Context: an optimization exercise on an open-source flow, tuned for a short achievable clock period and few clock cycles. The choices shown serve that exercise and are no tape-out recipe.
Where RTL was checked, it was by simulation tests only, not by an equivalence proof against the original.
Some runs may be left out. An edit can pass the tests and still lose a function that they never use.
Function not checked in runs 2 to 4: the RTL went through the layout flow alone.

[design/flow/design.v]
module risc(clk, reset, mem_addr, mem_wdata, mem_rdata, mem_read, mem_write,
            rg0, rg1, rg2, rg3, rg4, rg5, rg6, rg7);
input clk, reset;
output [15:0] mem_addr, mem_wdata;
input  [15:0] mem_rdata;
output mem_read, mem_write;
output [15:0] rg0, rg1, rg2, rg3, rg4, rg5, rg6, rg7;
localparam CB = 4;               
localparam CN = 1 << CB;         
localparam TW = 16 - CB;         
localparam M_NONE = 2'd0, M_LOAD = 2'd1, M_LM = 2'd2, M_SM = 2'd3;
reg [15:0] r0, r1, r2, r3, r4, r5, r6, pc1;    
reg fz, fc;                                    
reg [15:0] ir, ir_pc, ir_npc;
reg ir_v, ir_pred, fill_v;
reg [15:0] fa;                                 
reg [15:0] maddr, mwdata;
reg mwrite, pfetch;                            
reg [1:0] mode;
reg [2:0] ld_dst;
reg [6:0] mmask;                               
reg [CN-1:0] c_v, c_j;
wire [CN*16-1:0] c_d;
wire [CN*TW-1:0] c_t;
wire [CN*16-1:0] c_g;
assign mem_addr = maddr;
assign mem_wdata = mwdata;
assign mem_write = mwrite;
assign mem_read = 1'b1;
assign rg0 = r0; assign rg1 = r1; assign rg2 = r2; assign rg3 = r3;
assign rg4 = r4; assign rg5 = r5; assign rg6 = r6; assign rg7 = pc1;
wire [127:0] rflat = {ir_npc, r6, r5, r4, r3, r2, r1, r0};
wire [3:0] op = ir[15:12];
wire [2:0] fra = ir[11:9], frb = ir[8:6], frc = ir[5:3];
wire [1:0] cz = ir[1:0];
wire [15:0] imm6 = {{10{ir[5]}}, ir[5:0]};
wire [15:0] imm9 = {{7{ir[8]}}, ir[8:0]};
wire [6:0] imask = ir[6:0];
wire [15:0] va = rflat[fra*16 +: 16];
wire [15:0] vb = rflat[frb*16 +: 16];
wire x_stall = (mode == M_LOAD) || (mode == M_LM) || (mode == M_SM && mmask != 7'd0);
wire xv = ir_v && !x_stall;
wire is_add = op == 4'b0000, is_nd = op == 4'b0010, is_adi = op == 4'b0001,
     is_lhi = op == 4'b0011, is_lw = op == 4'b0100, is_sw = op == 4'b0101,
     is_lm = op == 4'b0110, is_sm = op == 4'b0111, is_beq = op == 4'b1100,
     is_jal = op == 4'b1000, is_jlr = op == 4'b1001;
wire cond = (cz == 2'b00) || (cz == 2'b01 && fz) || (cz == 2'b10 && fc);
wire [15:0] s_ab = va + vb;
wire [15:0] s_bi = vb + imm6;
wire [15:0] nd_ab = ~(va & vb);
wire [15:0] d_ba = vb - va;
wire eq_ab = va == vb;
wire [15:0] btgt = ir_npc + imm6;
reg x_we; reg [2:0] x_wd; reg [15:0] x_wv;
reg x_fe; reg x_z, x_c;
reg x_rd; reg [15:0] x_tgt;
always @(*) begin
  x_we = 1'b0; x_wd = fra; x_wv = s_bi;
  x_fe = 1'b0; x_z = 1'b0; x_c = 1'b0;
  x_rd = 1'b0; x_tgt = btgt;
  if (is_add && cond) begin
    x_we = 1'b1; x_wd = frc; x_wv = s_ab;
    x_fe = 1'b1; x_z = vb[14:0] == 15'd0; x_c = vb[15];
  end
  if (is_nd && cond) begin
    x_we = 1'b1; x_wd = frc; x_wv = nd_ab;
  end
  if (is_adi) begin
    x_we = 1'b1; x_wv = s_bi;
    x_fe = 1'b1; x_z = s_bi == 16'd0; x_c = (vb[15] == imm6[15]) ? vb[15] : ~s_bi[15];
  end
  if (is_lhi) begin
    x_we = 1'b1; x_wv = imm9;
  end
  if (is_lw) begin
    x_fe = 1'b1; x_z = vb == 16'd0; x_c = 1'b0;
  end
  if (is_beq) begin
    x_fe = 1'b1; x_z = eq_ab; x_c = (vb[15] == va[15]) ? vb[15] : ~d_ba[15];
    x_rd = eq_ab;
  end
  if (is_jal) begin
    x_we = 1'b1; x_wv = ir_npc;
    x_rd = !ir_pred;
  end
  if (is_jlr) begin
    x_we = 1'b1; x_wv = ir_npc;
    x_rd = 1'b1; x_tgt = (fra == frb) ? ir_npc : vb;
  end
end
wire redirect = xv && x_rd;
wire [CB-1:0] cidx = fa[CB-1:0];
wire hit = c_v[cidx] && (c_t[cidx*TW +: TW] == fa[15:CB]);
wire cjmp = c_j[cidx];
wire [15:0] fa1 = fa + 16'd1;
wire ir_free = !ir_v || xv;
wire deliver = ir_free && (hit || pfetch) && !redirect;
wire [15:0] fa_next = redirect ? x_tgt :
                      deliver ? ((hit && cjmp) ? c_g[cidx*16 +: 16] : fa1) : fa;
wire jal_mark = xv && is_jal && !ir_pred;
wire cwe = fill_v || jal_mark;
wire [CB-1:0] widx = ir_pc[CB-1:0];
wire [2:0] mlow = mmask[0] ? 3'd0 : mmask[1] ? 3'd1 : mmask[2] ? 3'd2 : mmask[3] ? 3'd3 :
                  mmask[4] ? 3'd4 : mmask[5] ? 3'd5 : 3'd6;
wire [2:0] ilow = imask[0] ? 3'd0 : imask[1] ? 3'd1 : imask[2] ? 3'd2 : imask[3] ? 3'd3 :
                  imask[4] ? 3'd4 : imask[5] ? 3'd5 : 3'd6;
wire [6:0] mrest = mmask & (mmask - 7'd1);
wire [6:0] irest = imask & (imask - 7'd1);
wire [15:0] mlow_v = rflat[mlow*16 +: 16];
wire [15:0] ilow_v = rflat[ilow*16 +: 16];
always @(posedge clk) begin
  if (!reset) begin
    r0 <= 16'd0; r1 <= 16'd0; r2 <= 16'd0; r3 <= 16'd0;
    r4 <= 16'd0; r5 <= 16'd0; r6 <= 16'd0; pc1 <= 16'd0;
    fz <= 1'b0; fc <= 1'b0;
    ir_v <= 1'b0; ir_pred <= 1'b0; fill_v <= 1'b0;
    fa <= 16'd0; maddr <= 16'd0; mwdata <= 16'd0; mwrite <= 1'b0; pfetch <= 1'b1;
    mode <= M_NONE; ld_dst <= 3'd0; mmask <= 7'd0;
    c_v <= {CN{1'b0}}; c_j <= {CN{1'b0}};
  end else begin
    if (mode == M_LOAD || mode == M_LM) begin
      case (mode == M_LM ? mlow : ld_dst)
        3'd0: r0 <= mem_rdata; 3'd1: r1 <= mem_rdata; 3'd2: r2 <= mem_rdata;
        3'd3: r3 <= mem_rdata; 3'd4: r4 <= mem_rdata; 3'd5: r5 <= mem_rdata;
        3'd6: r6 <= mem_rdata; default: ;
      endcase
    end else if (xv && x_we) begin
      case (x_wd)
        3'd0: r0 <= x_wv; 3'd1: r1 <= x_wv; 3'd2: r2 <= x_wv; 3'd3: r3 <= x_wv;
        3'd4: r4 <= x_wv; 3'd5: r5 <= x_wv; 3'd6: r6 <= x_wv; default: ;
      endcase
    end
    if (xv) pc1 <= ir_npc;
    if (xv && x_fe) begin fz <= x_z; fc <= x_c; end
    if (deliver) begin
      ir <= hit ? c_d[cidx*16 +: 16] : mem_rdata;
      ir_pc <= fa; ir_npc <= fa1;
      ir_pred <= hit && cjmp;
      ir_v <= 1'b1;
    end else if (xv) begin
      ir_v <= 1'b0;
    end
    fill_v <= deliver && !hit;
    fa <= fa_next;
    if (cwe) begin
      c_v[widx] <= 1'b1;
      c_j[widx] <= jal_mark;
    end
    if (mode == M_LM && mrest != 7'd0) begin
      maddr <= maddr + 16'd1; mwrite <= 1'b0; pfetch <= 1'b0;
      mmask <= mrest;
    end else if (mode == M_SM && mmask != 7'd0) begin
      maddr <= maddr + 16'd1; mwrite <= 1'b1; pfetch <= 1'b0;
      mwdata <= mlow_v; mmask <= mrest;
    end else if (xv && is_lw) begin
      maddr <= s_bi; mwrite <= 1'b0; pfetch <= 1'b0;
      mode <= M_LOAD; ld_dst <= fra;
    end else if (xv && is_sw) begin
      maddr <= s_bi; mwrite <= 1'b1; pfetch <= 1'b0; mwdata <= va;
      mode <= M_SM; mmask <= 7'd0;
    end else if (xv && is_lm && imask != 7'd0) begin
      maddr <= va; mwrite <= 1'b0; pfetch <= 1'b0;
      mode <= M_LM; mmask <= imask;
    end else if (xv && is_sm && imask != 7'd0) begin
      maddr <= va; mwrite <= 1'b1; pfetch <= 1'b0; mwdata <= ilow_v;
      mode <= M_SM; mmask <= irest;
    end else begin
      maddr <= fa_next; mwrite <= 1'b0; pfetch <= 1'b1;
      mode <= M_NONE;
    end
  end
end
genvar gi;
generate
  for (gi = 0; gi < CN; gi = gi + 1) begin : ce
    reg [15:0] d, g;
    reg [TW-1:0] t;
    always @(posedge clk) begin
      if (cwe && widx == gi) begin
        d <= ir;
        t <= ir_pc[15:CB];
        if (jal_mark) g <= x_tgt;
      end
    end
    assign c_d[gi*16 +: 16] = d;
    assign c_t[gi*TW +: TW] = t;
    assign c_g[gi*16 +: 16] = g;
  end
endgenerate
endmodule
[design/flow/run.sh]
#!/bin/bash
# synth_recipe.tcl (not shown) runs the flow's synth.tcl, then flattens the netlist and writes it again
# the make line also repeats each setting of config.mk as NAME=value (left out here)
make -C /OpenROAD-flow-scripts/flow DESIGN_CONFIG=/design/flow/config.mk WORK_HOME=/design/flow/orfs CLKGATE_MAP_FILE= SYNTH_SCRIPT=/design/flow/synth_recipe.tcl finish
[design/flow/config.mk]
export PLATFORM = sky130hd
export DESIGN_NAME = risc
export DESIGN_NICKNAME = risc
export VERILOG_FILES = /design/flow/design.v
export SDC_FILE = /design/flow/constraint.sdc
export NUM_CORES = 4
export LEC_CHECK = 0
export CAP_MARGIN = 20
export CORE_MARGIN = 2
export CORE_UTILIZATION = 40
export SLEW_MARGIN = 20
[design/flow/constraint.sdc]
create_clock -name core_clock -period 10.0 [get_ports {clk}]
set_input_delay 2.0000 -clock core_clock [delete_from_list [all_inputs] [get_ports {clk}]]
set_output_delay 2.0000 -clock core_clock [all_outputs]
set_load 0.01 [all_outputs]
==> metrics.md, run 1 <==
| Metric | Value |
|---|---|
| DRT iter0 DRCs | 2,999 |
| Sequential area share after synthesis | 58.5% |
| Post-DP HPWL | 93,700 µm |
| Multi-input gate area | 18,200 µm² |
| Final Hold Vio Count | 0 |
| Minimum clock period | 6100 ps |
| TritonCTS Sinks | 979 |
| Cells after synthesis | 3,333 |
| Die Y | 344 µm |
| CTS Hold Bufs | 0 |
| Slew @ Worst Pin | 1150 ps |
| Most common cell after layout, fill and taps aside | edfxtp_1 |
| Max Fclk | 164 MHz |
| Initial antenna violation count | 5 |
| Starting density of the core | 40.4% |
| Initial DRT Pass Iterations | 5 |
| Core ar. | 115,000 µm² |
| Min Hold Slack | 453 ps |
| Avg WL per Cell | 28.0 µm |
| Post-Syn Nets | 3,425 |
| Reg2Reg Setup Slack | 3900 ps |
| Worst-path clk slew | 60 ps |
| Data arrival, critical path | 6660 ps |
| First-pass GRT wire length | 209,000 µm |
| Vias per inst | 6.02 |
| Core Rows | 124 |
| Status | no timing/DRC/antenna violations |
| CP endpoint kind | flip-flop |
| Number of global-route vias before repair | 29.7k |
| Relative slew margins | 23.3% |
| Pin count of the biggest net entering global routing | 92 |
| Reg-to-reg critical path endpoint | maddr[6]$_SDFF_PN0_ |
| XOR/XNOR Fraction of Synth Area | 1.51% |
| Clk root buf | clkbuf_16 |
| Layout cell share with drive strength beyond 1 | 18.6% |
| Post-route setup slack | 3900 ps |
| DR vias | 30.7k |
| Number of synthesized flops with an enable pin | 752 |
| Final Max Tran Viols | 0 |
| CTS Buf Count | 98 |
| Kind of cell adding the most delay to the critical path | compound AO/OA/AOI/OAI gates |
| Final-layout fill cell count | 9,939 |
| Post_cts resized | 0 |
| Placed Instances | 4,907 |
| Compound-Gate Fraction of Synth Area | 8.53% |
| Main combinational cell family by area after synthesis | multiplexers |
| # port buffers | 178 |
| Setup TNS | 0 ps |
| Crit path cell chain | buf_4 -> mux4_2 -> mux2i_1 -> inv_1 -> ha_1 -> inv_1 -> nor3_1 -> nand2_1 -> or4_1 -> a21oi_2 -> buf_4 -> a221o_1 -> nor2_1 -> a221oi_1 -> a21oi_1 -> o221a_1 |
| CTS tree | done |
| Max Fanout on Critical Path | 44 |
| Critical Path Max Stage Delay | 630 ps |
| Final #Nets | 3,588 |
| WP data required | 10,560 ps |
| Post-Syn Area | 46,300 µm² |
| Antenna viol nets, final | 0 |
| Clk buf depth | 3 |
| WHS Path Cells | 2 |
| Cell Area, Placed | 50,100 µm² |
| Synthesis Warnings | 1 |
Testbench counts for the RTL of run 1, summed over its fixed seeds: cycles 35,801.
-- run 1: area by class of cell --
cell class / instances / area share, %
multi-input combinational: 2058 / 34.0
antenna: 2 / 0.00934
inverter: 79 / 0.562
tap: 1512 / 3.53
sequential: 979 / 50.6
clock buffer: 121 / 4.83
clock inverter: 64 / 1.68
timing repair buffer: 280 / 4.76
-- run 1: per-layer routing --
metal	track usage (%)	vias up	part of all wire [%]	wire length [µm]
met5	0	-	0.0091	13
met4	7.86	2	3.3	4770
met3	4.29	246	8.5	12100
met2	38.6	1458	47	67100
met1	33.0	15678	41	58900
li1	-	13312	-	-
-- run 1: worst max path at each step --
stage                     cells after the start              endpoint            start  slack (ps)
after floorplan                              15       ir[0]$_DFFE_PP_  ir[7]$_DFFE_PP_        3490
after global placement                       16  maddr[12]$_SDFF_PN0_  ir[6]$_DFFE_PP_        4090
after detailed placement                     16   maddr[6]$_SDFF_PN0_  ir[6]$_DFFE_PP_        4040
after CTS                                    16   maddr[6]$_SDFF_PN0_  ir[6]$_DFFE_PP_        3960
after global routing                         16  maddr[12]$_SDFF_PN0_  ir[6]$_DFFE_PP_        3540
final                                        16   maddr[6]$_SDFF_PN0_  ir[6]$_DFFE_PP_        3900
-- run 1: cell usage after synthesis, types with 20 or more instances --
cell | n | area share (%)
nand2b_1 | 20 | 0.27
nor3_1 | 39 | 0.42
buf_1 | 36 | 0.29
nand2_1 | 333 | 2.7
a22oi_1 | 31 | 0.50
a211oi_1 | 36 | 0.58
nand3_1 | 53 | 0.57
dfxtp_1 | 227 | 9.8
xnor2_1 | 55 | 1.0
nor2b_1 | 30 | 0.41
mux2_2 | 26 | 0.63
mux4_2 | 318 | 15
xor2_1 | 25 | 0.47
o211ai_1 | 30 | 0.49
o21ai_0 | 143 | 1.5
nor2_1 | 219 | 1.8
a31oi_1 | 31 | 0.42
and2_1 | 29 | 0.39
mux2i_1 | 131 | 2.8
clkbuf_1 | 154 | 1.2
ha_1 | 70 | 1.9
edfxtp_1 | 752 | 49
a311oi_1 | 22 | 0.42
inv_1 | 78 | 0.63
a21oi_1 | 188 | 2.0
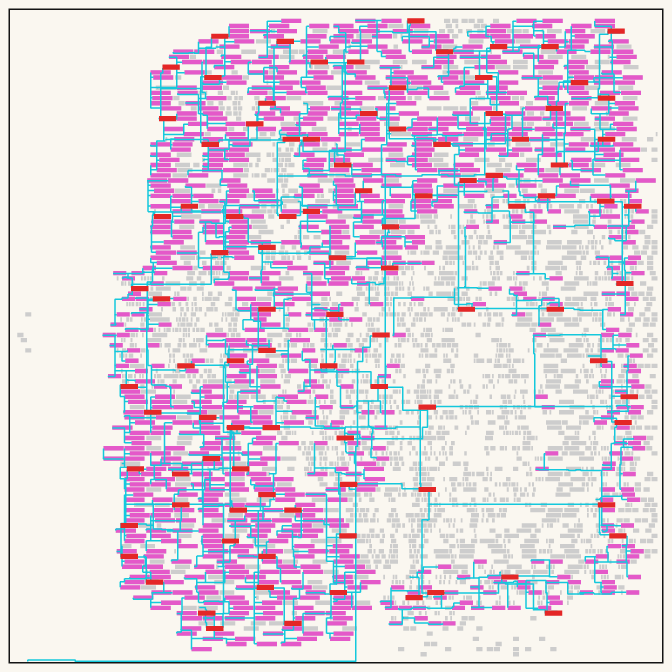
Figure 1: run 1, routed clock nets over the placement.
- flip-flops: magenta (count 979)
- clock wires: cyan (length 11,800 µm)
- clock drivers: red (count 98)
- routed clock nets: 99
- flops lie: spread over the die
Clock Skew: 45.3 ps
Clk Latency, worst-skew pair: 700 ps

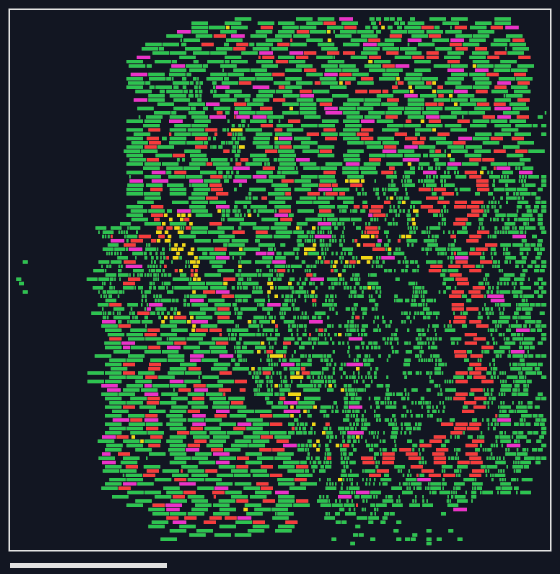
Figure 2: run 1, sizing map.
Bar = 100 µm.
- _6 and larger: magenta (cells 130; share 3.6%; most used clkbuf_16)
- _0 and _1 cells: green (cells 2,916; share 81%; most used edfxtp_1)
- _3 and _4 cells: yellow (cells 132; share 3.7%; most used buf_4)
- _2 cells: red (cells 403; share 11%; most used mux4_2)
area delta synth->final: 15.7%
post-route design area: 53,600 µm²
Buffers excl. clock: 280

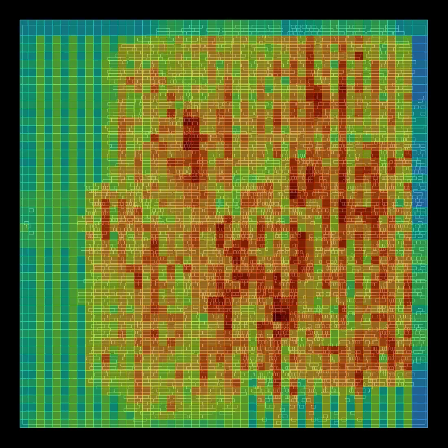
Figure 3: run 1, routing congestion map.
met1 Use GR: 33.0%
final core utilization: 46.8%
gr busiest metal: met2
gr usage total: 24.0%
grt met2 use: 38.6%

--- run 2 (diff from run 1) ---
--- a/design/flow/design.v
+++ b/design/flow/design.v
@@ -38,12 +38,26 @@
 wire [6:0] imask = ir[6:0];
 wire [15:0] va = rflat[fra*16 +: 16];
 wire [15:0] vb = rflat[frb*16 +: 16];
-wire x_stall = (mode == M_LOAD) || (mode == M_LM) || (mode == M_SM && mmask != 7'd0);
-wire xv = ir_v && !x_stall;
 wire is_add = op == 4'b0000, is_nd = op == 4'b0010, is_adi = op == 4'b0001,
      is_lhi = op == 4'b0011, is_lw = op == 4'b0100, is_sw = op == 4'b0101,
      is_lm = op == 4'b0110, is_sm = op == 4'b0111, is_beq = op == 4'b1100,
      is_jal = op == 4'b1000, is_jlr = op == 4'b1001;
+wire [7:0] oh_a8 = 8'd1 << fra, oh_b8 = 8'd1 << frb, oh_c8 = 8'd1 << frc, oh_l8 = 8'd1 << ld_dst;
+wire [6:0] oh_a = oh_a8[6:0], oh_b = oh_b8[6:0], oh_c = oh_c8[6:0];
+wire [6:0] rset = ((is_add | is_nd | is_sw | is_lm | is_sm | is_beq) ? oh_a : 7'd0) |
+                  ((is_add | is_nd | is_adi | is_lw | is_sw | is_beq | is_jlr) ? oh_b : 7'd0) |
+                  (is_sm ? imask : 7'd0);
+wire [6:0] wset = ((is_add | is_nd) ? oh_c : 7'd0) |
+                  ((is_adi | is_lhi | is_lw | is_jal | is_jlr) ? oh_a : 7'd0) |
+                  (is_lm ? imask : 7'd0);
+wire is_mem = is_lw | is_sw | ((is_lm | is_sm) && imask != 7'd0);
+wire [6:0] mrest = mmask & (mmask - 7'd1);
+wire [6:0] pend_w = (mode == M_LOAD) ? oh_l8[6:0] : (mode == M_LM) ? mmask : 7'd0;
+wire [6:0] pend_r = (mode == M_SM) ? mrest : 7'd0;
+wire port_busy = (mode == M_LM && mrest != 7'd0) || (mode == M_SM && mmask != 7'd0);
+wire x_stall = (((rset | wset) & pend_w) != 7'd0) || ((wset & pend_r) != 7'd0) ||
+               (is_mem && port_busy);
+wire xv = ir_v && !x_stall;
 wire cond = (cz == 2'b00) || (cz == 2'b01 && fz) || (cz == 2'b10 && fc);
 wire [15:0] s_ab = va + vb;
 wire [15:0] s_bi = vb + imm6;
@@ -104,7 +118,6 @@
                   mmask[4] ? 3'd4 : mmask[5] ? 3'd5 : 3'd6;
 wire [2:0] ilow = imask[0] ? 3'd0 : imask[1] ? 3'd1 : imask[2] ? 3'd2 : imask[3] ? 3'd3 :
                   imask[4] ? 3'd4 : imask[5] ? 3'd5 : 3'd6;
-wire [6:0] mrest = mmask & (mmask - 7'd1);
 wire [6:0] irest = imask & (imask - 7'd1);
 wire [15:0] mlow_v = rflat[mlow*16 +: 16];
 wire [15:0] ilow_v = rflat[ilow*16 +: 16];
@@ -118,16 +131,17 @@
     mode <= M_NONE; ld_dst <= 3'd0; mmask <= 7'd0;
     c_v <= {CN{1'b0}}; c_j <= {CN{1'b0}};
   end else begin
+    if (xv && x_we) begin
+      case (x_wd)
+        3'd0: r0 <= x_wv; 3'd1: r1 <= x_wv; 3'd2: r2 <= x_wv; 3'd3: r3 <= x_wv;
+        3'd4: r4 <= x_wv; 3'd5: r5 <= x_wv; 3'd6: r6 <= x_wv; default: ;
+      endcase
+    end
     if (mode == M_LOAD || mode == M_LM) begin
       case (mode == M_LM ? mlow : ld_dst)
         3'd0: r0 <= mem_rdata; 3'd1: r1 <= mem_rdata; 3'd2: r2 <= mem_rdata;
         3'd3: r3 <= mem_rdata; 3'd4: r4 <= mem_rdata; 3'd5: r5 <= mem_rdata;
         3'd6: r6 <= mem_rdata; default: ;
-      endcase
-    end else if (xv && x_we) begin
-      case (x_wd)
-        3'd0: r0 <= x_wv; 3'd1: r1 <= x_wv; 3'd2: r2 <= x_wv; 3'd3: r3 <= x_wv;
-        3'd4: r4 <= x_wv; 3'd5: r5 <= x_wv; 3'd6: r6 <= x_wv; default: ;
       endcase
     end
     if (xv) pc1 <= ir_npc;
--- a/design/flow/config.mk
+++ b/design/flow/config.mk
@@ -5,7 +5,9 @@
 export SDC_FILE = /design/flow/constraint.sdc
 export NUM_CORES = 4
 export LEC_CHECK = 0
+export ABC_CLOCK_PERIOD_IN_PS = 3000
 export CAP_MARGIN = 20
 export CORE_MARGIN = 2
 export CORE_UTILIZATION = 40
+export SETUP_SLACK_MARGIN = 5
 export SLEW_MARGIN = 20
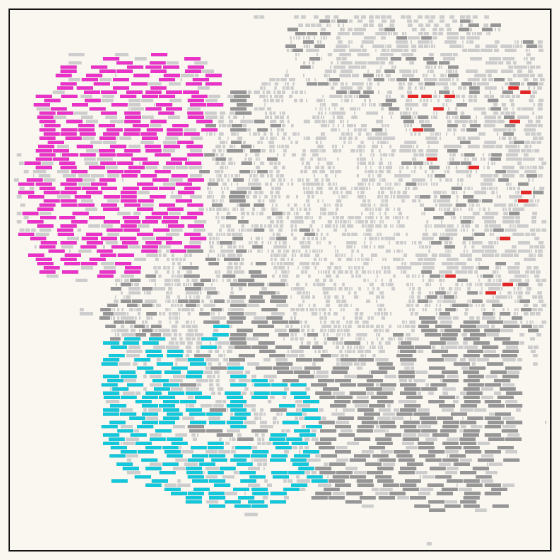
Figure 4: run 2, register map, names as in the netlist.
- `r1`: red (placed flops 16)
- `ce.g`: magenta (placed flops 256)
- `ce.t`: cyan (placed flops 192)
- not coloured: 515
register share of the cell area: 48.4%
final core utilization: 46.8%

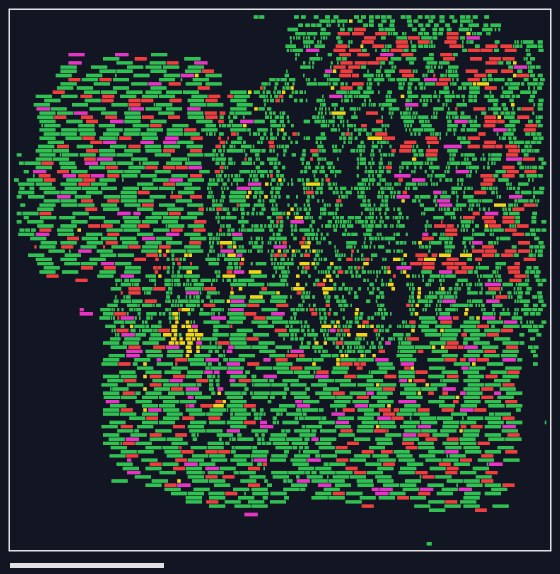
Figure 5: run 2, sizing map.
Bar = 100 µm.
- _3 and _4 cells: yellow (cells 160; share 4.2%; most used buf_4)
- _2 cells: red (cells 455; share 12%; most used mux4_2)
- _0 and _1 cells: green (cells 3,021; share 80%; most used edfxtp_1)
- _6 and larger: magenta (cells 151; share 4.0%; most used clkbuf_16)
Buffers excl. clock: 308
post-route setup slack: 5190 ps
post-route design area: 56,100 µm²
area delta synth->final: 16.2%

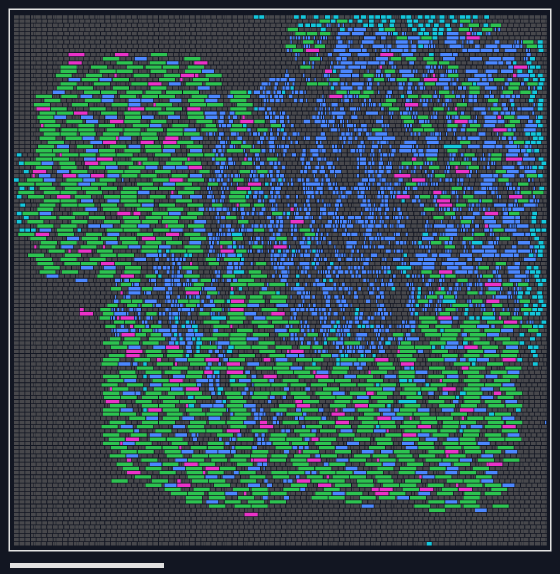
Figure 6: run 2, cells coloured by class.
Bar = 100 µm. Fill, decap, tap and diode cells in grey.
- clock drivers and dummy loads: magenta (cells 189)
- sequential cells: green (cells 979)
- combinational and other logic: blue (cells 2,311)
- remaining buffers and delay cells: cyan (cells 308)
Core Rows: 127
Core ar.: 120,000 µm²

==> run 2 against run 1 <==
Worst hold slack better by 2.4 ps. Maximum frequency increased by 27%. Critical path depth decreased by 3. Clock skew increased by 2.3 ps. Sequential cell count did not move. Critical endpoint is now r5[15]$_SDFF_PN0_.
==> metrics.md, run 2 <==
| Metric | Value |
|---|---|
| Kind of cell adding the most delay to the critical path | multiplexers |
| Vias per inst | 6.24 (+3.5%) |
| Hold Crit Class | flip-flop to flip-flop |
| Worst R2R Path Depth | 13 |
| Pin count of the biggest net entering global routing | 67 (-27%) |
| # port buffers | 178 (unchanged) |
| Synth Flop Type | edfxtp_1 |
| WHS Path Cells | 2 (unchanged) |
| Cells after synthesis | 3,543 (+6.3%) |
| Most common cell after layout, fill and taps aside | edfxtp_1 |
| WP data required | 10,530 ps (-30 ps) |
| Max Fclk | 208 MHz (+27%) |
| Slew @ Worst Pin | 1240 ps (+87.0 ps) |
| CTS tree | done |
| MaxCap Viol Count | 0 |
| # IOs | 180 |
| CTS Buf Count | 102 (+4.1%) |
| Reg-to-reg critical path endpoint | r5[15]$_SDFF_PN0_ |
| Synth area leader | edfxtp_1 |
| Final #Nets | 3,795 (+5.8%) |
| Gpl congestion | 0.987 |
| DRT iter0 DRCs | 4,446 (+48%) |
| Initial DRT Pass Iterations | 5 (unchanged) |
| Clock Skew | 47.6 ps (+2.28 ps) |
| Crit path cell chain | buf_8 -> buf_16 -> mux4_2 -> mux2i_1 -> inv_1 -> ha_1 -> a22o_1 -> or3_1 -> a311o_1 -> and3_1 -> o32a_1 -> mux2i_1 -> a21oi_1 |
| Mapped Avg Cell Area | 13.6 µm² |
| Gr usage total | 25.2% (+1.3 points) |
| Initial antenna violation count | 3 (-2) |
| Reg2Reg Setup Slack | 5190 ps (+1280 ps) |
| Starting density of the core | 40.3% (-0.15 points) |
| Post-Syn Nets | 3,636 (+6.2%) |
| Final-layout fill cell count | 10.6k (+6.3%) |
| CP endpoint kind | flip-flop |
| Cell count along the critical path | 13 (-3) |
| Relative slew margins | 17.1% (-6.2 points) |
| Commonest cells post-synth | edfxtp_1 (752), mux4_2 (336), nand2_1 (318) |
| Hold Crit Endpoint | mwdata[7]$_SDFFE_PN0P_ |
| TritonCTS Sinks | 979 (unchanged) |
| Die Y | 351 µm (+2.0%) |
| Minimum clock period | 4810 ps (-1280 ps) |
| Area contributors post-synth | edfxtp_1 (47%), mux4_2 (16%), dfxtp_1 (9.4%) |
| Setup TNS | 0 ps (unchanged) |
| DR vias | 33.7k (+9.7%) |
| WP buf/inv | 3 |
| Number of synthesized flops with an enable pin | 752 (unchanged) |
| Worst Setup SP | ir[9]$_DFFE_PP_ |
| Max Fanout on Critical Path | 20 (-55%) |
| Critical Path Max Stage Delay | 750 ps (+120 ps) |
| Post-Syn Area | 48,300 µm² (+4.1%) |
| Final Hold Vio Count | 0 (unchanged) |
| Status | no timing/DRC/antenna violations |
| Clk root buf | clkbuf_16 |
| Htree depth | 3 |
| Multi-input gate area | 20,300 µm² (+11%) |
| Data arrival, critical path | 5340 ps (-1320 ps) |
| Antenna viol nets, final | 0 (unchanged) |
| GRT Residual Overflow | 0 |
| Top cell type's share of synthesized area | 46.8% (-1.9 points) |
| Critical Path End | r5[15]$_SDFF_PN0_ |
| Hold_sp | mwdata[7]$_SDFFE_PN0P_ |
| Final Max Tran Viols | 0 (unchanged) |
| Clk Latency, worst-skew pair | 710 ps (about the same) |
| Post-DP HPWL | 99,700 µm (+6.4%) |
| Die area | 123,000 µm² |
| Sequential area share after synthesis | 56.2% (-2.3 points) |
| Layout cell share with drive strength beyond 1 | 20.2% (+1.7 points) |
| Most common cell in the netlist | edfxtp_1 |
| Synthesis Warnings | 1 (unchanged) |
| Avg WL per Cell | 29.1 µm (+3.7%) |
| Worst-path clk slew | 60 ps (about the same) |
| First-pass GRT wire length | 228,000 µm (+9.4%) |
| Number of global-route vias before repair | 32.2k (+8.2%) |
| Clk buf depth | 3 (unchanged) |
==> run 2: changes by cell type after synthesis, moves of 18 or more <==
cell       previous run  this run
a31oi_1              31        11
and3_1               18        40
buf_2                14        37
mux4_2              318       336
o211ai_1             30        56
o2bb2ai_1             0        24
or3_1                 3        21
==> run 2: repair_timing <==
| action | CTS | global route |
|---|---|---|
| resized for setup | 39 | 37 |
| cloned | 2 | 1 |
| hold buffers | 0 | 0 |
| pin swaps | 9 | 6 |
| setup endpoints to repair | 604 | 565 |
| buffers inserted | 16 | 18 |
==> run 2: logic make-up (layout without fill, tap and decap cells) <==
| kind of cell | count (synthesis) | after routing | synth area share, % |
|---|---|---|---|
| and+or+nand+nor | 846 | 846 | 8.32 |
| muxes | 489 | 489 | 18.9 |
| AOI/OAI and AO/OA | 735 | 735 | 10.2 |
| other | 1 | 2 | 0.00777 |
| adders and majority gates | 76 | 76 | 2.03 |
| xor gates and xnor gates | 81 | 81 | 1.47 |
| DFF | 979 | 979 | 56.2 |
| buffers and inverters | 336 | 580 | 2.78 |
==> run 2: metrics by stage <==
stage / instances / hold slack (ps) / instance area (µm²) / setup WS (ps)
after floorplan: 3543 / 406 / 48300 / 5040
final: 5400 / 456 / 56100 / 5190
after CTS: 5380 / 459 / 55700 / 5010
after global routing: 5399 / 475 / 56100 / 4970
after global placement: 5173 / 444 / 52000 / 4210
after detailed placement: 5173 / 451 / 52000 / 4060
==> run 2: area by class of cell <==
type / instances / area share [%]
inverters: 83 / 0.560
flip-flops and latches: 979 / 48.4
repair buffers: 308 / 5.33
well taps: 1612 / 3.60
clock buffers: 141 / 5.07
diodes: 1 / 0.00446
clock inverters: 48 / 0.824
multi-input cells: 2228 / 36.2
==> run 2: per-layer routing <==
metal  GRT usage (%)  vias to the layer above  part of all wire, %
met4            8.78                        2                  3.7
met3            4.76                      299                  9.1
li1                -                    14219                    -
met5               0                        -               0.0083
met1            36.7                    17291                   43
met2            37.8                     1865                   45
## Run 3: files that changed since run 2, shown whole
==> design/flow/design.v <==
module risc(clk, reset, mem_addr, mem_wdata, mem_rdata, mem_read, mem_write,
            rg0, rg1, rg2, rg3, rg4, rg5, rg6, rg7);
input clk, reset;
output [15:0] mem_addr, mem_wdata;
input  [15:0] mem_rdata;
output mem_read, mem_write;
output [15:0] rg0, rg1, rg2, rg3, rg4, rg5, rg6, rg7;
localparam CB = 5;               
localparam CN = 1 << CB;         
localparam TW = 16 - CB;         
localparam M_NONE = 2'd0, M_LOAD = 2'd1, M_LM = 2'd2, M_SM = 2'd3;
reg [15:0] r0, r1, r2, r3, r4, r5, r6, pc1;    
reg fz, fc;                                    
reg [15:0] ir, ir_pc, ir_npc;
reg ir_v, ir_pred;
reg [7:0] sa, sb, sc;                          
reg [10:0] cls;                                
reg [6:0] ir_rset, ir_wset;                    
reg ir_mem;                                    
reg [15:0] fa;                                 
reg [15:0] pfa;                                
reg [15:0] maddr, mwdata;
reg mwrite;
reg pdem;                                      
reg pfill;                                     
reg [1:0] mode;
reg [6:0] ld_oh;                               
reg [6:0] mmask;                               
reg fb_v;
reg [15:0] fb_w, fb_a;
reg [CN-1:0] c_v;
wire [CN-1:0] c_j;
wire [CN*16-1:0] c_d;
wire [CN*TW-1:0] c_t;
wire [CN*16-1:0] c_g;
assign mem_addr = maddr;
assign mem_wdata = mwdata;
assign mem_write = mwrite;
assign mem_read = 1'b1;
assign rg0 = r0; assign rg1 = r1; assign rg2 = r2; assign rg3 = r3;
assign rg4 = r4; assign rg5 = r5; assign rg6 = r6; assign rg7 = pc1;
wire c_add = cls[0], c_nd = cls[1], c_adi = cls[2], c_lhi = cls[3], c_lw = cls[4],
     c_sw = cls[5], c_lm = cls[6], c_sm = cls[7], c_beq = cls[8], c_jal = cls[9],
     c_jlr = cls[10];
wire [1:0] cz = ir[1:0];
wire [15:0] imm6 = {{10{ir[5]}}, ir[5:0]};
wire [15:0] imm9 = {{7{ir[8]}}, ir[8:0]};
wire [6:0] imask = ir[6:0];
wire [15:0] va = ({16{sa[0]}} & r0) | ({16{sa[1]}} & r1) | ({16{sa[2]}} & r2) |
                 ({16{sa[3]}} & r3) | ({16{sa[4]}} & r4) | ({16{sa[5]}} & r5) |
                 ({16{sa[6]}} & r6) | ({16{sa[7]}} & ir_npc);
wire [15:0] vb = ({16{sb[0]}} & r0) | ({16{sb[1]}} & r1) | ({16{sb[2]}} & r2) |
                 ({16{sb[3]}} & r3) | ({16{sb[4]}} & r4) | ({16{sb[5]}} & r5) |
                 ({16{sb[6]}} & r6) | ({16{sb[7]}} & ir_npc);
wire [6:0] mrest = mmask & (mmask - 7'd1);
wire [6:0] pend_w = (mode == M_LOAD) ? ld_oh : (mode == M_LM) ? mmask : 7'd0;
wire [6:0] pend_r = (mode == M_SM) ? mrest : 7'd0;
wire cont_lm = (mode == M_LM) && (mrest != 7'd0);
wire cont_sm = (mode == M_SM) && (mmask != 7'd0);
wire x_stall = (((ir_rset | ir_wset) & pend_w) != 7'd0) || ((ir_wset & pend_r) != 7'd0) ||
               (ir_mem && (cont_lm || cont_sm));
wire xv = ir_v && !x_stall;
wire cond = (cz == 2'b00) || (cz == 2'b01 && fz) || (cz == 2'b10 && fc);
wire [15:0] s_ab = va + vb;
wire [15:0] s_bi = vb + imm6;
wire [15:0] nd_ab = ~(va & vb);
wire [15:0] d_ba = vb - va;
wire eq_ab = va == vb;
wire [15:0] btgt = ir_npc + imm6;
wire [2:0] ilow = imask[0] ? 3'd0 : imask[1] ? 3'd1 : imask[2] ? 3'd2 : imask[3] ? 3'd3 :
                  imask[4] ? 3'd4 : imask[5] ? 3'd5 : 3'd6;
wire [6:0] irest = imask & (imask - 7'd1);
wire [2:0] mlow = mmask[0] ? 3'd0 : mmask[1] ? 3'd1 : mmask[2] ? 3'd2 : mmask[3] ? 3'd3 :
                  mmask[4] ? 3'd4 : mmask[5] ? 3'd5 : 3'd6;
wire [127:0] rflat = {ir_npc, r6, r5, r4, r3, r2, r1, r0};
wire [15:0] ilow_v = rflat[ilow*16 +: 16];
wire [15:0] mlow_v = rflat[mlow*16 +: 16];
reg x_we; reg [6:0] x_wd; reg [15:0] x_wv;
reg x_fe; reg x_z, x_c;
reg x_rd; reg [15:0] x_tgt;
always @(*) begin
  x_we = 1'b0; x_wd = sa[6:0]; x_wv = s_bi;
  x_fe = 1'b0; x_z = 1'b0; x_c = 1'b0;
  x_rd = 1'b0; x_tgt = btgt;
  if (c_add && cond) begin
    x_we = 1'b1; x_wd = sc[6:0]; x_wv = s_ab;
    x_fe = 1'b1; x_z = vb[14:0] == 15'd0; x_c = vb[15];
  end
  if (c_nd && cond) begin
    x_we = 1'b1; x_wd = sc[6:0]; x_wv = nd_ab;
  end
  if (c_adi) begin
    x_we = 1'b1; x_wv = s_bi;
    x_fe = 1'b1; x_z = s_bi == 16'd0; x_c = (vb[15] == imm6[15]) ? vb[15] : ~s_bi[15];
  end
  if (c_lhi) begin
    x_we = 1'b1; x_wv = imm9;
  end
  if (c_lw) begin
    x_fe = 1'b1; x_z = vb == 16'd0; x_c = 1'b0;
  end
  if (c_beq) begin
    x_fe = 1'b1; x_z = eq_ab; x_c = (vb[15] == va[15]) ? vb[15] : ~d_ba[15];
    x_rd = eq_ab;
  end
  if (c_jal) begin
    x_we = 1'b1; x_wv = ir_npc;
    x_rd = !ir_pred;
  end
  if (c_jlr) begin
    x_we = 1'b1; x_wv = ir_npc;
    x_rd = 1'b1; x_tgt = (sa == sb) ? ir_npc : vb;
  end
end
wire redirect = xv && x_rd;
wire [CB-1:0] cidx = fa[CB-1:0];
wire hit = c_v[cidx] && (c_t[cidx*TW +: TW] == fa[15:CB]);
wire pj = hit && c_j[cidx];                    
wire [15:0] cword = c_d[cidx*16 +: 16];
wire [15:0] fa1 = fa + 16'd1;
wire [CB-1:0] cidx1 = fa1[CB-1:0];
wire hit1 = c_v[cidx1] && (c_t[cidx1*TW +: TW] == fa1[15:CB]);
wire ir_free = !ir_v || xv;
wire deliver = ir_free && (hit || pdem) && !redirect;
wire [15:0] fa_next = redirect ? x_tgt :
                      deliver ? (pj ? c_g[cidx*16 +: 16] : fa1) : fa;
wire need_dem = redirect || (deliver ? (pj || !hit1) : !hit);
wire [15:0] prel = pfa - fa;
wire pf_keep = (prel != 16'd0) && (prel[15:5] == 11'd0);
wire pf_ok = (prel != 16'd0) && (prel[15:4] == 12'd0);
wire [7:0] dsa_c, dsb_c, dsc_c, dsa_m, dsb_m, dsc_m;
wire [10:0] dcls_c, dcls_m;
wire [6:0] drs_c, dws_c, drs_m, dws_m;
wire dmem_c, dmem_m;
predec pd_c(.w(cword), .sa(dsa_c), .sb(dsb_c), .sc(dsc_c), .cls(dcls_c),
            .rset(drs_c), .wset(dws_c), .mem(dmem_c));
predec pd_m(.w(mem_rdata), .sa(dsa_m), .sb(dsb_m), .sc(dsc_m), .cls(dcls_m),
            .rset(drs_m), .wset(dws_m), .mem(dmem_m));
wire [CB-1:0] widx = fb_a[CB-1:0];
wire fb_jal = fb_w[15:12] == 4'b1000;
wire [15:0] fb_tgt = fb_a + 16'd1 + {{10{fb_w[5]}}, fb_w[5:0]};
always @(posedge clk) begin
  if (!reset) begin
    r0 <= 16'd0; r1 <= 16'd0; r2 <= 16'd0; r3 <= 16'd0;
    r4 <= 16'd0; r5 <= 16'd0; r6 <= 16'd0; pc1 <= 16'd0;
    fz <= 1'b0; fc <= 1'b0;
    ir_v <= 1'b0;
    fa <= 16'd0; pfa <= 16'd1;
    maddr <= 16'd0; mwdata <= 16'd0; mwrite <= 1'b0; pdem <= 1'b1; pfill <= 1'b1;
    mode <= M_NONE; ld_oh <= 7'd0; mmask <= 7'd0;
    fb_v <= 1'b0;
    c_v <= {CN{1'b0}};
  end else begin
    if (xv && x_we) begin
      if (x_wd[0]) r0 <= x_wv;
      if (x_wd[1]) r1 <= x_wv;
      if (x_wd[2]) r2 <= x_wv;
      if (x_wd[3]) r3 <= x_wv;
      if (x_wd[4]) r4 <= x_wv;
      if (x_wd[5]) r5 <= x_wv;
      if (x_wd[6]) r6 <= x_wv;
    end
    if (mode == M_LOAD || mode == M_LM) begin
      case (mode == M_LM ? mlow : (ld_oh[0] ? 3'd0 : ld_oh[1] ? 3'd1 : ld_oh[2] ? 3'd2 :
                                   ld_oh[3] ? 3'd3 : ld_oh[4] ? 3'd4 : ld_oh[5] ? 3'd5 : 3'd6))
        3'd0: r0 <= mem_rdata; 3'd1: r1 <= mem_rdata; 3'd2: r2 <= mem_rdata;
        3'd3: r3 <= mem_rdata; 3'd4: r4 <= mem_rdata; 3'd5: r5 <= mem_rdata;
        3'd6: r6 <= mem_rdata; default: ;
      endcase
    end
    if (xv) pc1 <= ir_npc;
    if (xv && x_fe) begin fz <= x_z; fc <= x_c; end
    if (deliver) begin
      ir <= hit ? cword : mem_rdata;
      sa <= hit ? dsa_c : dsa_m;
      sb <= hit ? dsb_c : dsb_m;
      sc <= hit ? dsc_c : dsc_m;
      cls <= hit ? dcls_c : dcls_m;
      ir_rset <= hit ? drs_c : drs_m;
      ir_wset <= hit ? dws_c : dws_m;
      ir_mem <= hit ? dmem_c : dmem_m;
      ir_pc <= fa; ir_npc <= fa1;
      ir_pred <= pj;
      ir_v <= 1'b1;
    end else if (xv) begin
      ir_v <= 1'b0;
    end
    fa <= fa_next;
    fb_v <= pfill;
    fb_a <= maddr;
    fb_w <= mem_rdata;
    if (fb_v) c_v[widx] <= 1'b1;
    if (cont_lm) begin
      maddr <= maddr + 16'd1; mwrite <= 1'b0; pdem <= 1'b0; pfill <= 1'b0;
      mmask <= mrest;
    end else if (cont_sm) begin
      maddr <= maddr + 16'd1; mwrite <= 1'b1; pdem <= 1'b0; pfill <= 1'b0;
      mwdata <= mlow_v; mmask <= mrest;
    end else if (xv && c_lw) begin
      maddr <= s_bi; mwrite <= 1'b0; pdem <= 1'b0; pfill <= 1'b0;
      mode <= M_LOAD; ld_oh <= sa[6:0];
    end else if (xv && c_sw) begin
      maddr <= s_bi; mwrite <= 1'b1; pdem <= 1'b0; pfill <= 1'b0; mwdata <= va;
      mode <= M_SM; mmask <= 7'd0;
    end else if (xv && c_lm && imask != 7'd0) begin
      maddr <= va; mwrite <= 1'b0; pdem <= 1'b0; pfill <= 1'b0;
      mode <= M_LM; mmask <= imask;
    end else if (xv && c_sm && imask != 7'd0) begin
      maddr <= va; mwrite <= 1'b1; pdem <= 1'b0; pfill <= 1'b0; mwdata <= ilow_v;
      mode <= M_SM; mmask <= irest;
    end else if (need_dem || !pf_ok) begin
      maddr <= fa_next; mwrite <= 1'b0; pdem <= 1'b1; pfill <= 1'b1;
      mode <= M_NONE;
    end else begin
      maddr <= pfa; mwrite <= 1'b0; pdem <= 1'b0; pfill <= 1'b1;
      mode <= M_NONE;
    end
    if (!(cont_lm || cont_sm || (xv && ir_mem)) && !need_dem && pf_ok)
      pfa <= pfa + 16'd1;
    else if (!pf_keep)
      pfa <= fa1;
  end
end
genvar gi;
generate
  for (gi = 0; gi < CN; gi = gi + 1) begin : ce
    reg [15:0] d, g;
    reg [TW-1:0] t;
    reg j;
    always @(posedge clk) begin
      if (fb_v && widx == gi) begin
        d <= fb_w;
        t <= fb_a[15:CB];
        j <= fb_jal;
        g <= fb_tgt;
      end
    end
    assign c_d[gi*16 +: 16] = d;
    assign c_t[gi*TW +: TW] = t;
    assign c_j[gi] = j;
    assign c_g[gi*16 +: 16] = g;
  end
endgenerate
endmodule
module predec(w, sa, sb, sc, cls, rset, wset, mem);
input [15:0] w;
output [7:0] sa, sb, sc;
output [10:0] cls;
output [6:0] rset, wset;
output mem;
wire [3:0] op = w[15:12];
assign sa = 8'd1 << w[11:9];
assign sb = 8'd1 << w[8:6];
assign sc = 8'd1 << w[5:3];
wire add = op == 4'b0000, nd = op == 4'b0010, adi = op == 4'b0001, lhi = op == 4'b0011,
     lw = op == 4'b0100, sw = op == 4'b0101, lm = op == 4'b0110, sm = op == 4'b0111,
     beq = op == 4'b1100, jal = op == 4'b1000, jlr = op == 4'b1001;
assign cls = {jlr, jal, beq, sm, lm, sw, lw, lhi, adi, nd, add};
assign rset = ((add | nd | sw | lm | sm | beq) ? sa[6:0] : 7'd0) |
              ((add | nd | adi | lw | sw | beq | jlr) ? sb[6:0] : 7'd0) |
              (sm ? w[6:0] : 7'd0);
assign wset = ((add | nd) ? sc[6:0] : 7'd0) |
              ((adi | lhi | lw | jal | jlr) ? sa[6:0] : 7'd0) |
              (lm ? w[6:0] : 7'd0);
assign mem = lw | sw | ((lm | sm) && w[6:0] != 7'd0);
endmodule
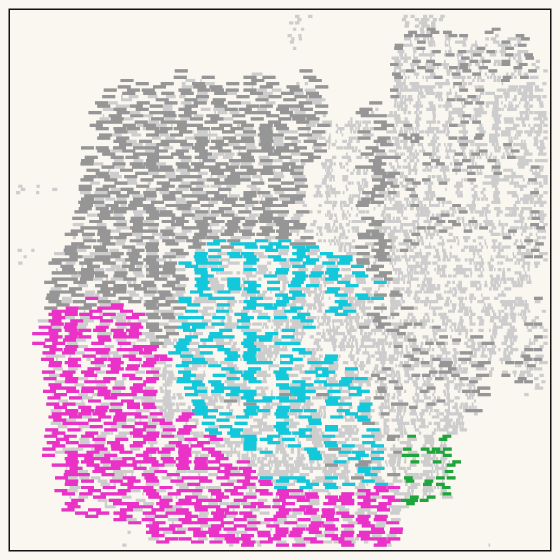
Figure 7: run 3, register map, names as in the netlist.
- `c_v`: green (placed flops 32; where bottom right)
- `ce.g`: magenta (placed flops 512)
- `ce.t`: cyan (placed flops 352)
register area: 50,500 µm²
final core utilization: 46.4%

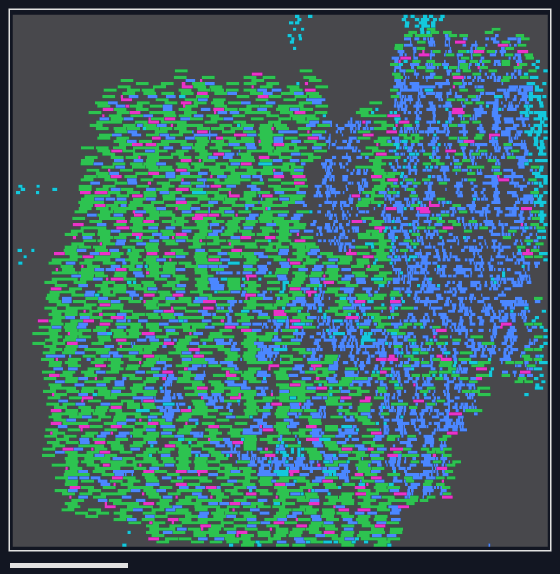
Figure 8: run 3, cells coloured by class.
Bar = 100 µm. Fill, decap, tap and diode cells in grey.
- combinational and other logic: blue (cells 3,386)
- remaining buffers and delay cells: cyan (cells 434)
- sequential cells: green (cells 1,762)
- clock drivers and dummy loads: magenta (cells 337)
register share of the cell area: 53.1%
post-route design area: 95,100 µm²
Core ar.: 205,000 µm²

==> run 3 against run 2 <==
Now fails the layout checks on max-capacitance violations, max-slew violations. Core utilization down 0.41 points. Non-clock buffer count rose by 126. Die area up 70%. Register-to-register slack got worse by 130 ps. Global-route usage up 1.4 points. First-iteration DRC count rose by 91%. Maximum frequency decreased by 2.6%. Final cell count grew 60%. Via count grew 67%.
==> metrics.md, run 3 <==
| Metric | Value |
|---|---|
| Status | complete, but fails checks |
| Layout Check Fails | max-capacitance violations, max-slew violations |
| TritonCTS Sinks | 1,762 (+80%) |
| Critical Path End | maddr[8]$_SDFF_PN0_ |
| Hold_sp | pfill$_SDFF_PN1_ |
| Final Hold Vio Count | 0 (unchanged) |
| Final #Nets | 5,892 (+55%) |
| Worst Setup SP | ir_npc[15]$_DFFE_PP_ |
| Post-Syn Area | 82,600 µm² (+71%) |
| Initial antenna violation count | 12 (+9) |
| Htree depth | 4 (+1) |
| DRT iter0 DRCs | 8,488 (+91%) |
| Die area | 210,000 µm² (+70%) |
| Post-Syn Nets | 5,653 (+55%) |
| Data arrival, critical path | 5730 ps (+390 ps) |
| Core Rows | 166 (+31%) |
| Synth Flop Type | edfxtp_1 |
| RSZ-0062 raised after global routing | true |
| Most common cell after layout, fill and taps aside | edfxtp_1 |
| GRT Residual Overflow | 0 (unchanged) |
| Post-DP HPWL | 174,000 µm (+75%) |
| Grt met2 use | 40.7% (+2.9 points) |
| Sequential area share after synthesis | 61.1% (+4.9 points) |
| Hold Crit Endpoint | fb_v$_SDFF_PN0_ |
| Layout cell share with drive strength beyond 1 | 21.3% (+1.0 points) |
| Met1 Use GR | 36.9% (+0.15 points) |
| Final Max Tran Viols | 4 (+4) |
| Slew @ Worst Pin | 2230 ps (+989 ps) |
| CTS Buf Count | 182 (+78%) |
| Vias per inst | 6.52 (+4.5%) |
| Max Fanout on Critical Path | 13 (-35%) |
| Worst-path clk slew | 60 ps (about the same) |
| Reg2Reg Setup Slack | 5060 ps (-130 ps) |
| DR vias | 56.1k (+67%) |
| Avg WL per Cell | 33.1 µm (+14%) |
| Synth area leader | edfxtp_1 |
| CP endpoint kind | flip-flop |
| Minimum clock period | 4940 ps (+131 ps) |
| Clk buf depth | 3 (unchanged) |
| MaxCap Viol Count | 1 (+1) |
| Cells after synthesis | 5,527 (+56%) |
| Setup TNS | 0 ps (unchanged) |
| Gpl congestion | 0.988 (about the same) |
| Number of synthesized flops with an enable pin | 1,515 (+100%) |
| Number of global-route vias before repair | 53.5k (+66%) |
| Clk root buf | clkbuf_16 |
| First-pass GRT wire length | 402,000 µm (+76%) |
| Relative slew margins | -52.3% (-69 points) |
| Reg-to-reg critical path endpoint | maddr[8]$_SDFF_PN0_ |
| Gr busiest metal | met2 |
| Initial DRT Pass Iterations | 7 (+2) |
| WP data required | 10,780 ps (+250 ps) |
| Mapped Avg Cell Area | 14.9 µm² (+9.7%) |
| Max Fclk | 202 MHz (-2.6%) |
| Worst R2R Path Depth | 12 (-1) |
| Hold Crit Class | flip-flop to flip-flop |
| Gr usage total | 26.6% (+1.4 points) |
| Die Y | 458 µm (+30%) |
| Synthesis Warnings | 1 (unchanged) |
| Commonest cells post-synth | edfxtp_1 (1,515), mux4_2 (560), nand2_1 (385) |
| Cell Area, Placed | 88,000 µm² (+69%) |
| Antenna viol nets, final | 0 (unchanged) |
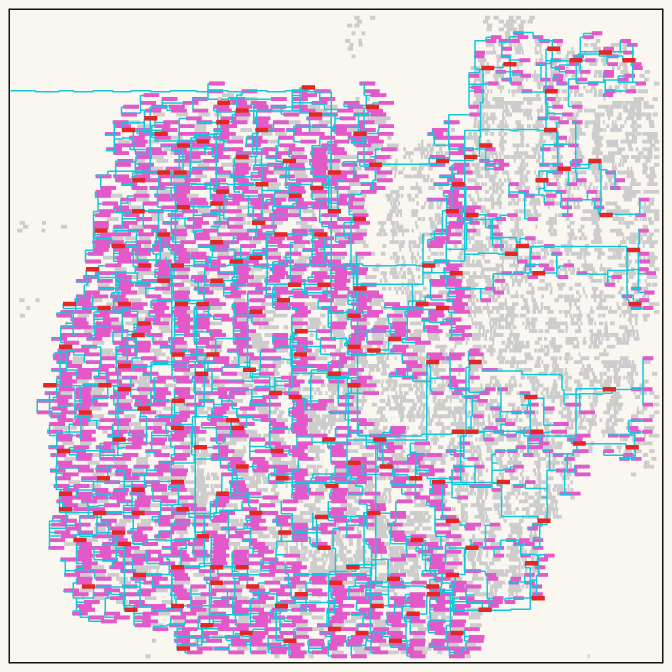
Figure 9: run 3, routed clock nets over the placement.
- clock wires: cyan (length 21.2 mm)
- clock drivers: red (count 182)
- flip-flops: magenta (count 1,762)
- routed clock nets: 183
- flops lie: spread over the die
Clk Latency, worst-skew pair: 870 ps
Clock Skew: 80.8 ps

## run 3: changes by cell type in the layout (fill, tap and decap cells not counted), sizes merged, moves of 46 or more
cell / previous run / this run
nand2: 322 / 385
mux4: 336 / 560
nand3: 56 / 122
a22oi: 38 / 136
a31oi: 11 / 73
nor2: 208 / 326
edfxtp: 752 / 1515
clkinv: 32 / 82
o221ai: 11 / 80
buf: 127 / 250
o21ai: 138 / 184
clkbuf: 143 / 222
nand4: 12 / 80
## run 3: kinds of logic after synthesis
family	after synthesis	synth area share (%)
adders and majority gates	110	1.71
muxes	722	17.3
DFF	1762	61.1
AOI/OAI and AO/OA	1056	8.75
buffers and inverters	507	2.78
and+or+nand+nor	1272	7.37
xor gates and xnor gates	97	1.04
other	1	0.00454
## run 3: metal layers
metal	up-vias	part of all wire, %
met4	0	5.1
met3	699	10
met1	28932	40
met2	3617	45
met5	-	0
li1	22892	-
## run 3: metrics by stage
stage | worst slack, ps | cells | util [%] | hold slack (ps)
after CTS | 5010 | 8576 | 46.1 | 464
final | 5060 | 8614 | 46.4 | 461
after global placement | 3610 | 8198 | 42.8 | 424
after detailed placement | 3670 | 8205 | 42.9 | 431
after floorplan | 5040 | 5527 | - | 412
after global routing | 4900 | 8609 | 46.4 | 478
## run 3: area by class of cell
cell class	instances	area [µm²]	share of cell area [%]
repair buffers	434	4250	4.47
flip-flops and latches	1762	50500	53.1
clock buffers	220	4790	5.04
well taps	2688	3360	3.54
multi-input cells	3264	30600	32.2
inverters	122	470	0.495
clock inverters	117	1150	1.21
diodes	7	17.5	0.0184
## run 3: critical path, cell delays in order (launching register included)
cell	delay [ps]
edfxtp_1	720
a22oi_1	290
nand4_1	560
ha_1	600
nor4_1	80
and4_1	280
a211oi_1	370
a21boi_1	210
a211o_4	420
and2_0	300
o2111a_1	420
or4_1	440
a31oi_1	180
## run 3: what timing repair did
item,CTS,global route
gates cloned,6,6
gates resized for setup,47,32
pin swaps,6,13
endpoints found under the setup margin,241,172
setup buffers,28,23
--- run 4 (diff from run 3) ---
==> design/flow/flow/run.sh (new file) <==
#!/bin/bash
set -euo pipefail
bash standard.sh SETUP_SLACK_MARGIN=6.5 finish > make_finish.log 2>&1
==> design/flow/standard.sh (new file) <==
#!/bin/bash
# synth_recipe.tcl (not shown) runs the flow's synth.tcl, then flattens the netlist and writes it again
# the make line also repeats each setting of config.mk as NAME=value (left out here)
make -C /OpenROAD-flow-scripts/flow DESIGN_CONFIG=/design/flow/config.mk WORK_HOME=/design/flow/orfs CLKGATE_MAP_FILE= SYNTH_SCRIPT=/design/flow/synth_recipe.tcl "${@:-finish}"
--- a/design/flow/config.mk
+++ b/design/flow/config.mk
@@ -9,5 +9,4 @@
 export CAP_MARGIN = 20
 export CORE_MARGIN = 2
 export CORE_UTILIZATION = 40
-export SETUP_SLACK_MARGIN = 5
 export SLEW_MARGIN = 20
removed: design/flow/run.sh
==> run 4 against run 3 <==
Largest cell class unchanged. Final area grew 9.8%. Critical endpoint is now maddr[11]$_SDFF_PN0_. Non-clock buffer count grew 454. First-iteration DRC count grew 6.7%. Now clean on timing, DRC and antenna. Critical path type unchanged. Sequential share of layout area shrank 4.3 points. Die area is the same. Maximum frequency grew 7.5%.
==> metrics.md, run 4 <==
| Metric | Value |
|---|---|
| Clk root buf | clkbuf_16 |
| Final-layout fill cell count | 16.6k |
| RSZ-0062 raised after global routing | true |
| Mux contribution to synthesized area | 17.3% (unchanged) |
| Worst-path clk slew | 60 ps (about the same) |
| Multi-input gate area | 33,800 µm² (+11%) |
| Clk buf depth | 3 (unchanged) |
| Initial DRT Pass Iterations | 8 (+1) |
| Final #Nets | 6,352 (+7.8%) |
| Starting density of the core | 40.3% |
| Most common cell after layout, fill and taps aside | edfxtp_1 |
| DR vias | 59.4k (+5.8%) |
| Synth Area in Adders | 1.71% (unchanged) |
| Reg-to-reg critical path endpoint | maddr[11]$_SDFF_PN0_ |
| Area delta synth->final | 26.5% |
| CP endpoint kind | flip-flop |
| Hold Crit Class | flip-flop to flip-flop |
| Data arrival, critical path | 5370 ps (-360 ps) |
| Relative slew margins | 16.7% (+69 points) |
| Status | no timing/DRC/antenna violations |
| First-pass GRT wire length | 427,000 µm (+6.2%) |
| WP data required | 10,770 ps (about the same) |
| Simple-gate share of the synthesized area | 7.36% (unchanged) |
| Post-DP HPWL | 172,000 µm (-1.5%) |
| Non-filler instance count after layout | 9,066 (+5.2%) |
| Die Y | 458 µm (unchanged) |
| WP buf/inv | 2 (+2) |
| Worst R2R Path Depth | 13 (+1) |
| CP max stage cell | a222oi_1 |
| Synth Flop Type | edfxtp_1 |
| Placed Instances | 8,193 (-0.15%) |
| Core ar. | 205,000 µm² (unchanged) |
| Max Fanout on Critical Path | 35 (+22) |
| Most common cell in the netlist | edfxtp_1 |
| Endpoints failing setup | 0 |
| Post-Syn Nets | 5,653 (unchanged) |
| Number of synthesized flops with an enable pin | 1,515 (unchanged) |
| Post-Place Worst Slack | 3330 ps (-343 ps) |
| Hold_sp | pfill$_SDFF_PN1_ |
| CTS Buf Count | 182 (unchanged) |
| Final Hold Vio Count | 0 (unchanged) |
| TritonCTS Sinks | 1,762 (unchanged) |
| Synthesis Warnings | 1 (unchanged) |
| Min Hold Slack | 457 ps (-4.55 ps) |
| Cells after synthesis | 5,527 (unchanged) |
| CP Class | flip-flop to flip-flop |
| Reg2Reg Setup Slack | 5400 ps (+340 ps) |
| Area contributors post-synth | edfxtp_1 (55%), mux4_2 (15%), dfxtp_1 (6.0%) |
| GRT Residual Overflow | 0 (unchanged) |
| Minimum clock period | 4600 ps (-344 ps) |
| Compound-Gate Fraction of Synth Area | 8.75% (unchanged) |
| Antenna viol nets, final | 0 (unchanged) |
| Die area | 210,000 µm² (unchanged) |
| Critical Path Max Stage Delay | 790 ps (+70 ps) |
| Crit path cell chain | buf_16 -> nand2_1 -> a31o_2 -> a32o_2 -> a222oi_1 -> a21oi_1 -> or4bb_1 -> or4_4 -> nor4b_4 -> o2111a_2 -> buf_6 -> nand3_2 -> a31oi_1 |
| MaxCap Viol Count | 0 (-1) |
| XOR/XNOR Fraction of Synth Area | 1.04% (unchanged) |
| Hold Crit Endpoint | fb_v$_SDFF_PN0_ |
| Main combinational cell family by area after synthesis | multiplexers |
| Initial antenna violation count | 18 (+6) |
| Layout cell share with drive strength beyond 1 | 37.8% (+17 points) |
| Pin count of the biggest net entering global routing | 77 |
| Htree depth | 4 (unchanged) |
| # port buffers | 178 |
| Sequential area share after synthesis | 61.1% (unchanged) |
| # IOs | 180 |
| Biggest regs | ce.d (512), ce.g (512), ce.t (352) |
| Period utilisation layout | 46.0% |
| Setup TNS | 0 ps (unchanged) |
| Clock Skew | 73.6 ps (-7.23 ps) |
| Max Fclk | 217 MHz (+7.5%) |
| DRT iter0 DRCs | 9,060 (+6.7%) |
| Post-route setup slack | 5400 ps (+344 ps) |
| Slew @ Worst Pin | 1250 ps (-981 ps) |
| Post-Syn Area | 82,600 µm² (unchanged) |
| Mapped Avg Cell Area | 14.9 µm² (unchanged) |
| Synth area leader | edfxtp_1 |
| Number of global-route vias before repair | 56.5k (+5.8%) |
| Final Max Tran Viols | 0 (-4) |
| Kind of cell adding the most delay to the critical path | compound AO/OA/AOI/OAI gates |
| Clk Latency, worst-skew pair | 870 ps (about the same) |
| Commonest cells post-synth | edfxtp_1 (1,515), mux4_2 (560), nand2_1 (385) |
| Gpl congestion | 0.953 (-3.5%) |
| Post-synthesis cell type count | 90 |
| Vias per inst | 6.55 (+0.53%) |
## run 4: how the worst max path moves through the flow
stage | from | endpoint | slack, ps | depth (start not counted)
2_1_floorplan | fb_a[1]$_DFFE_PP_ | ce[21].d[0]$_DFFE_PP_ | 5260 | 5
3_3_place_gp | fa[1]$_SDFF_PN0_ | pfa[7]$_SDFFE_PN0P_ | 3280 | 13
3_5_place_dp | fa[1]$_SDFF_PN0_ | pfa[14]$_SDFFE_PN0P_ | 3330 | 13
4_1_cts | fa[0]$_SDFF_PN0_ | maddr[14]$_SDFF_PN0_ | 5650 | 14
5_1_grt | fa[0]$_SDFF_PN0_ | maddr[5]$_SDFF_PN0_ | 5310 | 14
6_report | fa[1]$_SDFF_PN0_ | maddr[11]$_SDFF_PN0_ | 5400 | 13
## run 4: cell families after synthesis
| family | after synthesis |
|---|---|
| buf+inv | 507 |
| flops | 1762 |
| other cells | 1 |
| xor+xnor | 97 |
| compound gates | 1056 |
| fa+ha+maj | 110 |
| simple gates | 1272 |
| mux | 722 |
## run 4: layout make-up
cell class | instances | share of cell area [%]
clock buffers | 245 | 4.70
clock inverters | 84 | 0.856
multi-input cells | 3270 | 32.4
diodes | 7 | 0.0168
flip-flops and latches | 1762 | 48.8
inverters | 122 | 0.516
repair buffers | 888 | 9.54
well taps | 2688 | 3.22
## run 4: what timing repair did
action                                   CTS  global route
hold buffers                               0             0
pin swaps                                191           222
endpoints found under the setup margin   904           620
cloned                                    40            25
setup buffers                            336           136
resized for setup                       1391           409
endpoints found under the hold margin      0             0
## run 4: metrics by stage
stage	area (µm²)	util, %
5_1_grt	104000	50.9
3_5_place_dp	88200	43.0
3_3_place_gp	88100	43.0
4_1_cts	101000	49.2
6_report	104000	50.9
2_1_floorplan	83700	-
## run 4: routing by layer
layer | vias up | GRT usage, % | share of wire (%)
met2 | 4251 | 42.8 | 44
met5 | - | 0 | 0.019
li1 | 23818 | - | -
met1 | 30311 | 37.9 | 37
met4 | 10 | 14.4 | 6.5
met3 | 1009 | 7.50 | 12
## run 4: worst register-to-register path: stages, from the launching register on
cell and delay, ps:
dfxtp_4 430, buf_16 280, nand2_1 170, a31o_2 250, a32o_2 330, a222oi_1 790
a21oi_1 210, or4bb_1 530, or4_4 440, nor4b_4 350, o2111a_2 290, buf_6 160
nand3_2 80, a31oi_1 190
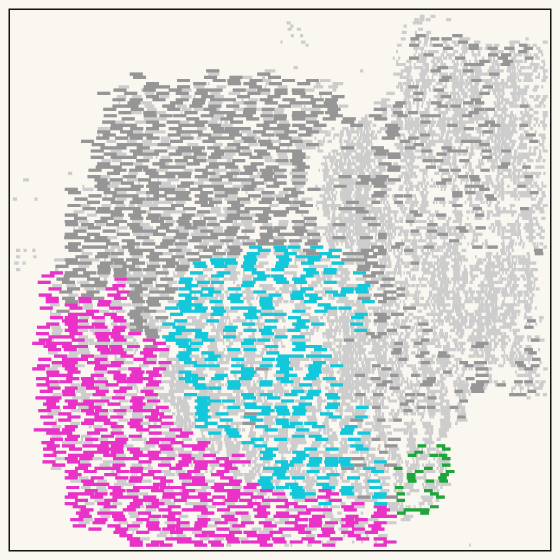
Figure 10: run 4, register map, names as in the netlist.
- `ce.g`: magenta (placed flops 512)
- `ce.t`: cyan (placed flops 352)
- `c_v`: green (placed flops 32; where bottom right)
register area: 50,900 µm²
final core utilization: 50.9%
register share of the cell area: 48.8%

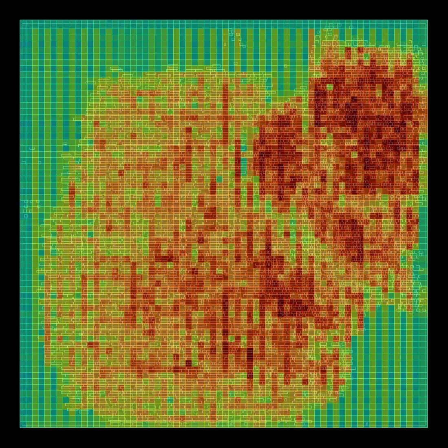
Figure 11: run 4, routing congestion map.
grt met2 use: 42.8%
Avg WL per Cell: 34.0 µm
gr usage total: 28.4%
met1 Use GR: 37.9%
GR Util met3: 7.50%

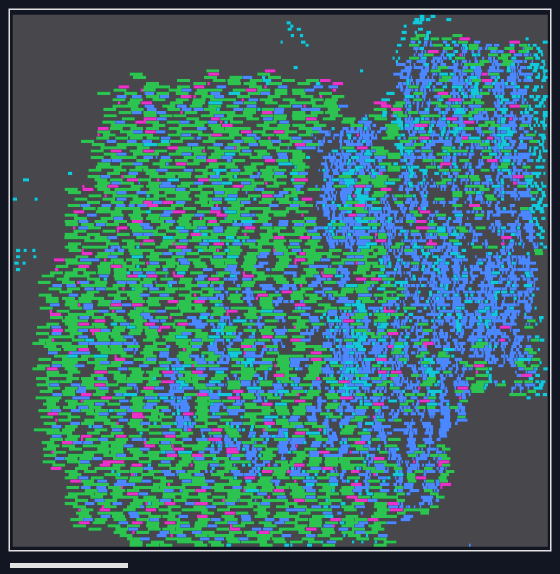
Figure 12: run 4, cells coloured by class.
Bar = 100 µm. Fill, decap, tap and diode cells in grey.
- clock drivers and dummy loads: magenta (cells 329)
- remaining buffers and delay cells: cyan (cells 888)
- sequential cells: green (cells 1,762)
- combinational and other logic: blue (cells 3,392)
post-route design area: 104,000 µm²
Core Rows: 166

--- run 5 (changed files replaced; the others as in run 4) ---
==> design/flow/design.v <==
module risc(clk, reset, mem_addr, mem_wdata, mem_rdata, mem_read, mem_write,
            rg0, rg1, rg2, rg3, rg4, rg5, rg6, rg7);
input clk, reset;
output [15:0] mem_addr, mem_wdata;
input  [15:0] mem_rdata;
output mem_read, mem_write;
output [15:0] rg0, rg1, rg2, rg3, rg4, rg5, rg6, rg7;
localparam CB = 5;               
localparam CN = 1 << CB;         
localparam TW = 16 - CB;         
localparam M_NONE = 2'd0, M_LOAD = 2'd1, M_LM = 2'd2, M_SM = 2'd3;
reg [15:0] r0, r1, r2, r3, r4, r5, r6, pc1;    
reg fz, fc;                                    
reg [15:0] ir, ir_pc, ir_npc;
reg ir_v, ir_pred;
reg [15:0] opa, opb;                           
reg [7:0] sa, sb, sc;                          
reg [10:0] cls;                                
reg [6:0] ir_rset, ir_wset;                    
reg ir_mem;                                    
reg [15:0] fa;                                 
reg [15:0] pfa;                                
wire [15:0] prel = pfa - fa;
reg [CN-1:0] foh;                              
reg hit_r;                                     
reg [15:0] maddr, mwdata;
reg mwrite;
reg pdem;                                      
reg pfill;                                     
reg [1:0] mode;
reg [6:0] ld_oh;                               
reg [6:0] mmask;                               
reg fb_v;
reg [15:0] fb_w, fb_a;
reg [CN-1:0] c_v;
wire [CN-1:0] c_j;
wire [CN*16-1:0] c_d;
wire [CN*TW-1:0] c_t;
wire [CN*16-1:0] c_g;
assign mem_addr = maddr;
assign mem_wdata = mwdata;
assign mem_write = mwrite;
assign mem_read = 1'b1;
assign rg0 = r0; assign rg1 = r1; assign rg2 = r2; assign rg3 = r3;
assign rg4 = r4; assign rg5 = r5; assign rg6 = r6; assign rg7 = pc1;
wire c_add = cls[0], c_nd = cls[1], c_adi = cls[2], c_lhi = cls[3], c_lw = cls[4],
     c_sw = cls[5], c_lm = cls[6], c_sm = cls[7], c_beq = cls[8], c_jal = cls[9],
     c_jlr = cls[10];
wire [1:0] cz = ir[1:0];
wire [15:0] imm6 = {{10{ir[5]}}, ir[5:0]};
wire [15:0] imm9 = {{7{ir[8]}}, ir[8:0]};
wire [6:0] imask = ir[6:0];
wire [15:0] va = opa, vb = opb;
wire [6:0] mrest = mmask & (mmask - 7'd1);
wire [6:0] pend_w = (mode == M_LOAD) ? ld_oh : (mode == M_LM) ? mmask : 7'd0;
wire [6:0] pend_r = (mode == M_SM) ? mrest : 7'd0;
wire cont_lm = (mode == M_LM) && (mrest != 7'd0);
wire cont_sm = (mode == M_SM) && (mmask != 7'd0);
wire x_stall = (((ir_rset | ir_wset) & pend_w) != 7'd0) || ((ir_wset & pend_r) != 7'd0) ||
               (ir_mem && (cont_lm || cont_sm));
wire xv = ir_v && !x_stall;
wire cond = (cz == 2'b00) || (cz == 2'b01 && fz) || (cz == 2'b10 && fc);
wire [15:0] s_ab, s_bi, d_ba;
ksadd add_ab(.a(va), .b(vb), .ci(1'b0), .s(s_ab));
ksadd add_bi(.a(vb), .b(imm6), .ci(1'b0), .s(s_bi));
ksadd sub_ba(.a(vb), .b(~va), .ci(1'b1), .s(d_ba));
wire [15:0] nd_ab = ~(va & vb);
wire eq_ab = va == vb;
wire [15:0] btgt = ir_npc + imm6;
wire [15:0] nimm6 = 16'd0 - imm6;
wire z_bi = vb == nimm6;
wire [2:0] ilow = imask[0] ? 3'd0 : imask[1] ? 3'd1 : imask[2] ? 3'd2 : imask[3] ? 3'd3 :
                  imask[4] ? 3'd4 : imask[5] ? 3'd5 : 3'd6;
wire [6:0] irest = imask & (imask - 7'd1);
wire [2:0] mlow = mmask[0] ? 3'd0 : mmask[1] ? 3'd1 : mmask[2] ? 3'd2 : mmask[3] ? 3'd3 :
                  mmask[4] ? 3'd4 : mmask[5] ? 3'd5 : 3'd6;
wire [127:0] rflat = {ir_npc, r6, r5, r4, r3, r2, r1, r0};
wire [15:0] ilow_v = rflat[ilow*16 +: 16];
wire [15:0] mlow_v = rflat[mlow*16 +: 16];
reg x_we; reg [6:0] x_wd; reg [15:0] x_wv;
reg x_fe; reg x_z, x_c;
reg x_rd; reg [15:0] x_tgt;
always @(*) begin
  x_we = 1'b0; x_wd = sa[6:0]; x_wv = s_bi;
  x_fe = 1'b0; x_z = 1'b0; x_c = 1'b0;
  x_rd = 1'b0; x_tgt = btgt;
  if (c_add && cond) begin
    x_we = 1'b1; x_wd = sc[6:0]; x_wv = s_ab;
    x_fe = 1'b1; x_z = vb[14:0] == 15'd0; x_c = vb[15];
  end
  if (c_nd && cond) begin
    x_we = 1'b1; x_wd = sc[6:0]; x_wv = nd_ab;
  end
  if (c_adi) begin
    x_we = 1'b1; x_wv = s_bi;
    x_fe = 1'b1; x_z = z_bi; x_c = (vb[15] == imm6[15]) ? vb[15] : ~s_bi[15];
  end
  if (c_lhi) begin
    x_we = 1'b1; x_wv = imm9;
  end
  if (c_lw) begin
    x_fe = 1'b1; x_z = vb == 16'd0; x_c = 1'b0;
  end
  if (c_beq) begin
    x_fe = 1'b1; x_z = eq_ab; x_c = (vb[15] == va[15]) ? vb[15] : ~d_ba[15];
    x_rd = eq_ab;
  end
  if (c_jal) begin
    x_we = 1'b1; x_wv = ir_npc;
    x_rd = !ir_pred;
  end
  if (c_jlr) begin
    x_we = 1'b1; x_wv = ir_npc;
    x_rd = 1'b1; x_tgt = (sa == sb) ? ir_npc : vb;
  end
end
wire redirect = xv && x_rd;
wire [CN-1:0] foh1 = {foh[CN-2:0], foh[CN-1]};
reg [15:0] cword, ctgt;
reg [TW-1:0] ctag1, ctag0;
always @(*) begin : cread
  integer k;
  cword = 16'd0; ctgt = 16'd0; ctag1 = {TW{1'b0}}; ctag0 = {TW{1'b0}};
  for (k = 0; k < CN; k = k + 1) begin
    cword = cword | ({16{foh[k]}} & c_d[k*16 +: 16]);
    ctgt = ctgt | ({16{foh[k]}} & c_g[k*16 +: 16]);
    ctag1 = ctag1 | ({TW{foh1[k]}} & c_t[k*TW +: TW]);
    ctag0 = ctag0 | ({TW{foh[k]}} & c_t[k*TW +: TW]);
  end
end
wire hit = hit_r;
wire pj = hit && ((foh & c_j) != {CN{1'b0}});   
wire [15:0] fa1;
wire pjm = !hit && mem_rdata[15:12] == 4'b1000;
wire [6:0] jt_lo = {1'b0, fa1[5:0]} + {1'b0, mem_rdata[5:0]};
wire [9:0] fa1_hp = fa1[15:6] + 10'd1, fa1_hm = fa1[15:6] - 10'd1;
wire [15:0] jt_m = {(jt_lo[6] && !mem_rdata[5]) ? fa1_hp :
                    (!jt_lo[6] && mem_rdata[5]) ? fa1_hm : fa1[15:6], jt_lo[5:0]};
wire [CN-1:0] toh = {{CN-1{1'b0}}, 1'b1} << ctgt[CB-1:0];
reg [TW-1:0] ctagt;
always @(*) begin : treadt
  integer k;
  ctagt = {TW{1'b0}};
  for (k = 0; k < CN; k = k + 1) ctagt = ctagt | ({TW{toh[k]}} & c_t[k*TW +: TW]);
end
wire hitt = ((toh & c_v) != {CN{1'b0}}) && (ctagt == ctgt[15:CB]);
assign fa1 = fa + 16'd1;
wire hit1 = ((foh1 & c_v) != {CN{1'b0}}) && (ctag1 == fa1[15:CB]);
wire hit0 = ((foh & c_v) != {CN{1'b0}}) && (ctag0 == fa[15:CB]);
wire ir_free = !ir_v || xv;
wire fetch_ok = ir_free && (hit || pdem);
wire deliver = fetch_ok && !redirect;
wire [15:0] fa_next = redirect ? x_tgt :
                      deliver ? (pj ? ctgt : pjm ? jt_m : fa1) : fa;
wire need_dem = redirect || (deliver ? (pj || pjm || !hit1) : !hit);
wire pf_keep = (prel != 16'd0) && (prel[15:5] == 11'd0);
wire pf_ok = (prel != 16'd0) && (prel[15:4] == 12'd0);
wire [7:0] dsa_c, dsb_c, dsc_c, dsa_m, dsb_m, dsc_m;
wire [10:0] dcls_c, dcls_m;
wire [6:0] drs_c, dws_c, drs_m, dws_m;
wire dmem_c, dmem_m;
predec pd_c(.w(cword), .sa(dsa_c), .sb(dsb_c), .sc(dsc_c), .cls(dcls_c),
            .rset(drs_c), .wset(dws_c), .mem(dmem_c));
predec pd_m(.w(mem_rdata), .sa(dsa_m), .sb(dsb_m), .sc(dsc_m), .cls(dcls_m),
            .rset(drs_m), .wset(dws_m), .mem(dmem_m));
wire [6:0] ldw = (mode == M_LOAD) ? ld_oh : (mode == M_LM) ? (7'd1 << mlow) : 7'd0;
wire [6:0] xw = (xv && x_we) ? x_wd : 7'd0;
wire [15:0] ra_c;
rsel8 u_ra_c(.s(dsa_c), .q0(r0), .q1(r1), .q2(r2), .q3(r3), .q4(r4), .q5(r5), .q6(r6), .q7(fa1), .y(ra_c));
wire [15:0] ra_m;
rsel8 u_ra_m(.s(dsa_m), .q0(r0), .q1(r1), .q2(r2), .q3(r3), .q4(r4), .q5(r5), .q6(r6), .q7(fa1), .y(ra_m));
wire [15:0] ra_o;
rsel8 u_ra_o(.s(sa), .q0(r0), .q1(r1), .q2(r2), .q3(r3), .q4(r4), .q5(r5), .q6(r6), .q7(ir_npc), .y(ra_o));
wire [15:0] rb_c;
rsel8 u_rb_c(.s(dsb_c), .q0(r0), .q1(r1), .q2(r2), .q3(r3), .q4(r4), .q5(r5), .q6(r6), .q7(fa1), .y(rb_c));
wire [15:0] rb_m;
rsel8 u_rb_m(.s(dsb_m), .q0(r0), .q1(r1), .q2(r2), .q3(r3), .q4(r4), .q5(r5), .q6(r6), .q7(fa1), .y(rb_m));
wire [15:0] rb_o;
rsel8 u_rb_o(.s(sb), .q0(r0), .q1(r1), .q2(r2), .q3(r3), .q4(r4), .q5(r5), .q6(r6), .q7(ir_npc), .y(rb_o));
wire [15:0] la_c = ((ldw & dsa_c[6:0]) != 7'd0) ? mem_rdata : ra_c;
wire [15:0] la_m = ((ldw & dsa_m[6:0]) != 7'd0) ? mem_rdata : ra_m;
wire [15:0] la_o = ((ldw & sa[6:0]) != 7'd0) ? mem_rdata : ra_o;
wire [15:0] lb_c = ((ldw & dsb_c[6:0]) != 7'd0) ? mem_rdata : rb_c;
wire [15:0] lb_m = ((ldw & dsb_m[6:0]) != 7'd0) ? mem_rdata : rb_m;
wire [15:0] lb_o = ((ldw & sb[6:0]) != 7'd0) ? mem_rdata : rb_o;
wire fa_x = fetch_ok ? (hit ? ((xw & dsa_c[6:0]) != 7'd0) : ((xw & dsa_m[6:0]) != 7'd0))
                     : ((xw & sa[6:0]) != 7'd0);
wire fb_x = fetch_ok ? (hit ? ((xw & dsb_c[6:0]) != 7'd0) : ((xw & dsb_m[6:0]) != 7'd0))
                     : ((xw & sb[6:0]) != 7'd0);
wire [15:0] opa_n = fa_x ? x_wv : fetch_ok ? (hit ? la_c : la_m) : la_o;
wire [15:0] opb_n = fb_x ? x_wv : fetch_ok ? (hit ? lb_c : lb_m) : lb_o;
wire [CB-1:0] widx = fb_a[CB-1:0];
wire [CN-1:0] woh = {{CN-1{1'b0}}, fb_v} << widx;
wire fb_jal = fb_w[15:12] == 4'b1000;
wire [15:0] fb_tgt = fb_a + 16'd1 + {{10{fb_w[5]}}, fb_w[5:0]};
always @(posedge clk) begin
  if (!reset) begin
    r0 <= 16'd0; r1 <= 16'd0; r2 <= 16'd0; r3 <= 16'd0;
    r4 <= 16'd0; r5 <= 16'd0; r6 <= 16'd0; pc1 <= 16'd0;
    fz <= 1'b0; fc <= 1'b0;
    ir_v <= 1'b0;
    fa <= 16'd0; pfa <= 16'd1; foh <= {{CN-1{1'b0}}, 1'b1}; hit_r <= 1'b0;
    maddr <= 16'd0; mwdata <= 16'd0; mwrite <= 1'b0; pdem <= 1'b1; pfill <= 1'b1;
    mode <= M_NONE; ld_oh <= 7'd0; mmask <= 7'd0;
    fb_v <= 1'b0;
    c_v <= {CN{1'b0}};
  end else begin
    if (xv && x_we) begin
      if (x_wd[0]) r0 <= x_wv;
      if (x_wd[1]) r1 <= x_wv;
      if (x_wd[2]) r2 <= x_wv;
      if (x_wd[3]) r3 <= x_wv;
      if (x_wd[4]) r4 <= x_wv;
      if (x_wd[5]) r5 <= x_wv;
      if (x_wd[6]) r6 <= x_wv;
    end
    if (mode == M_LOAD || mode == M_LM) begin
      case (mode == M_LM ? mlow : (ld_oh[0] ? 3'd0 : ld_oh[1] ? 3'd1 : ld_oh[2] ? 3'd2 :
                                   ld_oh[3] ? 3'd3 : ld_oh[4] ? 3'd4 : ld_oh[5] ? 3'd5 : 3'd6))
        3'd0: r0 <= mem_rdata; 3'd1: r1 <= mem_rdata; 3'd2: r2 <= mem_rdata;
        3'd3: r3 <= mem_rdata; 3'd4: r4 <= mem_rdata; 3'd5: r5 <= mem_rdata;
        3'd6: r6 <= mem_rdata; default: ;
      endcase
    end
    if (xv) pc1 <= ir_npc;
    if (xv && x_fe) begin fz <= x_z; fc <= x_c; end
    ir_v <= deliver || (ir_v && !xv);
    fa <= fa_next;
    foh <= {{CN-1{1'b0}}, 1'b1} << fa_next[CB-1:0];
    hit_r <= redirect ? 1'b0 :
             deliver ? (pj ? (hitt && (woh & toh) == {CN{1'b0}}) :
                        (!pjm && hit1 && (woh & foh1) == {CN{1'b0}})) :
                       (hit0 && (woh & foh) == {CN{1'b0}});
    fb_v <= pfill;
    if (fb_v) c_v[widx] <= 1'b1;
    if (cont_lm) begin
      maddr <= maddr + 16'd1; mwrite <= 1'b0; pdem <= 1'b0; pfill <= 1'b0;
      mmask <= mrest;
    end else if (cont_sm) begin
      maddr <= maddr + 16'd1; mwrite <= 1'b1; pdem <= 1'b0; pfill <= 1'b0;
      mwdata <= mlow_v; mmask <= mrest;
    end else if (xv && c_lw) begin
      maddr <= s_bi; mwrite <= 1'b0; pdem <= 1'b0; pfill <= 1'b0;
      mode <= M_LOAD; ld_oh <= sa[6:0];
    end else if (xv && c_sw) begin
      maddr <= s_bi; mwrite <= 1'b1; pdem <= 1'b0; pfill <= 1'b0; mwdata <= va;
      mode <= M_SM; mmask <= 7'd0;
    end else if (xv && c_lm && imask != 7'd0) begin
      maddr <= va; mwrite <= 1'b0; pdem <= 1'b0; pfill <= 1'b0;
      mode <= M_LM; mmask <= imask;
    end else if (xv && c_sm && imask != 7'd0) begin
      maddr <= va; mwrite <= 1'b1; pdem <= 1'b0; pfill <= 1'b0; mwdata <= ilow_v;
      mode <= M_SM; mmask <= irest;
    end else if (need_dem || !pf_ok) begin
      maddr <= fa_next; mwrite <= 1'b0; pdem <= 1'b1; pfill <= 1'b1;
      mode <= M_NONE;
    end else begin
      maddr <= pfa; mwrite <= 1'b0; pdem <= 1'b0; pfill <= 1'b1;
      mode <= M_NONE;
    end
    if (!(cont_lm || cont_sm || (xv && ir_mem)) && !need_dem && pf_ok)
      pfa <= pfa + 16'd1;
    else if (!pf_keep)
      pfa <= fa1;
  end
end
always @(posedge clk) begin
    if (fetch_ok) begin
      ir <= hit ? cword : mem_rdata;
      sa <= hit ? dsa_c : dsa_m;
      sb <= hit ? dsb_c : dsb_m;
      sc <= hit ? dsc_c : dsc_m;
      cls <= hit ? dcls_c : dcls_m;
      ir_rset <= hit ? drs_c : drs_m;
      ir_wset <= hit ? dws_c : dws_m;
      ir_mem <= hit ? dmem_c : dmem_m;
      ir_pc <= fa; ir_npc <= fa1;
      ir_pred <= pj || pjm;
    end
    opa <= opa_n;
    opb <= opb_n;
    fb_a <= maddr;
    fb_w <= mem_rdata;
end
genvar gi;
generate
  for (gi = 0; gi < CN; gi = gi + 1) begin : ce
    reg [15:0] d, g;
    reg [TW-1:0] t;
    reg j;
    always @(posedge clk) begin
      if (fb_v && widx == gi) begin
        d <= fb_w;
        t <= fb_a[15:CB];
        j <= fb_jal;
        g <= fb_tgt;
      end
    end
    assign c_d[gi*16 +: 16] = d;
    assign c_t[gi*TW +: TW] = t;
    assign c_j[gi] = j;
    assign c_g[gi*16 +: 16] = g;
  end
endgenerate
endmodule
module predec(w, sa, sb, sc, cls, rset, wset, mem);
input [15:0] w;
output [7:0] sa, sb, sc;
output [10:0] cls;
output [6:0] rset, wset;
output mem;
wire [3:0] op = w[15:12];
assign sa = 8'd1 << w[11:9];
assign sb = 8'd1 << w[8:6];
assign sc = 8'd1 << w[5:3];
wire add = op == 4'b0000, nd = op == 4'b0010, adi = op == 4'b0001, lhi = op == 4'b0011,
     lw = op == 4'b0100, sw = op == 4'b0101, lm = op == 4'b0110, sm = op == 4'b0111,
     beq = op == 4'b1100, jal = op == 4'b1000, jlr = op == 4'b1001;
assign cls = {jlr, jal, beq, sm, lm, sw, lw, lhi, adi, nd, add};
assign rset = ((add | nd | sw | lm | sm | beq) ? sa[6:0] : 7'd0) |
              ((add | nd | adi | lw | sw | beq | jlr) ? sb[6:0] : 7'd0) |
              (sm ? w[6:0] : 7'd0);
assign wset = ((add | nd) ? sc[6:0] : 7'd0) |
              ((adi | lhi | lw | jal | jlr) ? sa[6:0] : 7'd0) |
              (lm ? w[6:0] : 7'd0);
assign mem = lw | sw | ((lm | sm) && w[6:0] != 7'd0);
endmodule
module ksadd(a, b, ci, s);
input [15:0] a, b;
input ci;
output [15:0] s;
wire [15:0] p = a ^ b;
wire [16:0] g0 = {a & b, ci};
wire [16:0] p0 = {p, 1'b0};
wire [16:0] g1, p1, g2, p2, g3, p3, g4, p4;
genvar i;
generate
  for (i = 0; i < 17; i = i + 1) begin : l1
    if (i < 1) begin
      assign g1[i] = g0[i]; assign p1[i] = p0[i];
    end else begin
      assign g1[i] = g0[i] | (p0[i] & g0[i-1]); assign p1[i] = p0[i] & p0[i-1];
    end
  end
  for (i = 0; i < 17; i = i + 1) begin : l2
    if (i < 2) begin
      assign g2[i] = g1[i]; assign p2[i] = p1[i];
    end else begin
      assign g2[i] = g1[i] | (p1[i] & g1[i-2]); assign p2[i] = p1[i] & p1[i-2];
    end
  end
  for (i = 0; i < 17; i = i + 1) begin : l3
    if (i < 4) begin
      assign g3[i] = g2[i]; assign p3[i] = p2[i];
    end else begin
      assign g3[i] = g2[i] | (p2[i] & g2[i-4]); assign p3[i] = p2[i] & p2[i-4];
    end
  end
  for (i = 0; i < 17; i = i + 1) begin : l4
    if (i < 8) begin
      assign g4[i] = g3[i]; assign p4[i] = p3[i];
    end else begin
      assign g4[i] = g3[i] | (p3[i] & g3[i-8]); assign p4[i] = p3[i] & p3[i-8];
    end
  end
endgenerate
assign s = p ^ g4[15:0];
endmodule
module rsel8(s, q0, q1, q2, q3, q4, q5, q6, q7, y);
input [7:0] s;
input [15:0] q0, q1, q2, q3, q4, q5, q6, q7;
output [15:0] y;
assign y = ({16{s[0]}} & q0) | ({16{s[1]}} & q1) | ({16{s[2]}} & q2) | ({16{s[3]}} & q3) |
           ({16{s[4]}} & q4) | ({16{s[5]}} & q5) | ({16{s[6]}} & q6) | ({16{s[7]}} & q7);
endmodule
==> design/flow/flow/run.sh <==
#!/bin/bash
set -euo pipefail
bash standard.sh SETUP_SLACK_MARGIN=7 finish > make_finish.log 2>&1
==> design/flow/config.mk <==
export PLATFORM = sky130hd
export DESIGN_NAME = risc
export DESIGN_NICKNAME = risc
export VERILOG_FILES = /design/flow/design.v
export SDC_FILE = /design/flow/constraint.sdc
export NUM_CORES = 4
export LEC_CHECK = 0
export ABC_CLOCK_PERIOD_IN_PS = 3000
export CAP_MARGIN = 40
export CORE_MARGIN = 2
export CORE_UTILIZATION = 40
export SLEW_MARGIN = 40
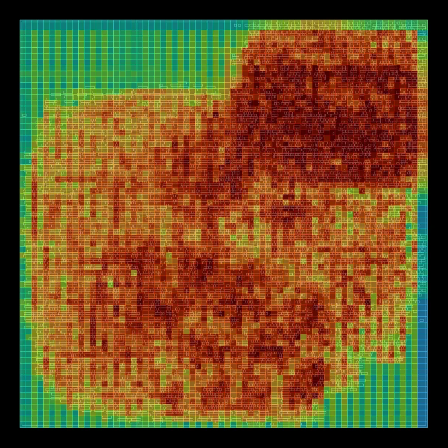
Figure 13: run 5, routing congestion map.
met1 Use GR: 53.7%
gr usage total: 43.5%
Avg WL per Cell: 44.6 µm
final core utilization: 53.0%
grt met2 use: 58.8%

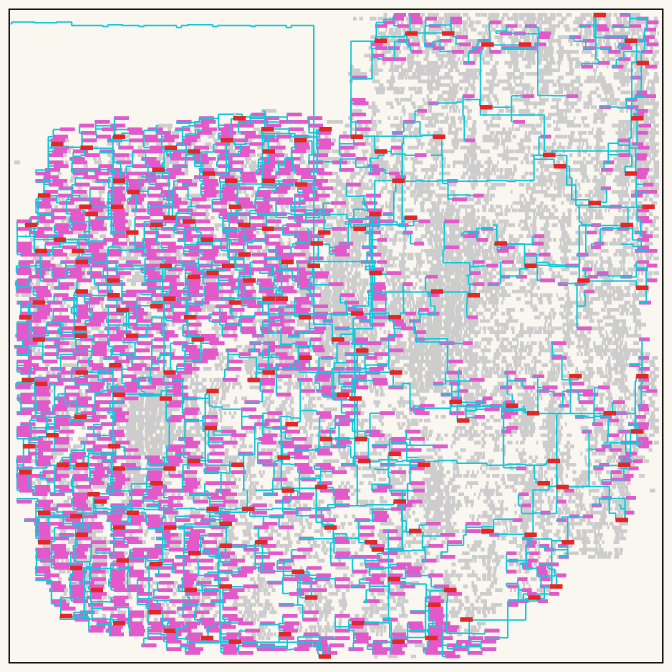
Figure 14: run 5, routed clock nets over the placement.
- clock wires: cyan (length 23.6 mm)
- clock drivers: red (count 194)
- flip-flops: magenta (count 1,827)
- routed clock nets: 195
- flops lie: spread over the die
Clk Latency, worst-skew pair: 900 ps
Clock Skew: 82.2 ps

==> run 5 against run 4 <==
Still clean. Non-clock buffer count up 440. Routed wire length up 73%. Global-route usage up 15 points. Register-to-register slack worse by 230 ps. Synthesized cell count up 44%. First-iteration DRC count up 110%. Critical path type unchanged. Critical endpoint is now hit_r$_SDFF_PP0_. Largest cell class unchanged.
==> metrics.md, run 5 <==
| Metric | Value |
|---|---|
| Commonest non-fill, non-tap cells in the layout | edfxtp_1 (1,483), a22oi_1 (755), buf_4 (656) |
| Post-synthesis cell type count | 113 (+26%) |
| Die Y | 481 µm (+5.0%) |
| Core ar. | 227,000 µm² (+11%) |
| Period utilisation layout | 48.3% (+2.3 points) |
| Final Hold Vio Count | 0 (unchanged) |
| Htree depth | 4 (unchanged) |
| GR Util met3 | 21.4% (+14 points) |
| Die W | 481 µm |
| DRT iter0 DRCs | 18.8k (+110%) |
| Async set-reset flop share out of synthesis | 0% |
| Setup TNS | 0 ps (unchanged) |
| Number of synthesized flops with an enable pin | 1,483 (-2.1%) |
| Post-DP HPWL | 288,000 µm (+68%) |
| Non-filler instance count after layout | 12.0k (+32%) |
| Cell Area, Placed | 97,900 µm² (+11%) |
| MaxCap Viol Count | 0 (unchanged) |
| Startpoint type of the worst setup path | flip-flop |
| DR vias | 89.9k (+51%) |
| Minimum clock period | 4830 ps (+228 ps) |
| Sequential area share after synthesis | 56.5% (-4.6 points) |
| Hold Crit Class | flip-flop to flip-flop |
| CTS Hold Bufs | 0 (unchanged) |
| Post-route setup slack | 5170 ps (-228 ps) |
| DRC violations left | 0 |
| Gr busiest metal | met2 |
| Initial DRT Pass Iterations | 14 (+6) |
| Most common cell after layout, fill and taps aside | edfxtp_1 |
| Synth Flop Type | edfxtp_1 |
| Max Fanout on Critical Path | 31 (-11%) |
| Starting density of the core | 40.1% (-0.15 points) |
| Synthesis Warnings | 1 (unchanged) |
| Cells after synthesis | 7,939 (+44%) |
| WP data required | 10,820 ps (+50 ps) |
| Biggest regs | ce.d (512), ce.g (512), ce.t (352) |
| DRT Wirelength | 533,000 µm |
| Max Fclk | 207 MHz (-4.7%) |
| TritonCTS Sinks | 1,827 (+3.7%) |
| Data arrival, critical path | 5640 ps (+270 ps) |
| # port buffers | 178 (unchanged) |
| Worst-path clk slew | 70 ps (about the same) |
| Status | no timing/DRC/antenna violations |
| # IOs | 180 (unchanged) |
| Worst R2R Path Depth | 14 (+1) |
| Area delta synth->final | 32.2% |
| Post-Place Worst Slack | 3850 ps (+523 ps) |
| Min Hold Slack | 440 ps (-17.2 ps) |
| CTS tree | done |
| Pin count of the biggest net entering global routing | 66 (-14%) |
| WHS Path Cells | 1 |
| Top cell type's share of synthesized area | 48.9% |
| Placed Instances | 10.7k (+31%) |
| CTS Buf Count | 194 (+6.6%) |
| Synth Register Bits | 1,827 |
| Gpl congestion | 1.04 (+9.1%) |
| Antenna viol nets, final | 0 (unchanged) |
| Initial antenna violation count | 44 (+26) |
| CP Class | flip-flop to flip-flop |
| First-pass GRT wire length | 695,000 µm (+63%) |
| Post-Syn Area | 91,000 µm² (+10%) |
| Synth area leader | edfxtp_1 |
| Most common cell in the netlist | edfxtp_1 |
| Mapped Avg Cell Area | 11.5 µm² (-23%) |
| Die area | 231,000 µm² (+10%) |
| Clk root buf | clkbuf_16 |
| Final Max Tran Viols | 0 (unchanged) |
| Final #Nets | 8,893 (+40%) |
| Layout cell share with drive strength beyond 1 | 31.7% (-6.1 points) |
| Vias per inst | 7.52 (+15%) |
| Slew @ Worst Pin | 969 ps (-277 ps) |
| RSZ-0062 raised after global routing | true |
| Endpoints failing setup | 0 (unchanged) |
| Area contributors post-synth | edfxtp_1 (49%), dfxtp_1 (7.6%), a22oi_1 (6.6%) |
| Commonest cells post-synth | edfxtp_1 (1,483), a22oi_1 (805), nor2_1 (563) |
| Post-Syn Nets | 8,079 (+43%) |
| Number of global-route vias before repair | 81.0k (+43%) |
| CP endpoint kind | flip-flop |
| GRT Residual Overflow | 0 (unchanged) |
| Relative slew margins | 34.7% (+18 points) |
| Clk buf depth | 3 (unchanged) |
Testbench counts for the RTL of run 5, summed over its fixed seeds: cycles 30,592.
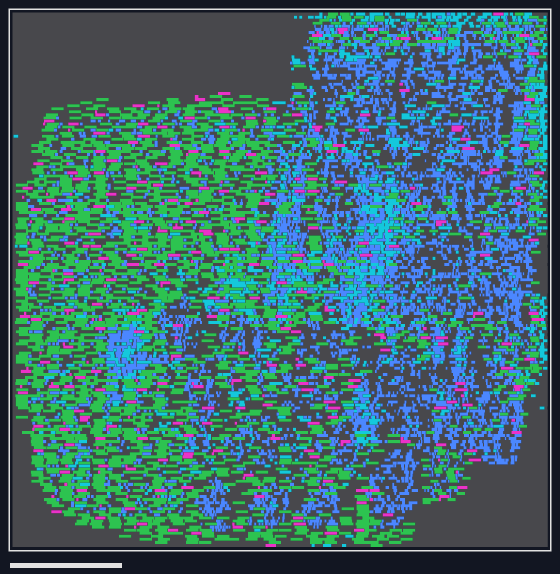
Figure 15: run 5, cells coloured by class.
Bar = 100 µm. Fill, decap, tap and diode cells in grey.
- remaining buffers and delay cells: cyan (cells 1,328)
- sequential cells: green (cells 1,827)
- clock drivers and dummy loads: magenta (cells 361)
- combinational and other logic: blue (cells 5,402)
register share of the cell area: 43.4%
post-route design area: 120,000 µm²
Core Rows: 175

-- run 5: cell types whose count changed after synthesis, moves of 195 or more --
cell,before,now
a22oi_1,136,805
nand3_1,120,375
mux4_2,560,78
clkbuf_1,252,462
nand4_1,80,275
nor2_1,326,563
a22o_1,22,227
a221oi_1,23,219
-- run 5: cell families (layout without fill, tap and decap cells) --
logic type               Yosys count  count (layout)  synth area share (%)
flip-flops                      1827            1827                  56.5
adder cells (fa/ha/maj)          125             125                  1.76
AND/OR/NAND/NOR                 2174            2189                  11.7
XOR/XNOR                         135             140                  1.31
multiplexers                     333             333                  4.87
buffers and inverters            865            1817                  3.79
AO/OA/AOI/OAI                   2479            2486                  20.0
other                              1              32               0.00412
-- run 5: cell type report --
cell class / instances / area (µm²)
fillers: 18988 / 107000
well taps: 3009 / 3760
diodes: 31 / 77.6
clock inverters: 115 / 1530
clock buffers: 246 / 5230
inverters: 128 / 581
multi-input cells: 5274 / 41500
flip-flops and latches: 1827 / 52200
repair buffers: 1328 / 15400
-- run 5: layer usage --
metal  vias to the layer above  share of wire (%)
li1                      33414                  -
met1                     44167                 34
met2                      9316                 39
met3                      2918                 17
met4                        59                9.5
met5                         -               0.26
-- run 5: path summary, 6_finish.rpt --
check                                       start                to  slack [ps]
worst max-delay path            foh[5]$_SDFF_PP0_  hit_r$_SDFF_PP0_        5170
worst min-delay path             pfill$_SDFF_PN1_   fb_v$_SDFF_PN0_         440
worst min register to register   pfill$_SDFF_PN1_   fb_v$_SDFF_PN0_         440
worst max register to register  foh[5]$_SDFF_PP0_  hit_r$_SDFF_PP0_        5170
-- run 5: repair_timing --
action | CTS | global route
setup endpoints to repair | 1667 | 1189
gates cloned | 46 | 34
pin swaps | 210 | 299
gates resized for setup | 2029 | 609
setup buffers | 555 | 226
-- run 5: worst max-delay path: stages, from the launching register on --
cell and delay (ps):
dfxtp_4 420, buf_4 280, a22oi_1 220, nand4_1 180, nor4_4 370, buf_4 410
and2_4 440, buf_4 500, and2_2 560, a2111oi_0 230, nand3_1 150, nor4_2 60
xnor2_1 130, nor4bb_1 500, a41o_1 240
--- run 6 (diff from run 5) ---
--- a/design/flow/design.v
+++ b/design/flow/design.v
@@ -130,29 +130,15 @@
 end
 wire hit = hit_r;
 wire pj = hit && ((foh & c_j) != {CN{1'b0}});   
-wire [15:0] fa1;
-wire pjm = !hit && mem_rdata[15:12] == 4'b1000;
-wire [6:0] jt_lo = {1'b0, fa1[5:0]} + {1'b0, mem_rdata[5:0]};
-wire [9:0] fa1_hp = fa1[15:6] + 10'd1, fa1_hm = fa1[15:6] - 10'd1;
-wire [15:0] jt_m = {(jt_lo[6] && !mem_rdata[5]) ? fa1_hp :
-                    (!jt_lo[6] && mem_rdata[5]) ? fa1_hm : fa1[15:6], jt_lo[5:0]};
-wire [CN-1:0] toh = {{CN-1{1'b0}}, 1'b1} << ctgt[CB-1:0];
-reg [TW-1:0] ctagt;
-always @(*) begin : treadt
-  integer k;
-  ctagt = {TW{1'b0}};
-  for (k = 0; k < CN; k = k + 1) ctagt = ctagt | ({TW{toh[k]}} & c_t[k*TW +: TW]);
-end
-wire hitt = ((toh & c_v) != {CN{1'b0}}) && (ctagt == ctgt[15:CB]);
-assign fa1 = fa + 16'd1;
+wire [15:0] fa1 = fa + 16'd1;
 wire hit1 = ((foh1 & c_v) != {CN{1'b0}}) && (ctag1 == fa1[15:CB]);
 wire hit0 = ((foh & c_v) != {CN{1'b0}}) && (ctag0 == fa[15:CB]);
 wire ir_free = !ir_v || xv;
 wire fetch_ok = ir_free && (hit || pdem);
 wire deliver = fetch_ok && !redirect;
 wire [15:0] fa_next = redirect ? x_tgt :
-                      deliver ? (pj ? ctgt : pjm ? jt_m : fa1) : fa;
-wire need_dem = redirect || (deliver ? (pj || pjm || !hit1) : !hit);
+                      deliver ? (pj ? ctgt : fa1) : fa;
+wire need_dem = redirect || (deliver ? (pj || !hit1) : !hit);
 wire pf_keep = (prel != 16'd0) && (prel[15:5] == 11'd0);
 wire pf_ok = (prel != 16'd0) && (prel[15:4] == 12'd0);
 wire [7:0] dsa_c, dsb_c, dsc_c, dsa_m, dsb_m, dsc_m;
@@ -228,8 +214,7 @@
     fa <= fa_next;
     foh <= {{CN-1{1'b0}}, 1'b1} << fa_next[CB-1:0];
     hit_r <= redirect ? 1'b0 :
-             deliver ? (pj ? (hitt && (woh & toh) == {CN{1'b0}}) :
-                        (!pjm && hit1 && (woh & foh1) == {CN{1'b0}})) :
+             deliver ? (!pj && hit1 && (woh & foh1) == {CN{1'b0}}) :
                        (hit0 && (woh & foh) == {CN{1'b0}});
     fb_v <= pfill;
     if (fb_v) c_v[widx] <= 1'b1;
@@ -275,7 +260,7 @@
       ir_wset <= hit ? dws_c : dws_m;
       ir_mem <= hit ? dmem_c : dmem_m;
       ir_pc <= fa; ir_npc <= fa1;
-      ir_pred <= pj || pjm;
+      ir_pred <= pj;
     end
     opa <= opa_n;
     opb <= opb_n;
==> run 6 against run 5 <==
Critical endpoint is now maddr[3]$_SDFF_PN0_. Setup slack improved by 900 ps. Still clean. Largest cell class unchanged. Synthesized cell count decreased by 8.5%. Maximum frequency increased by 23%. Final cell count decreased by 6.9%. Routed wire length decreased by 7.4%. Clock-buffer cell count decreased by 2.
==> metrics.md, run 6 <==
| Metric | Value |
|---|---|
| Sequential area share after synthesis | 59.6% (+3.1 points) |
| Async set-reset flop share out of synthesis | 0% (unchanged) |
| # port buffers | 178 (unchanged) |
| Synthesis Warnings | 1 (unchanged) |
| Number of global-route vias before repair | 73.8k (-8.9%) |
| Cell Area, Placed | 93,400 µm² (-4.6%) |
| Data arrival, critical path | 4700 ps (-940 ps) |
| Layout cell share with drive strength beyond 1 | 32.2% (+0.46 points) |
| Synth area leader | edfxtp_1 |
| Endpoints failing setup | 0 (unchanged) |
| Synth Register Bits | 1,827 (unchanged) |
| DRT Wirelength | 494,000 µm (-7.4%) |
| Period utilisation layout | 39.3% (-9.0 points) |
| Clk root buf | clkbuf_16 |
| Starting density of the core | 40.2% (+0.097 points) |
| Initial antenna violation count | 48 (+9.1%) |
| Htree depth | 4 (unchanged) |
| Min Hold Slack | 406 ps (-33.5 ps) |
| Minimum clock period | 3930 ps (-896 ps) |
| Gr usage total | 43.3% (-0.14 points) |
| Core ar. | 215,000 µm² (-5.4%) |
| Synth Flop Type | edfxtp_1 |
| Most common cell in the netlist | edfxtp_1 |
| Hold Crit Class | flip-flop to flip-flop |
| Commonest non-fill, non-tap cells in the layout | edfxtp_1 (1,483), a22oi_1 (829), buf_4 (652) |
| Die W | 469 µm (-2.6%) |
| Slew @ Worst Pin | 990 ps (+21.3 ps) |
| Clk buf depth | 3 (unchanged) |
| Post-synthesis cell type count | 105 (-7.1%) |
| RSZ-0062 raised after global routing | true |
| Post-Syn Nets | 7,399 (-8.4%) |
| Final Max Tran Viols | 0 (unchanged) |
| Initial DRT Pass Iterations | 10 (-4) |
| Top cell type's share of synthesized area | 51.6% (+2.7 points) |
| Non-filler instance count after layout | 11.1k (-6.9%) |
| Hold_sp | maddr[6]$_SDFF_PN0_ |
| Cells after synthesis | 7,268 (-8.5%) |
| Setup TNS | 0 ps (unchanged) |
| Most common cell after layout, fill and taps aside | edfxtp_1 |
| Reg2Reg Setup Slack | 6070 ps (+900 ps) |
| WHS Path Cells | 0 (-1) |
| Pin count of the biggest net entering global routing | 90 (+36%) |
| Final-layout fill cell count | 17.7k (-6.8%) |
| Avg WL per Cell | 44.3 µm (-0.63%) |
| Final #Nets | 8,223 (-7.5%) |
| Final Hold Vio Count | 0 (unchanged) |
| Post-Syn Area | 86,300 µm² (-5.2%) |
| Gpl congestion | 1.07 (+3.1%) |
| Max Fclk | 254 MHz (+23%) |
| MaxCap Viol Count | 0 (unchanged) |
| Worst R2R Path Depth | 13 (-1) |
| Max Fanout on Critical Path | 24 (-23%) |
| Placed Instances | 9,976 (-6.8%) |
| Reg2reg start | foh[14]$_SDFF_PP0_ |
| Multi-input gate area | 37,100 µm² (-11%) |
| Post-route design area | 114,000 µm² (-4.9%) |
| Critical Path End | maddr[3]$_SDFF_PN0_ |
| First-pass GRT wire length | 651,000 µm (-6.4%) |
| Antenna viol nets, final | 0 (unchanged) |
| # IOs | 180 (unchanged) |
| Clock Skew | 64.4 ps (-17.8 ps) |
| Die Y | 469 µm (-2.6%) |
| Biggest regs | ce.d (512), ce.g (512), ce.t (352) |
| Post-DP HPWL | 272,000 µm (-5.6%) |
| TritonCTS Sinks | 1,827 (unchanged) |
| Mapped Avg Cell Area | 11.9 µm² (+3.6%) |
| CP endpoint kind | flip-flop |
| Hold Crit Endpoint | fb_a[6]$_DFF_P_ |
| Commonest cells post-synth | edfxtp_1 (1,483), a22oi_1 (857), clkbuf_1 (482) |
| Die area | 220,000 µm² (-5.1%) |
| WP data required | 10,770 ps (-50 ps) |
| Worst-path clk slew | 70 ps (about the same) |
| Relative slew margins | 32.3% (-2.4 points) |
| Area contributors post-synth | edfxtp_1 (52%), dfxtp_1 (8.0%), a22oi_1 (7.5%) |
| Startpoint type of the worst setup path | flip-flop |
| Reg-to-reg critical path endpoint | maddr[3]$_SDFF_PN0_ |
| DR vias | 81.9k (-8.9%) |
| Vias per inst | 7.35 (-2.2%) |
| DRT iter0 DRCs | 15.8k (-16%) |
| CP Class | flip-flop to flip-flop |
| GRT Residual Overflow | 0 (unchanged) |
| Number of synthesized flops with an enable pin | 1,483 (unchanged) |
| CTS tree | done |
| Status | no timing/DRC/antenna violations |
| Area delta synth->final | 32.6% |
| Worst Setup SP | foh[14]$_SDFF_PP0_ |
| DRC violations left | 0 (unchanged) |
Testbench counts for the RTL of run 6, summed over its fixed seeds: cycles 31,201.
## run 6: cell count changes in the layout (fill, tap and decap cells not counted), sizes merged, moves of 33 or more
cell | previous run | this run
nand3 | 380 | 175
nor2 | 569 | 449
buf | 1288 | 1224
a22o | 228 | 172
a22oi | 805 | 857
and3 | 77 | 28
a311oi | 60 | 13
nand4 | 277 | 241
mux4 | 78 | 43
and2 | 61 | 28
## run 6: per-stage QoR
step,setup WS [ps],utilization (%)
after global routing,6120,53.3
final,6070,53.3
after floorplan,6030,-
after CTS,6310,52.0
after detailed placement,4630,43.5
after global placement,4570,43.2
## run 6: layout make-up
cell class,instances,area share (%)
Timing Repair Buffer,1272,13.0
Inverter,115,0.424
Clock buffer,244,4.47
Clock inverter,113,1.03
Antenna cell,45,0.0984
Tap cell,2838,3.10
Multi-Input combinational cell,4684,32.4
Sequential cell,1827,45.5
## run 6: kinds of logic after synthesis
group | count (synthesis) | share of synthesized area [%]
AND/OR/NAND/NOR | 1741 | 9.86
other | 1 | 0.00434
buffers and inverters | 781 | 3.57
AO/OA/AOI/OAI | 2389 | 19.9
adder cells (fa/ha/maj) | 114 | 1.69
multiplexers | 296 | 4.15
flip-flops | 1827 | 59.6
XOR/XNOR | 119 | 1.23
## run 6: repair_timing
action,CTS,global route
endpoints found under the setup margin,1540,855
pin swaps,265,224
cloned,70,14
hold buffers,0,0
gates resized for setup,2160,321
setup buffers,555,116
## run 6: layer usage
| metal | vias to the layer above | share of wire [%] | track usage (%) |
|---|---|---|---|
| li1 | 30768 | - | - |
| met4 | 42 | 9.1 | 29.2 |
| met1 | 40456 | 35 | 54.1 |
| met3 | 2349 | 17 | 20.1 |
| met2 | 8270 | 39 | 59.4 |
| met5 | - | 0.13 | 0.390 |
## run 6: critical path, cell delays in order (launching register included)
cell,delay [ps]
dfxtp_4,490
buf_12,270
a22oi_1,270
nand4_1,190
nor4_4,530
xnor2_1,170
or4_4,450
nor4_4,360
a2bb2o_4,210
buf_12,150
buf_12,140
and4_4,240
o21ai_1,60
a221oi_1,260
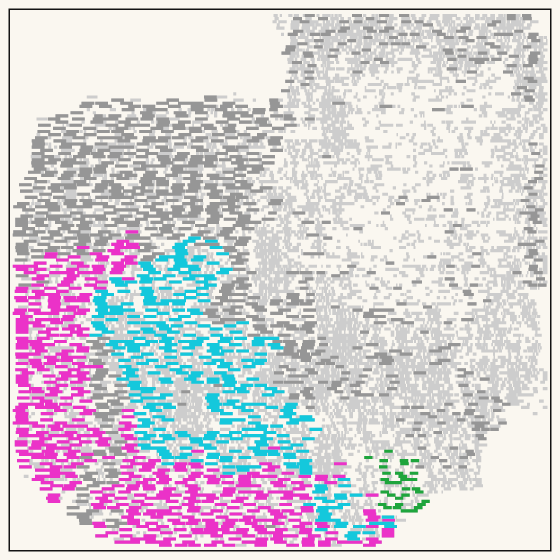
Figure 16: run 6, register map, names as in the netlist.
- `c_v`: green (placed flops 32; where bottom right)
- `ce.t`: cyan (placed flops 352)
- `ce.g`: magenta (placed flops 512)
- not coloured: 931
register share of the cell area: 45.5%

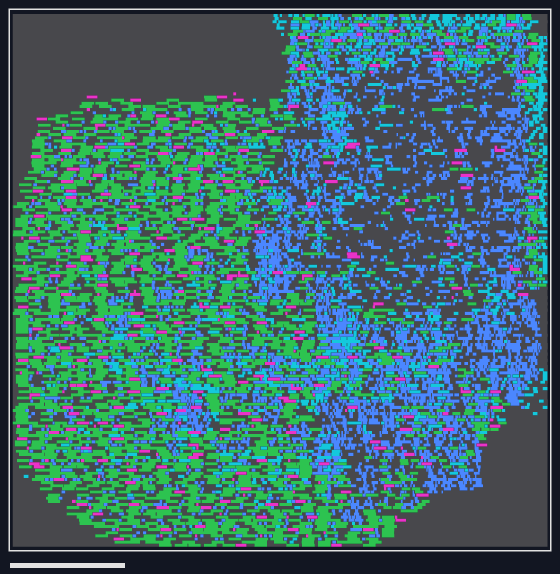
Figure 17: run 6, cells coloured by class.
Bar = 100 µm. Fill, decap, tap and diode cells in grey.
- sequential cells: green (cells 1,827)
- remaining buffers and delay cells: cyan (cells 1,272)
- clock drivers and dummy loads: magenta (cells 357)
- combinational and other logic: blue (cells 4,799)
final core utilization: 53.3%
Core Rows: 170

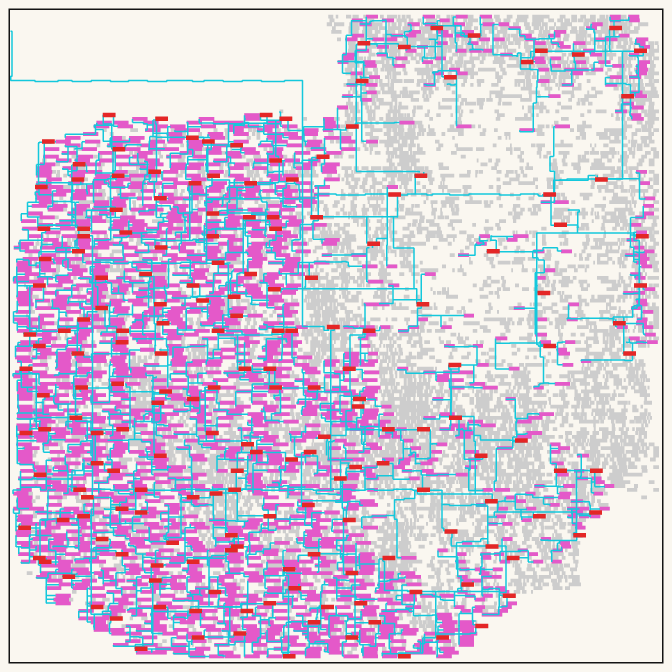
Figure 18: run 6, routed clock nets over the placement.
- flip-flops: magenta (count 1,827)
- clock wires: cyan (length 22.9 mm)
- clock drivers: red (count 192)
- routed clock nets: 193
- flops lie: spread over the die
Clk Latency, worst-skew pair: 910 ps

## port drivers added, routing unchanged
The results above use ideal ports. As a check the final layouts listed here were re-extracted and re-timed, cells and wires unchanged. Step 1, drivers: a clkbuf_16 drives clk and a buf_2 each remaining input, both assumed. Step 2 times the ports against the registers' clock, not the clock port: input delays grow and output delays shrink by t, the midpoint of the rising clock arrivals with the driver on. Three values: no drivers, after step 1, after step 2; two values: the first two.
run | t (ns) | slack for setup (ns) | worst setup path at the end
run 1 | 0.751 | 3.905 / 3.905 / 3.905 | register to register
run 2 | 0.754 | 5.189 / 5.189 / 5.189 | register to register
run 3 | 0.919 | 5.058 / 5.058 / 5.058 | register to register
run 4 | 0.924 | 5.402 / 5.402 / 5.206 | input to register
run 5 | 0.955 | 5.174 / 5.174 / 4.241 | input to register
run 6 | 0.961 | 6.070 / 6.070 / 5.306 | input to register
For run 5, which loses most, drivers alone change the setup slack by 0.000 ns; drivers and shift together by -0.933 ns.
